From an optimization exercise on the open Yosys and OpenROAD flow, aimed at small area; shortcuts taken in it are not production practice. Function was checked by simulation only, so behaviour that the tests miss may differ from the original. Some runs may be left out. An edit can pass the tests and still lose a function that they never use. Power figures rest on the tool's default switching activity, not on a simulated workload.

`flow/design.v`:
```
module goStickMan(clk, resetn, go, up, down, plot, x, y, colour, HEX2, HEX1, HEX0);
  input clk;
  input resetn;
  input go, up, down;
  output reg plot;
  output [7:0] x;
  output [6:0] y;
  output [2:0] colour;
  output [6:0] HEX2, HEX1, HEX0;
  localparam P_W = 3'd0, P_E = 3'd1, P_R1 = 3'd2, P_R2 = 3'd3, P_J = 3'd6, P_S = 3'd7;
  localparam PH_PRE = 2'd0, PH_DRAW = 2'd1, PH_PCLR = 2'd3, PH_CLR = 2'd2;
  localparam S_SC = 4'd0, S_SPR = 4'd4, S_SPRE = 4'd5, S_B3 = 4'd11, S_B0 = 4'd8,
             S_PREF = 4'd7, S_PREW = 4'd6;
  reg [2:0] pose;
  reg [1:0] ph;
  reg [3:0] seg;      
  reg [1:0] pass;     
  reg [11:0] score;
  reg [4:0] b;        
  reg [3:0] fl;       
  reg [3:0] lfsr;
  reg [7:0] xr;
  reg [6:0] yr;       
  assign colour = {3{ph[0]}};
  wire game = pose[1];
  wire isW = (pose[1:0] == 2'b00);
  wire isE = (pose[1:0] == 2'b01);
  wire hold = pose[2] & !pose[1];
  wire low = (seg[3:2] == 2'b00);           
  assign x = hold ? (isW ? 8'd48 : 8'd62) : xr;
  assign y = hold ? (isW ? 7'd56 : 7'd48) : yr - 7'd14 - (low ? 7'd48 : 7'd0) - ((seg == S_SPRE) ? 7'd4 : 7'd0);
  wire pclr = (ph == PH_PCLR);
  wire active = !pclr || game;
  wire blkseg = seg[3];
  wire [1:0] bj = seg[1:0];                 
  function [3:0] nib; input [1:0] s; input [11:0] sc;
    nib = (s == 2'd1) ? sc[3:0] : (s == 2'd2) ? sc[7:4] : sc[11:8];
  endfunction
  function [4:0] dbx5; input [1:0] s;       
    dbx5 = (s == 2'd1) ? 5'd24 : (s == 2'd2) ? 5'd18 : 5'd12;
  endfunction
  function [7:0] dbx; input [1:0] s;        
    dbx = (s == 2'd1) ? 8'd152 : (s == 2'd2) ? 8'd146 : 8'd140;
  endfunction
  wire [3:0] nseg = (seg == S_PREF) ? S_SC : (seg == S_PREW) ? S_SPR :
                    (seg == 4'd3) ? (isE ? S_SPRE : S_SPR) :
                    (seg == S_SPR) ? S_B3 : seg[3] ? seg - 4'd1 : seg + 4'd1;
  wire [3:0] dcur = nib(seg[1:0], score);
  wire [3:0] dnext = nib(nseg[1:0], score);
  wire [1:0] sk = {nseg[2], nseg[0]};
  wire [7:0] dbase = dbx(seg[1:0]);
  wire [2:0] col = xr[2:0] - dbase[2:0];
  wire rh_n0 = ~xr[0];
  wire rh_n1 = ~xr[1] & rh_n0;
  wire rh_n2 = ~xr[2] & rh_n1;
  wire rh_n3 = ~xr[3] & rh_n2;
  wire rh_n4 = ~xr[6] & rh_n3;
  wire rh_n5 = ~xr[6] & rh_n0;
  wire rh_n6 = pose[0] ? rh_n5 : rh_n4;
  wire rh_n7 = pose[2];
  wire rh_n8 = ~xr[0] | rh_n7;
  wire rh_n9 = ~xr[2] & rh_n8;
  wire rh_n10 = ~xr[4] & rh_n9;
  wire rh_n11 = ~pose[2];
  wire rh_n12 = ~xr[0] & rh_n11;
  wire rh_n13 = ~xr[1] & rh_n12;
  wire rh_n14 = ~xr[2] | rh_n13;
  wire rh_n15 = ~xr[4] & rh_n14;
  wire rh_n16 = pose[0] ? rh_n15 : rh_n10;
  wire rh_n17 = pose[1] ? rh_n16 : rh_n6;
  wire rh_n18 = xr[1] & rh_n0;
  wire rh_n19 = xr[2] & rh_n18;
  wire rh_n20 = xr[3] ? rh_n2 : rh_n19;
  wire rh_n21 = xr[4] & rh_n20;
  wire rh_n22 = xr[0];
  wire rh_n23 = ~xr[2] & rh_n22;
  wire rh_n24 = ~xr[2];
  wire rh_n25 = xr[3] ? rh_n24 : rh_n23;
  wire rh_n26 = xr[4] | rh_n25;
  wire rh_n27 = xr[5] ? rh_n26 : rh_n21;
  wire rh_n28 = xr[6] & rh_n27;
  wire rh_n29 = xr[1] | rh_n0;
  wire rh_n30 = xr[2] ? rh_n29 : rh_n0;
  wire rh_n31 = ~xr[3] | rh_n30;
  wire rh_n32 = xr[2];
  wire rh_n33 = ~xr[2] | rh_n22;
  wire rh_n34 = xr[3] ? rh_n33 : rh_n32;
  wire rh_n35 = xr[4] ? rh_n34 : rh_n31;
  wire rh_n36 = xr[2] | rh_n0;
  wire rh_n37 = xr[5] ? rh_n36 : rh_n35;
  wire rh_n38 = ~xr[6] | rh_n37;
  wire rh_n39 = pose[0] ? rh_n38 : rh_n28;
  wire rh_n40 = xr[0] | rh_n11;
  wire rh_n41 = ~xr[1] | rh_n40;
  wire rh_n42 = ~xr[2] | rh_n41;
  wire rh_n43 = xr[4] ? rh_n41 : rh_n42;
  wire rh_n44 = ~xr[0] | rh_n11;
  wire rh_n45 = xr[1] ? rh_n44 : rh_n22;
  wire rh_n46 = xr[1] ? rh_n0 : rh_n44;
  wire rh_n47 = xr[4] ? rh_n46 : rh_n45;
  wire rh_n48 = pose[0] ? rh_n47 : rh_n43;
  wire rh_n49 = pose[1] ? rh_n48 : rh_n39;
  wire rh_n50 = ~xr[1] | rh_n0;
  wire rh_n51 = ~xr[2] | rh_n50;
  wire rh_n52 = xr[1] | rh_n22;
  wire rh_n53 = xr[2] | rh_n52;
  wire rh_n54 = xr[3] ? rh_n53 : rh_n51;
  wire rh_n55 = ~xr[4] | rh_n54;
  wire rh_n56 = xr[3] ? rh_n51 : rh_n36;
  wire rh_n57 = ~xr[4] & rh_n56;
  wire rh_n58 = xr[5] ? rh_n57 : rh_n55;
  wire rh_n59 = ~xr[6] | rh_n58;
  wire rh_n60 = xr[1] ? rh_n22 : rh_n0;
  wire rh_n61 = ~xr[1];
  wire rh_n62 = xr[2] ? rh_n61 : rh_n60;
  wire rh_n63 = ~xr[3] | rh_n62;
  wire rh_n64 = xr[4] ? rh_n34 : rh_n63;
  wire rh_n65 = xr[2] | rh_n60;
  wire rh_n66 = xr[5] ? rh_n65 : rh_n64;
  wire rh_n67 = ~xr[6] | rh_n66;
  wire rh_n68 = pose[0] ? rh_n67 : rh_n59;
  wire rh_n69 = xr[1] ? rh_n12 : rh_n8;
  wire rh_n70 = xr[2] & rh_n69;
  wire rh_n71 = xr[1] ? rh_n22 : rh_n12;
  wire rh_n72 = xr[4] ? rh_n71 : rh_n70;
  wire rh_n73 = ~xr[0] & rh_n7;
  wire rh_n74 = xr[1] ? rh_n73 : rh_n0;
  wire rh_n75 = xr[0] ? rh_n7 : rh_n11;
  wire rh_n76 = xr[1] ? rh_n0 : rh_n75;
  wire rh_n77 = xr[4] ? rh_n76 : rh_n74;
  wire rh_n78 = pose[0] ? rh_n77 : rh_n72;
  wire rh_n79 = pose[1] ? rh_n78 : rh_n68;
  wire rh_n80 = ~xr[1] | rh_n22;
  wire rh_n81 = ~xr[2] | rh_n80;
  wire rh_n82 = xr[2] ? rh_n22 : rh_n61;
  wire rh_n83 = xr[3] ? rh_n82 : rh_n81;
  wire rh_n84 = ~xr[4] | rh_n83;
  wire rh_n85 = ~xr[3] | rh_n32;
  wire rh_n86 = xr[4] | rh_n85;
  wire rh_n87 = xr[5] ? rh_n86 : rh_n84;
  wire rh_n88 = ~xr[6] | rh_n87;
  wire rh_n89 = xr[2] & rh_n0;
  wire rh_n90 = xr[3] ? rh_n89 : rh_n23;
  wire rh_n91 = xr[4] & rh_n90;
  wire rh_n92 = xr[5] ? rh_n2 : rh_n91;
  wire rh_n93 = xr[6] & rh_n92;
  wire rh_n94 = pose[0] ? rh_n93 : rh_n88;
  wire rh_n95 = xr[1] | rh_n73;
  wire rh_n96 = ~xr[2] | rh_n95;
  wire rh_n97 = xr[1] ? rh_n0 : rh_n22;
  wire rh_n98 = xr[4] ? rh_n97 : rh_n96;
  wire rh_n99 = xr[0] & rh_n11;
  wire rh_n100 = xr[1] ? rh_n75 : rh_n99;
  wire rh_n101 = xr[0] ? rh_n11 : rh_n7;
  wire rh_n102 = xr[1] ? rh_n22 : rh_n101;
  wire rh_n103 = xr[4] ? rh_n102 : rh_n100;
  wire rh_n104 = pose[0] ? rh_n103 : rh_n98;
  wire rh_n105 = pose[1] ? rh_n104 : rh_n94;
  wire rh_n106 = ~xr[1] & rh_n22;
  wire rh_n107 = xr[1];
  wire rh_n108 = xr[2] ? rh_n107 : rh_n106;
  wire rh_n109 = xr[3] ? rh_n108 : rh_n51;
  wire rh_n110 = xr[4] | rh_n109;
  wire rh_n111 = xr[2] ? rh_n107 : rh_n52;
  wire rh_n112 = xr[3] ? rh_n81 : rh_n111;
  wire rh_n113 = xr[4] | rh_n112;
  wire rh_n114 = xr[5] ? rh_n113 : rh_n110;
  wire rh_n115 = ~xr[6] | rh_n114;
  wire rh_n116 = ~xr[5] | rh_n53;
  wire rh_n117 = ~xr[6] | rh_n116;
  wire rh_n118 = pose[0] ? rh_n117 : rh_n115;
  wire rh_n119 = xr[1] ? rh_n7 : rh_n40;
  wire rh_n120 = ~xr[2] | rh_n119;
  wire rh_n121 = xr[1] | rh_n7;
  wire rh_n122 = xr[4] ? rh_n121 : rh_n120;
  wire rh_n123 = xr[1] | rh_n8;
  wire rh_n124 = xr[0] | rh_n7;
  wire rh_n125 = xr[1] | rh_n124;
  wire rh_n126 = xr[4] ? rh_n125 : rh_n123;
  wire rh_n127 = pose[0] ? rh_n126 : rh_n122;
  wire rh_n128 = pose[1] ? rh_n127 : rh_n118;
  wire rh_n129 = xr[3] ? rh_n33 : rh_n36;
  wire rh_n130 = ~xr[4] | rh_n129;
  wire rh_n131 = xr[5] | rh_n130;
  wire rh_n132 = ~xr[6] | rh_n131;
  wire rh_n133 = pose[0] & rh_n132;
  wire rh_n134 = ~xr[2] | rh_n11;
  wire rh_n135 = xr[4] ? rh_n11 : rh_n134;
  wire rh_n136 = xr[4] | rh_n123;
  wire rh_n137 = pose[0] ? rh_n136 : rh_n135;
  wire rh_n138 = pose[1] ? rh_n137 : rh_n133;
  wire rh_n139 = xr[3] | rh_n81;
  wire rh_n140 = xr[1] & rh_n22;
  wire rh_n141 = ~xr[2] | rh_n140;
  wire rh_n142 = xr[3] ? rh_n141 : rh_n81;
  wire rh_n143 = ~xr[2] | rh_n52;
  wire rh_n144 = xr[3] | rh_n143;
  wire rh_n145 = xr[4] ? rh_n144 : rh_n142;
  wire rh_n146 = xr[3] ? rh_n143 : rh_n81;
  wire rh_n147 = xr[4] | rh_n146;
  wire rh_n148 = xr[5] ? rh_n147 : rh_n145;
  wire rh_n149 = xr[6] ? rh_n148 : rh_n139;
  wire rh_n150 = ~xr[3] | rh_n53;
  wire rh_n151 = xr[2] | rh_n22;
  wire rh_n152 = xr[3] ? rh_n33 : rh_n151;
  wire rh_n153 = xr[4] ? rh_n152 : rh_n150;
  wire rh_n154 = xr[5] | rh_n153;
  wire rh_n155 = ~xr[6] | rh_n154;
  wire rh_n156 = pose[0] ? rh_n155 : rh_n149;
  wire rh_n157 = pose[1] | rh_n156;
  wire rh_n158 = xr[3] ? rh_n32 : rh_n19;
  wire rh_n159 = xr[2] ? rh_n18 : rh_n1;
  wire rh_n160 = xr[2] & rh_n50;
  wire rh_n161 = xr[3] ? rh_n160 : rh_n159;
  wire rh_n162 = xr[2] & rh_n1;
  wire rh_n163 = xr[3] ? rh_n89 : rh_n162;
  wire rh_n164 = xr[4] ? rh_n163 : rh_n161;
  wire rh_n165 = xr[3] ? rh_n162 : rh_n19;
  wire rh_n166 = ~xr[4] & rh_n165;
  wire rh_n167 = xr[5] ? rh_n166 : rh_n164;
  wire rh_n168 = xr[6] ? rh_n167 : rh_n158;
  wire rh_n169 = ~pose[0] & rh_n168;
  wire rh_n170 = ~pose[1] & rh_n169;
  wire rh_n171 = xr[3] & rh_n2;
  wire rh_n172 = ~xr[2] & rh_n0;
  wire rh_n173 = xr[3] ? rh_n89 : rh_n172;
  wire rh_n174 = xr[4] ? rh_n173 : rh_n171;
  wire rh_n175 = ~xr[5] & rh_n174;
  wire rh_n176 = xr[6] & rh_n175;
  wire rh_n177 = pose[0] & rh_n176;
  wire rh_n178 = ~pose[1] & rh_n177;
  wire rh_n179 = xr[2] & rh_n52;
  wire rh_n180 = xr[4] ? rh_n61 : rh_n179;
  wire rh_n181 = xr[1] ? rh_n11 : rh_n99;
  wire rh_n182 = xr[2] & rh_n181;
  wire rh_n183 = ~xr[1] & rh_n11;
  wire rh_n184 = xr[4] ? rh_n183 : rh_n182;
  wire rh_n185 = pose[0] ? rh_n184 : rh_n180;
  wire rh_n186 = pose[1] & rh_n185;
  wire rh_n187 = ~xr[2] & rh_n140;
  wire rh_n188 = xr[3] & rh_n187;
  wire rh_n189 = ~xr[4] & rh_n188;
  wire rh_n190 = ~xr[5] & rh_n189;
  wire rh_n191 = xr[6] & rh_n190;
  wire rh_n192 = pose[0] & rh_n191;
  wire rh_n193 = xr[4] ? rh_n18 : rh_n162;
  wire rh_n194 = xr[2] & rh_n13;
  wire rh_n195 = xr[1] & rh_n12;
  wire rh_n196 = xr[4] ? rh_n195 : rh_n194;
  wire rh_n197 = pose[0] ? rh_n196 : rh_n193;
  wire rh_n198 = pose[1] ? rh_n197 : rh_n192;
  wire rh_n199 = xr[2] ? rh_n1 : rh_n18;
  wire rh_n200 = ~xr[3] | rh_n199;
  wire rh_n201 = xr[2] ? rh_n1 : rh_n22;
  wire rh_n202 = xr[2] | rh_n61;
  wire rh_n203 = xr[3] ? rh_n202 : rh_n201;
  wire rh_n204 = xr[4] ? rh_n203 : rh_n200;
  wire rh_n205 = xr[5] | rh_n204;
  wire rh_n206 = ~xr[6] | rh_n205;
  wire rh_n207 = pose[0] & rh_n206;
  wire rh_n208 = pose[1] ? rh_n197 : rh_n207;
  wire rh_n209 = xr[3] & rh_n106;
  wire rh_n210 = xr[2] ? rh_n22 : rh_n0;
  wire rh_n211 = xr[2] ? rh_n0 : rh_n107;
  wire rh_n212 = xr[3] ? rh_n211 : rh_n210;
  wire rh_n213 = xr[4] ? rh_n212 : rh_n209;
  wire rh_n214 = ~xr[5] & rh_n213;
  wire rh_n215 = xr[6] ? rh_n214 : rh_n0;
  wire rh_n216 = pose[0] & rh_n215;
  wire rh_n217 = pose[1] ? rh_n197 : rh_n216;
  wire rh_n218 = xr[2] ? rh_n107 : rh_n1;
  wire rh_n219 = xr[3] & rh_n218;
  wire rh_n220 = xr[4] ? rh_n212 : rh_n219;
  wire rh_n221 = ~xr[5] & rh_n220;
  wire rh_n222 = xr[6] ? rh_n221 : rh_n0;
  wire rh_n223 = pose[0] & rh_n222;
  wire rh_n224 = pose[1] ? rh_n197 : rh_n223;
  wire rh_n225 = xr[1] ? rh_n7 : rh_n75;
  wire rh_n226 = xr[2] & rh_n225;
  wire rh_n227 = xr[1] ? rh_n12 : rh_n7;
  wire rh_n228 = xr[4] ? rh_n227 : rh_n226;
  wire rh_n229 = xr[4] & rh_n195;
  wire rh_n230 = pose[0] ? rh_n229 : rh_n228;
  wire rh_n231 = pose[1] ? rh_n230 : rh_n223;
  wire rh_n232 = ~xr[2] | rh_n1;
  wire rh_n233 = xr[3] ? rh_n2 : rh_n232;
  wire rh_n234 = ~xr[4] | rh_n233;
  wire rh_n235 = xr[2] ? rh_n61 : rh_n1;
  wire rh_n236 = xr[3] & rh_n235;
  wire rh_n237 = xr[4] | rh_n236;
  wire rh_n238 = xr[5] ? rh_n237 : rh_n234;
  wire rh_n239 = ~xr[6] | rh_n238;
  wire rh_n240 = pose[0] ? rh_n222 : rh_n239;
  wire rh_n241 = xr[1] ? rh_n40 : rh_n99;
  wire rh_n242 = xr[2] & rh_n241;
  wire rh_n243 = xr[4] ? rh_n183 : rh_n242;
  wire rh_n244 = pose[0] ? rh_n184 : rh_n243;
  wire rh_n245 = pose[1] ? rh_n244 : rh_n240;
  wire rh_n246 = xr[2] | rh_n107;
  wire rh_n247 = xr[3] ? rh_n246 : rh_n159;
  wire rh_n248 = xr[3] ? rh_n51 : rh_n2;
  wire rh_n249 = xr[2] & rh_n60;
  wire rh_n250 = xr[3] ? rh_n32 : rh_n249;
  wire rh_n251 = xr[4] ? rh_n250 : rh_n248;
  wire rh_n252 = xr[2] ? rh_n80 : rh_n29;
  wire rh_n253 = xr[2] ? rh_n50 : rh_n106;
  wire rh_n254 = xr[3] ? rh_n253 : rh_n252;
  wire rh_n255 = xr[4] | rh_n254;
  wire rh_n256 = xr[5] ? rh_n255 : rh_n251;
  wire rh_n257 = xr[6] ? rh_n256 : rh_n247;
  wire rh_n258 = xr[3] | rh_n53;
  wire rh_n259 = xr[3] ? rh_n246 : rh_n210;
  wire rh_n260 = xr[4] ? rh_n259 : rh_n258;
  wire rh_n261 = xr[5] | rh_n260;
  wire rh_n262 = xr[6] ? rh_n261 : rh_n0;
  wire rh_n263 = pose[0] ? rh_n262 : rh_n257;
  wire rh_n264 = xr[2] & rh_n140;
  wire rh_n265 = ~xr[4] & rh_n264;
  wire rh_n266 = xr[1] & rh_n99;
  wire rh_n267 = xr[2] & rh_n266;
  wire rh_n268 = ~xr[4] & rh_n267;
  wire rh_n269 = pose[0] ? rh_n268 : rh_n265;
  wire rh_n270 = pose[1] ? rh_n269 : rh_n263;
  wire rh_n271 = xr[3] ? rh_n32 : rh_n89;
  wire rh_n272 = xr[4] ? rh_n271 : rh_n248;
  wire rh_n273 = xr[2] ? rh_n50 : rh_n29;
  wire rh_n274 = xr[2] ? rh_n50 : rh_n107;
  wire rh_n275 = xr[3] ? rh_n274 : rh_n273;
  wire rh_n276 = xr[4] | rh_n275;
  wire rh_n277 = xr[5] ? rh_n276 : rh_n272;
  wire rh_n278 = xr[6] ? rh_n277 : rh_n247;
  wire rh_n279 = xr[3] ? rh_n218 : rh_n32;
  wire rh_n280 = xr[4] ? rh_n212 : rh_n279;
  wire rh_n281 = ~xr[5] & rh_n280;
  wire rh_n282 = xr[6] ? rh_n281 : rh_n0;
  wire rh_n283 = pose[0] ? rh_n282 : rh_n278;
  wire rh_n284 = xr[1] ? rh_n124 : rh_n7;
  wire rh_n285 = xr[2] & rh_n284;
  wire rh_n286 = xr[1] ? rh_n73 : rh_n7;
  wire rh_n287 = xr[4] ? rh_n286 : rh_n285;
  wire rh_n288 = pose[0] ? rh_n268 : rh_n287;
  wire rh_n289 = pose[1] ? rh_n288 : rh_n283;
  wire rh_n290 = xr[2] & rh_n61;
  wire rh_n291 = xr[3] ? rh_n32 : rh_n290;
  wire rh_n292 = xr[4] ? rh_n291 : rh_n248;
  wire rh_n293 = xr[5] ? rh_n276 : rh_n292;
  wire rh_n294 = xr[6] ? rh_n293 : rh_n247;
  wire rh_n295 = pose[0] ? rh_n282 : rh_n294;
  wire rh_n296 = pose[1] ? rh_n269 : rh_n295;
  wire rh_n297 = xr[3] ? rh_n246 : rh_n273;
  wire rh_n298 = ~xr[3] | rh_n51;
  wire rh_n299 = xr[3] ? rh_n32 : rh_n162;
  wire rh_n300 = xr[4] ? rh_n299 : rh_n298;
  wire rh_n301 = xr[5] ? rh_n276 : rh_n300;
  wire rh_n302 = xr[6] ? rh_n301 : rh_n297;
  wire rh_n303 = pose[0] ? rh_n282 : rh_n302;
  wire rh_n304 = xr[0] & rh_n7;
  wire rh_n305 = xr[1] | rh_n304;
  wire rh_n306 = xr[2] & rh_n305;
  wire rh_n307 = xr[4] ? rh_n61 : rh_n306;
  wire rh_n308 = xr[1] & rh_n11;
  wire rh_n309 = xr[2] & rh_n308;
  wire rh_n310 = xr[4] ? rh_n13 : rh_n309;
  wire rh_n311 = pose[0] ? rh_n310 : rh_n307;
  wire rh_n312 = pose[1] ? rh_n311 : rh_n303;
  wire rh_n313 = xr[2] ? rh_n50 : rh_n1;
  wire rh_n314 = xr[3] ? rh_n246 : rh_n313;
  wire rh_n315 = xr[3] ? rh_n51 : rh_n32;
  wire rh_n316 = xr[4] ? rh_n291 : rh_n315;
  wire rh_n317 = xr[2] | rh_n29;
  wire rh_n318 = xr[3] ? rh_n51 : rh_n317;
  wire rh_n319 = xr[4] | rh_n318;
  wire rh_n320 = xr[5] ? rh_n319 : rh_n316;
  wire rh_n321 = xr[6] ? rh_n320 : rh_n314;
  wire rh_n322 = pose[0] ? rh_n282 : rh_n321;
  wire rh_n323 = xr[1] ? rh_n22 : rh_n99;
  wire rh_n324 = xr[2] & rh_n323;
  wire rh_n325 = ~xr[1] & rh_n99;
  wire rh_n326 = xr[4] ? rh_n325 : rh_n324;
  wire rh_n327 = xr[2] & rh_n99;
  wire rh_n328 = xr[4] ? rh_n325 : rh_n327;
  wire rh_n329 = pose[0] ? rh_n328 : rh_n326;
  wire rh_n330 = pose[1] ? rh_n329 : rh_n322;
  wire rh_n331 = ~xr[2] & rh_n107;
  wire rh_n332 = xr[3] ? rh_n331 : rh_n313;
  wire rh_n333 = ~xr[2] | rh_n61;
  wire rh_n334 = xr[3] ? rh_n333 : rh_n317;
  wire rh_n335 = xr[4] | rh_n334;
  wire rh_n336 = xr[5] ? rh_n335 : rh_n316;
  wire rh_n337 = xr[6] ? rh_n336 : rh_n332;
  wire rh_n338 = ~xr[3] | rh_n218;
  wire rh_n339 = xr[4] ? rh_n158 : rh_n338;
  wire rh_n340 = xr[5] | rh_n339;
  wire rh_n341 = ~xr[6] | rh_n340;
  wire rh_n342 = pose[0] ? rh_n341 : rh_n337;
  wire rh_n343 = xr[4] ? rh_n18 : rh_n249;
  wire rh_n344 = pose[0] ? rh_n328 : rh_n343;
  wire rh_n345 = pose[1] ? rh_n344 : rh_n342;
  wire rh_n346 = xr[4] ? rh_n32 : rh_n315;
  wire rh_n347 = xr[3] | rh_n32;
  wire rh_n348 = xr[4] | rh_n347;
  wire rh_n349 = xr[5] ? rh_n348 : rh_n346;
  wire rh_n350 = xr[6] ? rh_n349 : rh_n314;
  wire rh_n351 = ~pose[0] & rh_n350;
  wire rh_n352 = xr[2] ? rh_n140 : rh_n22;
  wire rh_n353 = xr[4] ? rh_n140 : rh_n352;
  wire rh_n354 = pose[0] ? rh_n328 : rh_n353;
  wire rh_n355 = pose[1] ? rh_n354 : rh_n351;
  wire rh_n356 = ~xr[4] & rh_n352;
  wire rh_n357 = pose[0] ? rh_n328 : rh_n356;
  wire rh_n358 = pose[1] & rh_n357;
  wire rh_n359 = xr[2] & rh_n80;
  wire rh_n360 = ~xr[4] & rh_n359;
  wire rh_n361 = pose[0] ? rh_n328 : rh_n360;
  wire rh_n362 = pose[1] & rh_n361;
  wire rh_n363 = xr[2] & rh_n107;
  wire rh_n364 = ~xr[4] & rh_n363;
  wire rh_n365 = ~xr[1] & rh_n7;
  wire rh_n366 = xr[4] ? rh_n365 : rh_n306;
  wire rh_n367 = pose[0] ? rh_n366 : rh_n364;
  wire rh_n368 = pose[1] & rh_n367;
  wire rh_n369 = xr[4] | rh_n338;
  wire rh_n370 = ~xr[2] & rh_n50;
  wire rh_n371 = xr[5] ? rh_n370 : rh_n369;
  wire rh_n372 = ~xr[6] | rh_n371;
  wire rh_n373 = xr[4] ? rh_n1 : rh_n264;
  wire rh_n374 = xr[1] ? rh_n99 : rh_n0;
  wire rh_n375 = xr[2] & rh_n374;
  wire rh_n376 = xr[4] ? rh_n18 : rh_n375;
  wire rh_n377 = pose[0] ? rh_n376 : rh_n373;
  wire rh_n378 = pose[1] ? rh_n377 : rh_n372;
  wire rh_n379 = xr[3] ? rh_n89 : rh_n24;
  wire rh_n380 = xr[4] ? rh_n379 : rh_n279;
  wire rh_n381 = xr[5] ? rh_n187 : rh_n380;
  wire rh_n382 = xr[6] ? rh_n381 : rh_n0;
  wire rh_n383 = pose[0] ? rh_n376 : rh_n265;
  wire rh_n384 = pose[1] ? rh_n383 : rh_n382;
  wire rh_n385 = xr[5] ? rh_n32 : rh_n380;
  wire rh_n386 = xr[6] ? rh_n385 : rh_n0;
  wire rh_n387 = pose[0] & rh_n193;
  wire rh_n388 = pose[1] ? rh_n387 : rh_n386;
  wire rh_n389 = xr[4] ? rh_n1 : rh_n363;
  wire rh_n390 = xr[1] ? rh_n12 : rh_n0;
  wire rh_n391 = xr[2] & rh_n390;
  wire rh_n392 = xr[1] ? rh_n0 : rh_n12;
  wire rh_n393 = xr[4] ? rh_n392 : rh_n391;
  wire rh_n394 = pose[0] ? rh_n393 : rh_n389;
  wire rh_n395 = pose[1] ? rh_n394 : rh_n386;
  wire rh_n396 = ~xr[1] & rh_n8;
  wire rh_n397 = xr[4] ? rh_n396 : rh_n306;
  wire rh_n398 = pose[0] & rh_n397;
  wire rh_n399 = pose[1] ? rh_n398 : rh_n382;
  wire rh_n400 = xr[4] | rh_n279;
  wire rh_n401 = xr[5] ? rh_n370 : rh_n400;
  wire rh_n402 = xr[6] ? rh_n401 : rh_n0;
  wire rh_n403 = xr[2] & rh_n22;
  wire rh_n404 = xr[4] ? rh_n61 : rh_n403;
  wire rh_n405 = xr[1] & rh_n40;
  wire rh_n406 = xr[2] & rh_n405;
  wire rh_n407 = xr[4] ? rh_n325 : rh_n406;
  wire rh_n408 = pose[0] ? rh_n407 : rh_n404;
  wire rh_n409 = pose[1] ? rh_n408 : rh_n402;
  wire rh_n410 = xr[3] ? rh_n32 : rh_n24;
  wire rh_n411 = xr[4] ? rh_n410 : rh_n279;
  wire rh_n412 = ~xr[5] & rh_n411;
  wire rh_n413 = xr[6] ? rh_n412 : rh_n0;
  wire rh_n414 = xr[4] & rh_n18;
  wire rh_n415 = xr[4] ? rh_n125 : rh_n363;
  wire rh_n416 = pose[0] ? rh_n415 : rh_n414;
  wire rh_n417 = pose[1] ? rh_n416 : rh_n413;
  wire rh_n418 = ~xr[3] & rh_n32;
  wire rh_n419 = xr[4] ? rh_n410 : rh_n418;
  wire rh_n420 = ~xr[5] & rh_n419;
  wire rh_n421 = xr[6] ? rh_n420 : rh_n0;
  wire rh_n422 = xr[4] ? rh_n140 : rh_n32;
  wire rh_n423 = xr[1] ? rh_n40 : rh_n304;
  wire rh_n424 = xr[2] & rh_n423;
  wire rh_n425 = xr[4] ? rh_n325 : rh_n424;
  wire rh_n426 = pose[0] ? rh_n425 : rh_n422;
  wire rh_n427 = pose[1] ? rh_n426 : rh_n421;
  wire rh_n428 = xr[4] ? rh_n325 : rh_n264;
  wire rh_n429 = pose[0] & rh_n428;
  wire rh_n430 = pose[1] ? rh_n429 : rh_n421;
  wire rh_n431 = xr[4] ? rh_n107 : rh_n22;
  wire rh_n432 = xr[1] ? rh_n0 : rh_n11;
  wire rh_n433 = xr[4] ? rh_n325 : rh_n432;
  wire rh_n434 = pose[0] ? rh_n433 : rh_n431;
  wire rh_n435 = pose[1] ? rh_n434 : rh_n421;
  wire rh_n436 = ~xr[4] & rh_n61;
  wire rh_n437 = pose[0] & rh_n436;
  wire rh_n438 = ~pose[0] | rh_n61;
  wire [38:0] rh = {1'b0, rh_n438, rh_n437, rh_n435, rh_n430, rh_n427, rh_n417, rh_n409, rh_n399, rh_n395, rh_n388, rh_n384, rh_n378, rh_n368, rh_n362, rh_n358, rh_n355, rh_n345, rh_n330, rh_n312, rh_n296, rh_n289, rh_n270, rh_n245, rh_n231, rh_n224, rh_n217, rh_n208, rh_n198, rh_n186, rh_n178, rh_n170, rh_n157, rh_n138, rh_n128, rh_n105, rh_n79, rh_n49, rh_n17};
  wire rs_n0 = ~xr[2];
  wire rs_n1 = xr[1] & rs_n0;
  wire rs_n2 = ~xr[4] & rs_n1;
  wire rs_n3 = xr[2];
  wire rs_n4 = ~xr[0] | rs_n3;
  wire rs_n5 = xr[1] | rs_n4;
  wire rs_n6 = ~xr[3] | rs_n5;
  wire rs_n7 = ~xr[4] | rs_n6;
  wire rs_n8 = ~xr[1];
  wire rs_n9 = xr[1];
  wire rs_n10 = xr[0] & rs_n3;
  wire rs_n11 = xr[1] | rs_n10;
  wire rs_n12 = xr[0] & rs_n0;
  wire rs_n13 = xr[1] | rs_n12;
  wire rs_n14 = xr[3] ? rs_n13 : rs_n11;
  wire rs_n15 = xr[4] ? rs_n14 : rs_n9;
  wire rs_n16 = xr[3] | rs_n11;
  wire rs_n17 = ~xr[4] | rs_n16;
  wire rs_n18 = xr[0];
  wire rs_n19 = xr[1] ? rs_n3 : rs_n18;
  wire rs_n20 = xr[3] ? rs_n9 : rs_n11;
  wire rs_n21 = xr[4] ? rs_n20 : rs_n19;
  wire [31:0] rs = {1'b0, 1'b0, 1'b0, 1'b0, 1'b0, 1'b0, 1'b0, 1'b0, 1'b0, 1'b0, 1'b0, 1'b0, 1'b0, 1'b0, rs_n21, rs_n17, rs_n15, 1'b1, 1'b0, 1'b0, 1'b0, 1'b0, 1'b0, 1'b0, rs_n9, rs_n8, 1'b0, 1'b1, 1'b0, 1'b0, rs_n7, rs_n2};
  wire rd_n0 = ~col[2];
  wire rd_n1 = pass[0];
  wire rd_n2 = dcur[0] & rd_n1;
  wire rd_n3 = ~dcur[3] & rd_n2;
  wire rd_n4 = ~dcur[1] & rd_n3;
  wire rd_n5 = ~dcur[2] & rd_n4;
  wire rd_n6 = col[1] ? rd_n5 : rd_n0;
  wire rd_n7 = dcur[0];
  wire rd_n8 = ~dcur[3] & rd_n7;
  wire rd_n9 = ~pass[1];
  wire rd_n10 = ~pass[0] & rd_n9;
  wire rd_n11 = dcur[0] & rd_n10;
  wire rd_n12 = dcur[1] ? rd_n11 : rd_n8;
  wire rd_n13 = ~dcur[2] & rd_n12;
  wire rd_n14 = ~col[1] & rd_n13;
  wire rd_n15 = col[0] ? rd_n14 : rd_n6;
  wire rd_n16 = dcur[1] & rd_n7;
  wire rd_n17 = dcur[2] & rd_n16;
  wire rd_n18 = dcur[1] & rd_n11;
  wire rd_n19 = dcur[2] ? rd_n16 : rd_n18;
  wire rd_n20 = col[1] ? rd_n19 : rd_n17;
  wire rd_n21 = ~dcur[1] | rd_n7;
  wire rd_n22 = ~dcur[0];
  wire rd_n23 = dcur[1] & rd_n22;
  wire rd_n24 = dcur[2] ? rd_n23 : rd_n21;
  wire rd_n25 = ~col[1] & rd_n24;
  wire rd_n26 = col[0] ? rd_n25 : rd_n20;
  wire rd_n27 = ~dcur[1] | rd_n22;
  wire rd_n28 = ~dcur[2] | rd_n27;
  wire rd_n29 = pass[1];
  wire rd_n30 = pass[0] | rd_n29;
  wire rd_n31 = ~dcur[0] | rd_n30;
  wire rd_n32 = ~dcur[1] | rd_n31;
  wire rd_n33 = dcur[2] ? rd_n27 : rd_n32;
  wire rd_n34 = col[1] ? rd_n33 : rd_n28;
  wire rd_n35 = dcur[2] ? rd_n21 : rd_n23;
  wire rd_n36 = col[1] | rd_n35;
  wire rd_n37 = col[0] ? rd_n36 : rd_n34;
  wire rd_n38 = dcur[1] | rd_n7;
  wire rd_n39 = ~dcur[2] | rd_n38;
  wire rd_n40 = col[1] ? rd_n39 : rd_n28;
  wire rd_n41 = col[0] ? rd_n39 : rd_n40;
  wire rd_n42 = col[1] & rd_n19;
  wire rd_n43 = ~col[1] & rd_n17;
  wire rd_n44 = col[0] ? rd_n43 : rd_n42;
  wire rd_n45 = ~col[1] | rd_n33;
  wire rd_n46 = col[1] | rd_n28;
  wire rd_n47 = col[0] ? rd_n46 : rd_n45;
  wire rd_n48 = ~col[2] | rd_n7;
  wire rd_n49 = dcur[1] ? rd_n7 : rd_n48;
  wire rd_n50 = dcur[2] & rd_n49;
  wire rd_n51 = dcur[2] ? rd_n38 : rd_n32;
  wire rd_n52 = col[1] ? rd_n51 : rd_n50;
  wire rd_n53 = dcur[3] | rd_n22;
  wire rd_n54 = dcur[1] | rd_n53;
  wire rd_n55 = dcur[2] ? rd_n38 : rd_n54;
  wire rd_n56 = dcur[2] | rd_n54;
  wire rd_n57 = col[1] ? rd_n56 : rd_n55;
  wire rd_n58 = col[0] ? rd_n57 : rd_n52;
  wire rd_n59 = dcur[1] | rd_n0;
  wire rd_n60 = ~dcur[2] | rd_n59;
  wire rd_n61 = ~dcur[1] & rd_n8;
  wire rd_n62 = ~dcur[2] & rd_n61;
  wire rd_n63 = col[1] ? rd_n62 : rd_n60;
  wire rd_n64 = ~dcur[1] & rd_n22;
  wire rd_n65 = dcur[2] & rd_n64;
  wire rd_n66 = col[1] ? rd_n65 : rd_n62;
  wire rd_n67 = col[0] ? rd_n66 : rd_n63;
  wire rd_n68 = col[2];
  wire rd_n69 = ~dcur[1] | rd_n68;
  wire rd_n70 = dcur[1] ? rd_n48 : rd_n0;
  wire rd_n71 = dcur[2] ? rd_n70 : rd_n69;
  wire rd_n72 = col[1] ? rd_n62 : rd_n71;
  wire rd_n73 = col[1] & rd_n65;
  wire rd_n74 = col[0] ? rd_n73 : rd_n72;
  wire rd_n75 = dcur[2] ? rd_n0 : rd_n69;
  wire rd_n76 = col[1] ? rd_n62 : rd_n75;
  wire rd_n77 = col[0] ? rd_n73 : rd_n76;
  wire rd_n78 = ~dcur[3] | rd_n7;
  wire rd_n79 = col[2] & rd_n22;
  wire rd_n80 = dcur[1] ? rd_n79 : rd_n78;
  wire rd_n81 = dcur[2] ? rd_n0 : rd_n80;
  wire rd_n82 = dcur[3] ? rd_n22 : rd_n7;
  wire rd_n83 = dcur[1] ? rd_n7 : rd_n82;
  wire rd_n84 = dcur[1] ? rd_n22 : rd_n7;
  wire rd_n85 = dcur[2] ? rd_n84 : rd_n83;
  wire rd_n86 = col[1] ? rd_n85 : rd_n81;
  wire rd_n87 = dcur[3] & rd_n22;
  wire rd_n88 = ~dcur[1] & rd_n87;
  wire rd_n89 = dcur[2] ? rd_n38 : rd_n88;
  wire rd_n90 = dcur[1] ? rd_n7 : rd_n87;
  wire rd_n91 = dcur[2] | rd_n90;
  wire rd_n92 = col[1] ? rd_n91 : rd_n89;
  wire rd_n93 = col[0] ? rd_n92 : rd_n86;
  wire rd_n94 = ~dcur[3] | rd_n22;
  wire rd_n95 = col[2] | rd_n94;
  wire rd_n96 = col[2] & rd_n7;
  wire rd_n97 = dcur[1] ? rd_n96 : rd_n95;
  wire rd_n98 = dcur[1] | rd_n68;
  wire rd_n99 = dcur[2] ? rd_n98 : rd_n97;
  wire rd_n100 = ~dcur[1] & rd_n7;
  wire rd_n101 = dcur[2] ? rd_n16 : rd_n100;
  wire rd_n102 = col[1] ? rd_n101 : rd_n99;
  wire rd_n103 = dcur[3] & rd_n7;
  wire rd_n104 = ~dcur[1] & rd_n103;
  wire rd_n105 = ~dcur[2] & rd_n104;
  wire rd_n106 = dcur[1] ? rd_n22 : rd_n103;
  wire rd_n107 = dcur[2] ? rd_n64 : rd_n106;
  wire rd_n108 = col[1] ? rd_n107 : rd_n105;
  wire rd_n109 = col[0] ? rd_n108 : rd_n102;
  wire rd_n110 = dcur[1] ? rd_n22 : rd_n8;
  wire rd_n111 = dcur[2] ? rd_n16 : rd_n110;
  wire rd_n112 = col[1] ? rd_n111 : rd_n99;
  wire rd_n113 = col[0] ? rd_n73 : rd_n112;
  wire rd_n114 = dcur[2] ? rd_n16 : rd_n61;
  wire rd_n115 = col[1] ? rd_n114 : rd_n99;
  wire rd_n116 = ~dcur[2] & rd_n23;
  wire rd_n117 = col[1] ? rd_n65 : rd_n116;
  wire rd_n118 = col[0] ? rd_n117 : rd_n115;
  wire rd_n119 = ~dcur[2];
  wire rd_n120 = col[1] ? rd_n114 : rd_n119;
  wire rd_n121 = col[0] ? rd_n73 : rd_n120;
  wire [31:0] rd = {1'b0, rd_n121, rd_n118, rd_n113, rd_n109, rd_n93, rd_n77, rd_n74, rd_n67, rd_n58, 1'b0, 1'b0, 1'b0, 1'b0, 1'b0, 1'b0, 1'b0, 1'b0, 1'b0, 1'b0, 1'b0, 1'b0, 1'b0, 1'b0, 1'b0, 1'b1, rd_n47, rd_n44, rd_n41, rd_n37, rd_n26, rd_n15};
  wire st_n0 = ~sk[1];
  wire st_n1 = pose[1] | st_n0;
  wire st_n2 = ~pose[1] | st_n0;
  wire st_n3 = pose[2] | st_n2;
  wire st_n4 = pose[0] ? st_n3 : st_n1;
  wire st_n5 = sk[1];
  wire st_n6 = ~pose[1] & st_n5;
  wire st_n7 = pose[2] ? st_n5 : st_n6;
  wire st_n8 = pose[0] ? st_n6 : st_n7;
  wire st_n9 = pose[1] & st_n5;
  wire st_n10 = pose[2] & st_n9;
  wire st_n11 = pose[0] ? st_n10 : st_n7;
  wire st_n12 = ~pose[2] | st_n2;
  wire st_n13 = pose[0] ? st_n3 : st_n12;
  wire st_n14 = ~pose[2] & st_n9;
  wire st_n15 = pose[0] ? st_n5 : st_n14;
  wire st_n16 = pose[2] ? st_n1 : st_n0;
  wire st_n17 = pose[0] ? st_n16 : st_n1;
  wire st_n18 = pose[0] ? st_n2 : st_n0;
  wire st_n19 = ~pose[0] | st_n1;
  wire [14:0] st = {st_n0, st_n6, st_n6, st_n19, st_n0, st_n18, st_n9, st_n17, 1'b1, 1'b0, st_n15, st_n13, st_n11, st_n8, st_n4};
  wire ds_n0 = ~dnext[0];
  wire ds_n1 = ~dnext[1] | ds_n0;
  wire ds_n2 = dnext[2] | ds_n1;
  wire ds_n3 = dnext[0];
  wire ds_n4 = dnext[3] ? ds_n3 : ds_n2;
  wire ds_n5 = dnext[3] & ds_n0;
  wire ds_n6 = dnext[1] & ds_n3;
  wire ds_n7 = dnext[2] ? ds_n3 : ds_n6;
  wire ds_n8 = dnext[3] ? ds_n0 : ds_n7;
  wire ds_n9 = ~dnext[1];
  wire ds_n10 = dnext[1] ? ds_n0 : ds_n3;
  wire ds_n11 = dnext[2] ? ds_n10 : ds_n9;
  wire ds_n12 = dnext[3] ? ds_n3 : ds_n11;
  wire ds_n13 = dnext[1] | ds_n3;
  wire ds_n14 = dnext[2] ? ds_n13 : ds_n1;
  wire ds_n15 = dnext[3] | ds_n14;
  wire ds_n16 = ~dnext[1] & ds_n0;
  wire ds_n17 = dnext[2] ? ds_n10 : ds_n16;
  wire ds_n18 = dnext[3] ? ds_n3 : ds_n17;
  wire ds_n19 = dnext[1] ? ds_n3 : ds_n0;
  wire ds_n20 = dnext[2] ? ds_n19 : ds_n13;
  wire ds_n21 = dnext[3] ? ds_n0 : ds_n20;
  wire ds_n22 = dnext[1] & ds_n0;
  wire ds_n23 = ~dnext[2] & ds_n22;
  wire ds_n24 = ~dnext[3] & ds_n23;
  wire ds_n25 = dnext[2] ? ds_n6 : ds_n3;
  wire ds_n26 = ~dnext[3] & ds_n25;
  wire [11:0] ds = {ds_n5, ds_n26, ds_n24, 1'b1, 1'b0, ds_n21, ds_n18, ds_n15, ds_n12, ds_n8, ds_n5, ds_n4};
  wire df_n0 = ~dcur[0];
  wire df_n1 = dcur[3] | df_n0;
  wire df_n2 = dcur[0];
  wire df_n3 = dcur[1] ? df_n2 : df_n1;
  wire df_n4 = dcur[1] ? df_n0 : df_n2;
  wire df_n5 = dcur[2] ? df_n4 : df_n3;
  wire df_n6 = ~dcur[3] & df_n2;
  wire df_n7 = dcur[1] ? df_n0 : df_n6;
  wire df_n8 = ~dcur[1] & df_n0;
  wire df_n9 = dcur[2] ? df_n8 : df_n7;
  wire df_n10 = ~dcur[2] | df_n4;
  wire df_n11 = ~dcur[1] & df_n6;
  wire df_n12 = ~dcur[2] & df_n11;
  wire df_n13 = dcur[1] | df_n1;
  wire df_n14 = dcur[2] | df_n13;
  wire [9:0] df = {df_n14, df_n12, df_n12, 1'b1, 1'b0, 1'b1, 1'b0, df_n10, df_n9, df_n5};
  function [6:0] seg7;
    input [3:0] i;
    reg seg7_t_n0, seg7_t_n1, seg7_t_n2, seg7_t_n3, seg7_t_n4, seg7_t_n5, seg7_t_n6, seg7_t_n7, seg7_t_n8, seg7_t_n9, seg7_t_n10, seg7_t_n11, seg7_t_n12, seg7_t_n13, seg7_t_n14, seg7_t_n15, seg7_t_n16, seg7_t_n17;
    begin
      seg7_t_n0 = i[2];
      seg7_t_n1 = ~i[1] & seg7_t_n0;
      seg7_t_n2 = ~i[3];
      seg7_t_n3 = ~i[2] & seg7_t_n2;
      seg7_t_n4 = ~i[1] & seg7_t_n3;
      seg7_t_n5 = i[0] ? seg7_t_n4 : seg7_t_n1;
      seg7_t_n6 = i[1] & seg7_t_n0;
      seg7_t_n7 = i[0] ? seg7_t_n1 : seg7_t_n6;
      seg7_t_n8 = ~i[2];
      seg7_t_n9 = i[1] & seg7_t_n8;
      seg7_t_n10 = ~i[0] & seg7_t_n9;
      seg7_t_n11 = i[1] ? seg7_t_n0 : seg7_t_n8;
      seg7_t_n12 = i[0] ? seg7_t_n11 : seg7_t_n1;
      seg7_t_n13 = i[0] | seg7_t_n1;
      seg7_t_n14 = i[1] | seg7_t_n3;
      seg7_t_n15 = i[0] ? seg7_t_n14 : seg7_t_n9;
      seg7_t_n16 = i[1] ? seg7_t_n0 : seg7_t_n3;
      seg7_t_n17 = i[0] ? seg7_t_n16 : seg7_t_n4;
      seg7 = {seg7_t_n17, seg7_t_n15, seg7_t_n13, seg7_t_n12, seg7_t_n10, seg7_t_n7, seg7_t_n5};
    end
  endfunction
  wire fe_w = !xr[0] & !xr[1] & !xr[6] & yr[0] & !yr[3];
  wire fe_e = xr[5] & yr[0] & !yr[2] & !yr[3] & !yr[4];
  reg [38:0] t;
  always @(*) begin
    if (!low) t = rh;
    else if (seg[1:0] == 2'd0) t = {rh[38:32], rs};
    else t = {rh[38:32], rd};
  end
  wire [29:0] m = t[38:9];
  wire [2:0] dxn = t[8:6];
  wire [4:0] ytn = t[5:1];
  wire last = t[0];
  wire [29:0] thermo = ~(30'h3fffffff << yr[4:0]);
  wire [29:0] below = m & thermo;
  reg [29:0] above;
  reg [4:0] rn;
  integer k;
  always @(*) begin
    above[29] = 1'b0;
    for (k = 28; k >= 0; k = k - 1) above[k] = above[k+1] | below[k+1];
    rn = 5'd0;
    for (k = 0; k < 30; k = k + 1) if (below[k] & !above[k]) rn = rn | k;
  end
  wire any = above[0] | below[0];
  wire end_scan = !any & last;
  wire col_end = (xr[2:0] == {b[1:0], 1'b0});
  wire row_end = (yr[3:0] == (fl[bj] ? 4'd6 : 4'd15));
  wire wrap = low && (seg[1:0] != 2'd0) && (pass != 2'd2);
  wire seg_end = (seg == S_PREF) || (seg == S_PREW) || (blkseg ? (col_end & row_end) : (end_scan & !wrap));
  wire frame_end = (seg == S_SPR && isW && fe_w) ||
                   (seg == S_SPRE && fe_e) ||
                   (seg == S_B0 && row_end && xr[2:0] == {b[1:0], 1'b1});
  wire [2:0] dcol = seg_end ? ds[11:9] : (pass == 2'd0) ? 3'd1 : df[9:7];
  wire [4:0] dxs = dbx5(seg_end ? nseg[1:0] : seg[1:0]) + {2'b00, dcol};
  wire bstep = pclr || (blkseg && !seg_end);
  wire b3 = seg_end && (nseg == S_B3);
  reg [7:0] kx;
  always @(*) begin
    if (bstep) kx = col_end ? 8'd4 : -8'd1;
    else if (b3) kx = 8'd124;
    else if (seg_end) kx = -8'd36;
    else if (any) kx = 8'd0;
    else kx = -{5'd0, dxn};
  end
  wire [7:0] xs = (b3 ? {2'b00, b, 1'b0} : xr) + kx;
  reg [7:0] nx; reg [6:0] ny; reg [1:0] npass;
  always @(*) begin
    npass = pass; nx = xs;
    if (pclr && !game) begin  
      nx = 8'd48; ny = 7'd70;
    end else if (bstep) ny = col_end ? yr - 7'd1 : yr;    
    else if (seg_end) begin
      if (!nseg[3] && !nseg[2] && nseg[1:0] != 2'd0) begin  
        nx = {3'b100, dxs}; ny = ds[8:2]; npass = ds[1:0];
      end else if (!nseg[3]) begin nx = st[14:7]; ny = st[6:0]; end
      else ny = fl[nseg[1:0]] ? 7'd68 : 7'd93;
    end else if (end_scan) begin  
      npass = pass + 2'd1;
      nx = {3'b100, dxs}; ny = (pass == 2'd0) ? 7'd86 : df[6:0];
    end else ny = {2'b10, any ? rn : ytn};
  end
  wire collide = game & (ph == PH_CLR) & (b >= 5'd4) & (b <= 5'd9) & (fl[0] ? (pose != P_S) : (pose != P_J));
  reg [2:0] npose; reg [1:0] nph; reg [3:0] nsg;
  always @(*) begin
    npose = pose; nph = ph;
    nsg = (active && seg_end) ? nseg : seg;
    case (ph)
      PH_PRE: begin nph = PH_DRAW; nsg = isW ? S_PREW : S_PREF; end
      PH_DRAW: begin
        if (frame_end) begin
          if (!isW || go) begin nph = PH_PCLR; if (isW) npose = P_W; end
          else begin npose = P_W | 3'd4; nsg = S_PREW; end
        end
      end
      PH_PCLR: begin
        nsg = isW ? S_PREW : S_PREF;
        if (isW) begin if (!go) nph = PH_CLR; end
        else if (isE) begin if (go) nph = PH_CLR; end
        else if (col_end && yr == (fl[0] ? 7'd62 : 7'd87)) nph = PH_CLR;
      end
      default: begin  
        if (isE) begin
          if (frame_end) begin
            if (!go) begin npose = P_W; nph = PH_PRE; end
            else begin npose = P_E | 3'd4; nsg = S_PREF; end
          end
        end else if (frame_end) begin
          nph = PH_PRE;
          if (isW) npose = P_R1;
          else if (collide) npose = P_E;
          else if (up) npose = P_J;
          else if (down) npose = P_S;
          else if (pose == P_R1) npose = P_R2;
          else npose = P_R1;
        end
      end
    endcase
  end
  always @(posedge clk) begin
    if (!resetn) begin
      pose <= P_W; ph <= PH_PRE;
    end else begin
      pose <= npose; ph <= nph;
    end
    seg <= nsg;
    xr <= nx; yr <= ny; pass <= npass;
  end
  always @(posedge clk) begin
    if (!resetn) plot <= 1'b0;
    else plot <= (ph == PH_DRAW) | (ph == PH_CLR) | (ph == PH_PCLR && isW);
  end
  wire score_inc = game & (ph == PH_CLR) & frame_end & !collide & (b < 5'd3);
  always @(posedge clk) begin
    if (!resetn || (isW && ph == PH_DRAW)) score <= 12'd0;
    else if (score_inc) begin
      score[3:0] <= score[3:0] + 4'd1;
      if (score[3:0] == 4'd9) begin score[7:4] <= score[7:4] + 4'd1; score[3:0] <= 4'd0; end
      if (score[7:4] == 4'd9) begin score[7:4] <= 4'd0; score[11:8] <= score[11:8] + 4'd1; end
      if (score[11:8] == 4'd9) score[11:8] <= 4'd0;
    end
  end
  wire brst = !resetn || (isW && (ph == PH_PRE || ph == PH_DRAW));
  always @(posedge clk) begin
    if (brst) begin
      b <= 5'd25; fl <= 4'b1010; lfsr <= 4'd0;
    end else begin
      lfsr <= {lfsr[2:0], ~(lfsr[3] ^ lfsr[2])};
      if (game && ph == PH_PRE) begin
        if (b < 5'd3) begin b <= b + 5'd17; fl <= {lfsr[0], fl[3:1]}; end
        else b <= b - 5'd3;
      end
    end
  end
  assign HEX0 = seg7(score[3:0]);
  assign HEX1 = seg7(score[7:4]);
  assign HEX2 = seg7(score[11:8]);
endmodule
```
`flow/flow/run.sh`:
```
#!/bin/bash
# Own layout flow: the standard ORFS flow (standard.sh) with synthesis and buffering choices:
#  - flow/own.mk is added to the ORFS config: it keeps the half/full adder cells out
#    (DONT_USE_CELLS), so Yosys's adder extraction leaves that logic to ABC; it buffers the
#    ports, and the wires Yosys would leave as assignments, with the smallest buffer cell;
#    and it builds the clock tree from clkbuf_8 cells without dummy loads;
#  - ABC maps with flow/abc_area.script from several random seeds, run in parallel, and the
#    smallest result is kept (flow/own_synth.tcl).
# Registers, floorplan, power grid, placement, clock tree and routing come from the standard
# flow's steps.
set -euo pipefail
here=$(pwd)
cat config.mk flow/own.mk > own_config.mk
sed "s#source \$::env(SCRIPTS_DIR)/synth.tcl#source $here/flow/own_synth.tcl#" synth_recipe.tcl > own_synth_top.tcl
sed -e "s#DESIGN_CONFIG=[^ ]*#DESIGN_CONFIG=$here/own_config.mk#" \
    -e "s#SYNTH_SCRIPT=[^ ]*#SYNTH_SCRIPT=$here/own_synth_top.tcl#" standard.sh > own_standard.sh
export OWN_ABC_SCRIPT=$here/flow/abc_area.script
export OWN_ABC_DIR=$here/abc_runs
export OWN_ABC_SEEDS="1 2 3 4 5 6 7 8 9 10 11 12 13 14 15 16 17 18 19 20 21 22 23 24 25 26 27 28 29 30 31 32 33 34 35 36 37 38 39 40 41 42 43 44 45 46 47 48"
bash own_standard.sh > flow_make.log 2>&1
```
`flow/flow/abc_area.script`:
```
strash
&get -n
&fraig -x
&put
scorr
dc2
strash
&get -n
&deepsyn -J 100 -T 1800 -S @SEED@
&put
strash
&get -n
&dch -f
&nf -a -R 1000 -C 32 -F 8 -A 8 -p
&put
strash
&get -n
&dch -f
&nf -a -R 1000 -C 32 -F 8 -A 8 -p
&put
topo
stime -c
```
`flow/flow/own.mk`:
```
export DONT_USE_CELLS += sky130_fd_sc_hd__ha_1 sky130_fd_sc_hd__fa_1
export BUFFER_PORTS_ARGS = -buffer_cell sky130_fd_sc_hd__buf_1
override export MIN_BUF_CELL_AND_PORTS = sky130_fd_sc_hd__buf_1 A X
export CTS_ARGS = -sink_clustering_enable -repair_clock_nets -buf_list sky130_fd_sc_hd__clkbuf_8 -dont_use_dummy_load
```
`flow/flow/own_synth.tcl`:
```
# ORFS's synth.tcl, read and run unchanged except its ABC call: own_abc runs ABC
# on the same input from several random seeds at once (flow/abc_area.script with
# @SEED@ replaced), and keeps the smallest mapped result.
proc own_abc {abc_args} {
  set dir $::env(OWN_ABC_DIR)
  file mkdir $dir
  set rest [lrange $abc_args 2 end]
  # ABC's read_lib / read_constr lines, as Yosys's abc pass writes them
  set readlib "read_lib"
  set lib ""
  set constr ""
  for {set i 0} {$i < [llength $rest]} {incr i} {
    set a [lindex $rest $i]
    if {$a eq "-dont_use"} { incr i; append readlib " -X \"[lindex $rest $i]\"" }
    if {$a eq "-liberty"} { incr i; set lib [lindex $rest $i] }
    if {$a eq "-constr"} { incr i; set constr [lindex $rest $i] }
  }
  append readlib " -w \"$lib\""
  # 1. write ABC's input network
  design -save own_pre
  set f [open $dir/capture.script w]
  puts $f "write_blif $dir/in.blif"
  puts $f "strash"
  puts $f "map"
  close $f
  abc -script $dir/capture.script {*}$rest
  design -load own_pre
  # 2. the seeds, in parallel
  set tf [open $::env(OWN_ABC_SCRIPT)]
  set template [read $tf]
  close $tf
  if {[info exists ::env(YOSYS_EXE)]} {
    set abcbin [file join [file dirname [file normalize $::env(YOSYS_EXE)]] yosys-abc]
  } else {
    set abcbin [auto_execok yosys-abc]
  }
  set sh [open $dir/run_all.sh w]
  foreach s $::env(OWN_ABC_SEEDS) {
    set f [open $dir/seed_$s.script w]
    puts $f [string map [list @SEED@ $s] $template]
    close $f
    set f [open $dir/run_$s.abc w]
    puts $f "read_blif $dir/in.blif"
    puts $f $readlib
    if {$constr ne ""} { puts $f "read_constr -v \"$constr\"" }
    puts $f "source $dir/seed_$s.script"
    puts $f "write_blif $dir/out_$s.blif"
    puts $f "print_stats"
    close $f
    puts $sh "$abcbin -f $dir/run_$s.abc > $dir/log_$s.txt 2>&1"
  }
  close $sh
  set jobs 8
  if {[info exists ::env(NUM_CORES)]} { set jobs $::env(NUM_CORES) }
  set sh [open $dir/run_par.sh w]
  puts $sh "xargs -P $jobs -I CMD bash -c CMD < $dir/run_all.sh"
  close $sh
  exec bash $dir/run_par.sh
  # 3. the smallest
  set best ""
  set best_area 1e30
  foreach s $::env(OWN_ABC_SEEDS) {
    if {![file exists $dir/out_$s.blif]} continue
    set f [open $dir/log_$s.txt]
    set txt [read $f]
    close $f
    if {[regexp {area =\s*([0-9.]+)} [lindex [regexp -all -inline {area =\s*[0-9.]+} $txt] end] -> area]} {
      puts "own_abc: seed $s area $area"
      if {$area < $best_area} { set best_area $area; set best $s }
    }
  }
  if {$best eq ""} { error "own_abc: no ABC run finished" }
  puts "own_abc: keeping seed $best (area $best_area)"
  # 4. take it in through Yosys's abc pass
  set f [open $dir/take.script w]
  puts $f "read_blif $dir/out_$best.blif"
  close $f
  abc -script $dir/take.script {*}$rest
}
set own_f [open $::env(SCRIPTS_DIR)/synth.tcl]
set own_txt [read $own_f]
close $own_f
set own_old {log_cmd abc {*}$abc_args}
if { [string first $own_old $own_txt] < 0 } { error "own_synth.tcl: ABC call not found in synth.tcl" }
set own_txt [string map [list $own_old {own_abc $abc_args}] $own_txt]
eval $own_txt
```
`flow/standard.sh`:
```
#!/bin/bash
# synth_recipe.tcl (not shown) runs the flow's synth.tcl, then flattens the netlist and writes it again
# the make line also repeats each setting of config.mk as NAME=value (left out here)
make -C /OpenROAD-flow-scripts/flow DESIGN_CONFIG=/design/flow/config.mk WORK_HOME=/design/flow/orfs CLKGATE_MAP_FILE= SYNTH_SCRIPT=/design/flow/synth_recipe.tcl "${@:-finish}"
```
`flow/config.mk`:
```
export PLATFORM = sky130hd
export DESIGN_NAME = goStickMan
export DESIGN_NICKNAME = goStickMan
export VERILOG_FILES = /design/flow/design.v
export SDC_FILE = /design/flow/constraint.sdc
export NUM_CORES = 8
export LEC_CHECK = 0
export ABC_AREA = 1
export CAP_MARGIN = 20
export CORE_MARGIN = 2
export CORE_UTILIZATION = 30
export CTS_BUF_LIST = sky130_fd_sc_hd__clkbuf_8
export GPL_TIMING_DRIVEN = 0
export SLEW_MARGIN = 20
```
`flow/constraint.sdc`:
```
create_clock -name core_clock -period 20.0 [get_ports {clk}]
set_input_delay 4.0000 -clock core_clock [delete_from_list [all_inputs] [get_ports {clk}]]
set_output_delay 4.0000 -clock core_clock [all_outputs]
set_load 0.01 [all_outputs]
```
Figure 1. Where the registers sit (run 1).
Other sequential cells in the stronger gray, the rest of the logic in the fainter gray.
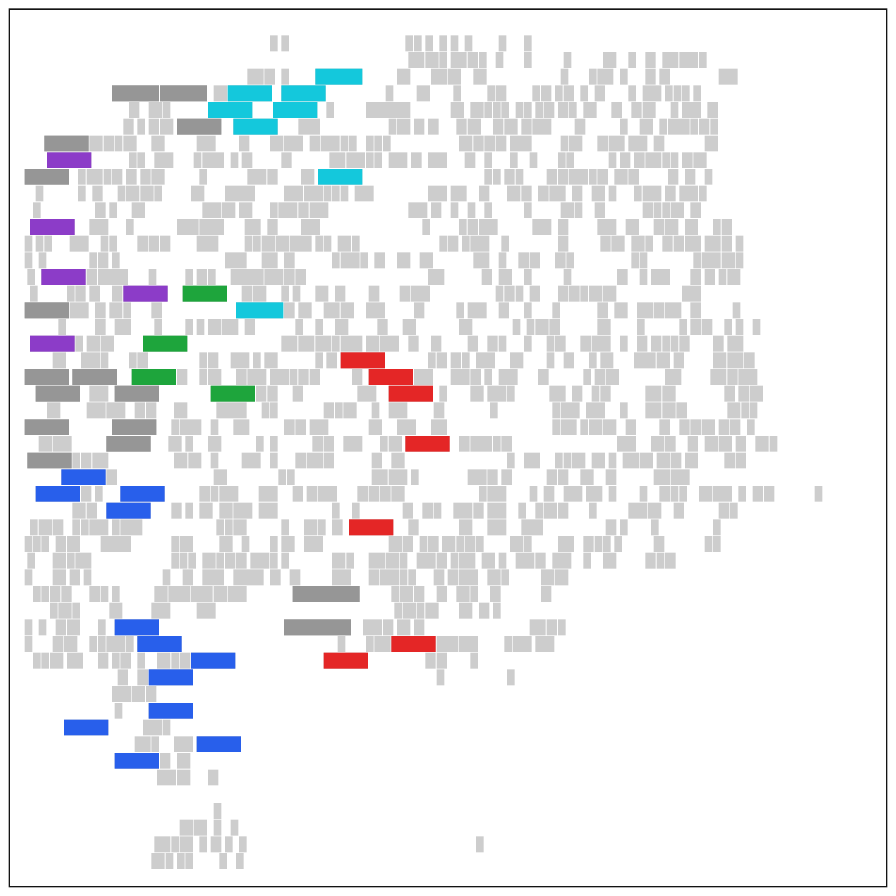
| color | signal | flops |
|---|---|---|
| red | yr | 7 |
| green | seg | 4 |
| purple | b | 5 |
| blue | score | 12 |
| cyan | xr | 8 |
not colored: 16
reported sequential group power: 216 µW
fraction of the core area covered by cells at the end of the flow: 0.340
fraction of standard cell area that is sequential: 0.167

Figure 2. Wiring by layer (run 1).
Only two layers are drawn.
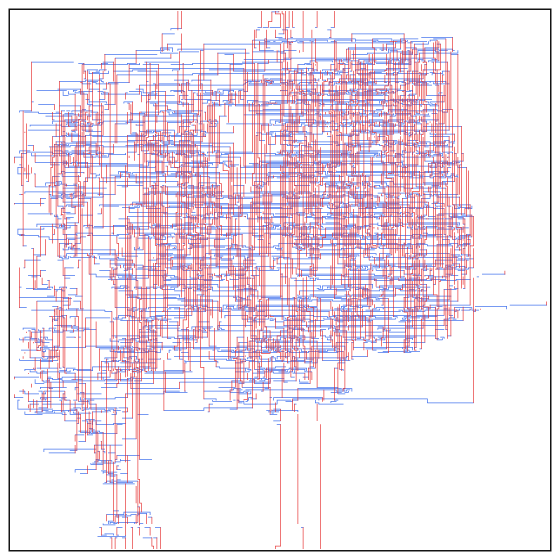
| color | layer | wire length |
|---|---|---|
| blue | M1 | 10200 µm |
| red | M2 | 10600 µm |
overall via count from detail_route: 7632
overall global routing resource usage: 0.235
detail-routed net length per standard cell: 20.0 µm
final routed wirelength across all metal layers: 24400 µm

==> impl_metrics.ini, run 1 <==
[outcome]
outcome = complete, no violations

[final_layout]
syn2layout_area_growth_pct = 10.8
final_layout_size_suffix_gt1_frac = 0.0167
mostFrequentLayoutCells = nor2_1 (143), nand2_1 (122), o21ai_0 (86), a21oi_1 (83), buf_1 (47)
num_antenna_cells = 0

[timing]
setup_tns_ns = 0
timing_max_transition_violations_final = 0
min_period_ns = 11.46
max_slew.worst_pin.slew_ns = 1.03
final.period_utilization = 0.573
setup_repair_after_global_routing_missed_its_margin = false

[floorplan]
initial_utilization = 0.307
floorplan.die.height_um = 143
row_count = 50
die_w_um = 143
placeable_core_region_um2 = 18800

[cts]
tritoncts.num_buffers = 5
clock-root-buffer = clkbuf_8
cts_resized = 0
post_cts.repair.setup_buffers = 0
ctsLongestPathBuffers = 2

[logic_synthesis]
synth_cell_types = 59
synth_simple_gate_area_frac = 0.395
largest_family_of_logic_cells_by_synthesized_area = simple AND/OR/NAND/NOR gates
postSynthNetCount = 910
yosys_warnings = 1
synth-async-reset-ratio = 0
yosys-top-cells-area = dfxtp_1 (17%), nor2_1 (9.4%), nand2_1 (7.9%)
multiplexer_share_of_the_synthesized_area = 0.0158
netlist_area_um2 = 5780
synth-compound-area-share = 0.348
synth_seq_area_share = 0.184
synth_largest_area_cell = dfxtp_1
synth_xor_area_frac = 0.0470

[worst_setup_path]
critPathLaunchType = flip-flop
timing.critical_path.mode_cell = nor2_1
timing_worst_setup_path_type = flip-flop to flip-flop
endpoint_kind = flip-flop
worstPathMaxFanout = 17
cp.required_ns = 20.22

[route]
drt_iter0_drc = 1370
antenna_violating_nets_post_route = 0
drtPass1Iterations = 6

[global_route]
globalRouteOverflowTotal = 0
grt_pass1_wl_um = 38300
first_global_vias = 7032
pin_count_of_the_biggest_net_entering_global_routing = 41

[power]
power.leakage_uw = 0.00216
cellPowerDensity_nw_per_um2 = 170
peakVddDrop_mv = 0.0637
proportion_of_total_power_due_to_net_switching = 0.606
combPwrFrac = 0.749
total_internal_power_uw = 428

[place]
dpl.hpwl_um = 18000
Figure 3. I/O nets highlighted (run 1).
The bar under the picture is 50 µm long.
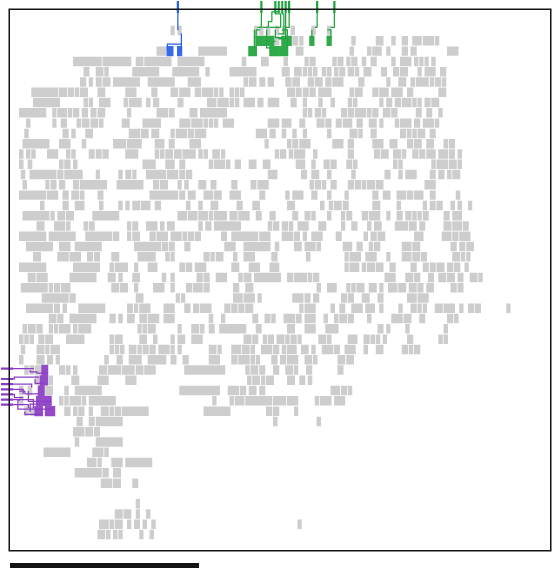
| color | port | bits | direction | edge | end cells | buffers | wire |
|---|---|---|---|---|---|---|---|
| purple | HEX1 | 7 | output | left | 7 | 7 | 85.6 µm |
| blue | down | 1 | input | top | 2 | 1 | 14.7 µm |
| green | x | 8 | output | top | 8 | 8 | 83.7 µm |
boundary pin count: 45
buffers added on ports: 44

Figure 4. Clock network drawn from the DEF (run 1).
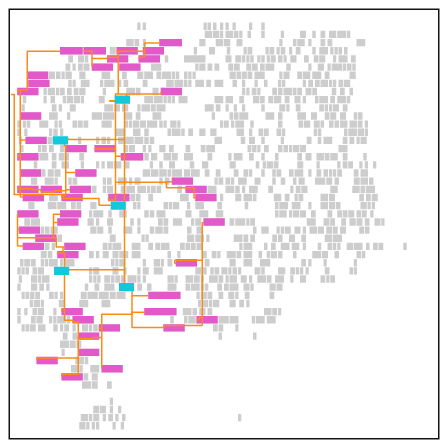
[orange] clock wires | length: 705 µm
[cyan] clock-net drivers | count: 5
[magenta] flip-flops | count: 52
routed clock nets: 6
insertion delay to the later sink of the worst-skew pair: 0.32 ns
Final Skew: 0.0203 ns
part of the total power dissipated in the clock network: 0.052
power attributed to the clock group: 56.9 µW

run 1: area by class of cell:
class / instances / area [µm²]
fill: 2087 / 12400
multi-input combinational: 837 / 4660
sequential: 52 / 1070
tap: 260 / 325
timing repair buffer: 50 / 220
clock buffer: 5 / 68.8
inverter: 13 / 48.8
buffer: 3 / 11.3
run 1: sequential cells by signal, indices dropped and copies added, names as in the netlist:
name / cells
score: 12
xr: 8
yr: 7
b: 5
fl: 4
lfsr: 4
seg: 4
pose: 3
pass: 2
ph: 2
plot: 1
run 1: power groups by stage:
stage | Sequential, µW | Combinational [µW] | Clock, µW
after CTS | 210 | 780 | 58.7
after floorplan | 183 | 554 | 0
final | 216 | 813 | 56.9
after global placement | 225 | 767 | 0
after global routing | 220 | 878 | 61.8
after detailed placement | 213 | 775 | 0
run 1: Yosys cell counts, drive strengths merged, types with 6 or more instances:
cell type,n
dfxtp,50
a21oi,83
a32oi,8
nor2b,33
o31ai,9
a211oi,10
a221oi,6
a311oi,7
nor2,144
xnor2,26
o221ai,7
nand3,33
nor3b,8
o32ai,9
and2,13
mux2i,8
o22ai,17
nor4,10
or3,7
clkinv,13
nand2b,25
nand2,122
and3,15
a21o,6
a31oi,16
o21ai,86
nor3,42
or2,14
run 1: metrics by stage:
stage	cell area, µm²	hold slack, ns	cells	util	worst slack [ns]
finish	6400	0.462	1220	0.340	8.54
global route	6400	0.492	1220	0.340	7.79
CTS	6390	0.477	1218	0.339	8.15
detailed placement	6320	0.439	1213	0.336	8.21
global placement	6270	0.449	1209	0.333	8.15
floorplan	5780	0.414	905	-	10.98
run 1: worst paths after layout:
| path | startpoint | cells after the start | end |
|---|---|---|---|
| hold reg to reg | lfsr[1] | 1 | lfsr[2] |
| setup / recovery | seg[0] | 41 | xr[7] |
| hold / removal | lfsr[1] | 1 | lfsr[2] |
| setup reg to reg | seg[0] | 41 | xr[7] |
run 1: layer usage:
layer	GRT usage	up-vias	part of all wire
li1	-	3534	-
met1	0.314	3474	0.42
met2	0.373	523	0.43
met3	0.0322	101	0.10
met4	0.112	0	0.049
met5	0	-	0
run 1: kinds of logic (layout without fill, tap and decap cells):
kind of cell | count (synthesis) | after routing
AO/OA/AOI/OAI | 316 | 316
XOR/XNOR | 31 | 31
buffers and inverters | 16 | 71
multiplexers | 9 | 9
AND/OR/NAND/NOR | 481 | 481
flip-flops | 52 | 52
run 1: critical path, delay by kind of cell (launching register included):
kind                      cells  cell delay, ns
DFF                           1            0.70
AOI/OAI and AO/OA            14            3.99
and+or+nand+nor              22            5.46
buffers and inverters         2            0.54
xor gates and xnor gates      1            0.18
muxes                         2            0.50
==> run 2: too many edits to list; what changed since run 1 <==
flow/design.v: 865 -> 836 lines; modules unchanged: 0
  goStickMan: edited, 865 -> 836 lines
==> run 2 against run 1 <==
  * Still clean on timing, DRC and antenna
  * First-iteration DRC count is 18% lower
  * Synthesized cell count rose by 0.77%
  * Final cell count grew 0.16%
  * Power down 7.5%
  * Clock power shrank 2%
  * Register-to-register slack improved by 2.0 ns
  * Combinational power fell by 12%
  * Sequential power increased by 7%
  * Cell area is 0.70% lower
  * Worst setup slack better by 2.0 ns
  * Count of clock-buffer cells in the layout unchanged
  * Flip-flop and latch count unchanged
  * Critical path type unchanged
  * Critical endpoint unchanged
==> impl_metrics.ini, run 2 <==
[outcome]
outcome = complete, no violations

[worst_setup_path]
cp.required_ns = 20.25
timing_worst_setup_path_type = flip-flop to flip-flop

[logic_synthesis]
netlist_area_um2 = 5780
largest_family_of_logic_cells_by_synthesized_area = simple AND/OR/NAND/NOR gates
post-synth-top-count-cell = nand2_1
yosys-top-cells-area = dfxtp_1 (17%), o21ai_0 (8.7%), nand2_1 (8.6%)
multiplexer_share_of_the_synthesized_area = 0.00866
synth-compound-area-share = 0.355

[power]
combPwrFrac = 0.713
total_internal_power_uw = 397

[route]
detail_routed_net_length_per_standard_cell_um = 20.1
drtPass1Iterations = 8
drt_iter0_drc = 1124

[place]
buffers_added_on_ports = 44
postPlaceCellArea_um2 = 6280

[timing]
skew_ns = 0.0309
final.period_utilization = 0.472

[global_route]
globalRouteOverflowTotal = 0

[floorplan]
ioPinCount = 45
row_count = 50
die_w_um = 143

[cts]
worst_skew_pair.late_latency_ns = 0.32
clock-root-buffer = clkbuf_8
ctsLongestPathBuffers = 2
tritoncts.num_buffers = 5

[final_layout]
stdcell_area_um2 = 6360
reg_top3 = score: 12 flops, xr: 8 flops, yr: 7 flops
num_antenna_cells = 0
-- run 2: cell count changes after synthesis, moves of 6 or more --
cell,previous run,this run
nand3_1,33,47
nand4_1,4,11
a22oi_1,2,8
o21ai_0,86,100
nand2_1,122,132
nor2_1,144,119
xor2_1,5,13
o32ai_1,9,1
nor2b_1,33,27
o21a_1,4,10
clkinv_1,13,23
-- run 2: cell families (layout without fill, tap and decap cells) --
group,Yosys count,after routing
simple gates,466,466
mux,5,5
xor+xnor,35,35
buf+inv,26,76
compound gates,328,328
flops,52,52
-- run 2: final cells by class --
cell class	instances	area, µm²	area share
flip-flops and latches	52	1070	0.168
repair buffers	45	170	0.0268
inverters	23	86.3	0.0136
well taps	260	325	0.0512
plain buffers	3	11.3	0.00177
multi-input cells	834	4630	0.728
clock buffers	5	68.8	0.0108
-- run 2: worst paths after layout --
| path | start | end | cells past startpoint |
|---|---|---|---|
| max | xr[0] | xr[7] | 29 |
| min | lfsr[1] | lfsr[2] | 1 |
| max reg2reg | xr[0] | xr[7] | 29 |
| min reg2reg | lfsr[1] | lfsr[2] | 1 |
-- run 2: critical path: cells and delay by family, from the launching register on --
kind / cells / cell delay (ns)
flip-flops: 1 / 0.90
XOR/XNOR: 1 / 0.16
AO/OA/AOI/OAI: 8 / 2.10
buffers and inverters: 2 / 0.72
multiplexers: 1 / 0.16
AND/OR/NAND/NOR: 17 / 5.31
-- run 2: layer usage --
layer | track usage | part of all wire
met2 | 0.364 | 0.44
met5 | 0 | 0
met3 | 0.0392 | 0.098
met4 | 0.117 | 0.052
met1 | 0.316 | 0.41
-- run 2: power by group through the flow --
stage	sequential (µW)	combinational, µW	clock [µW]
after CTS	223	685	57.4
after global placement	225	686	0
final	232	716	56.0
after floorplan	183	500	0
after detailed placement	225	682	0
after global routing	233	774	61.5
-- run 2: metrics by stage --
stage | cells | power, µW | util | hold WS, ns | setup slack (ns)
floorplan | 912 | 683 | - | 0.414 | 13.11
global placement | 1216 | 911 | 0.333 | 0.444 | 10.26
detailed placement | 1216 | 907 | 0.333 | 0.448 | 10.63
CTS | 1221 | 965 | 0.337 | 0.462 | 10.62
global route | 1222 | 1070 | 0.338 | 0.472 | 9.92
finish | 1222 | 1000 | 0.338 | 0.459 | 10.57
Figure 5. I/O nets highlighted (run 2).
The bar under the picture is 50 µm long.
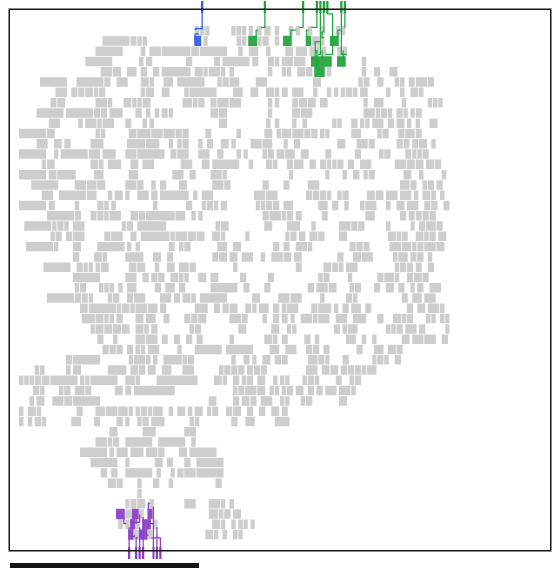
| color | port | bits | direction | edge | end cells | buffers | wire |
|---|---|---|---|---|---|---|---|
| green | x | 8 | output | top | 8 | 8 | 96.0 µm |
| purple | HEX1 | 7 | output | bottom | 7 | 7 | 58.2 µm |
| blue | down | 1 | input | top | 1 | 1 | 9.40 µm |

Figure 6. Clock network drawn from the DEF (run 2).
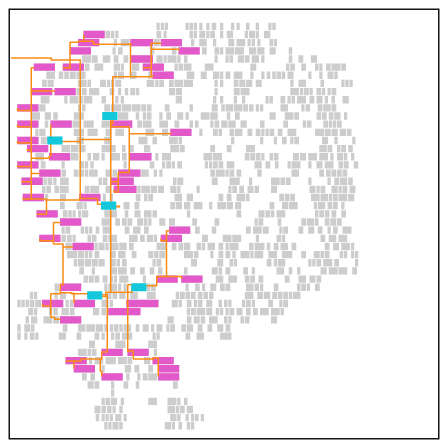
[cyan] clock-net drivers | count: 5
[orange] clock wires | length: 679 µm
[magenta] flip-flops | count: 52
routed clock nets: 6

Figure 7. Wiring by layer (run 2).
Only two layers are drawn.
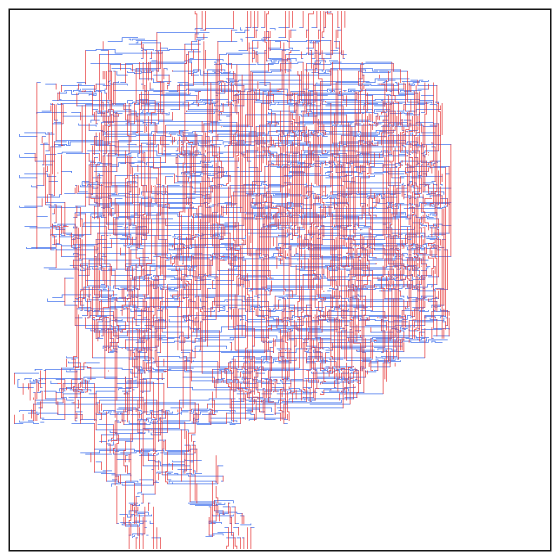
| color | layer | wire length |
|---|---|---|
| blue | M1 | 10200 µm |
| red | M2 | 10700 µm |

[afterwards: timing with drivers on the ports]
How much do the figures lean on ideal ports? The routed layouts below were timed once more, with nothing changed but the port constraints.
Step 1, drivers: a clkbuf_16 drives clk and a buf_2 each remaining input, both assumed.
Step 2 moves the port delays by t, midway between the first and last clock arrival at a register: inputs arrive t later, outputs are due t later. That takes back most of the time a late clock gives input paths.
Three values: ideal ports, drivers, drivers and shift; two values: the first two.
| run | shift t [ns] | setup WS [ns] | hold slack, ns | latest minus earliest clock arrival (ns) |
|---|---|---|---|---|
| run 1 | 0.342 | 8.535 / 8.535 / 8.535 | 0.462 / 0.462 / 0.462 | 0.020 / 0.020 |
| run 2 | 0.338 | 10.565 / 10.565 / 10.565 | 0.459 / 0.459 / 0.459 | 0.031 / 0.031 |
After both steps every run listed still meets setup and hold.
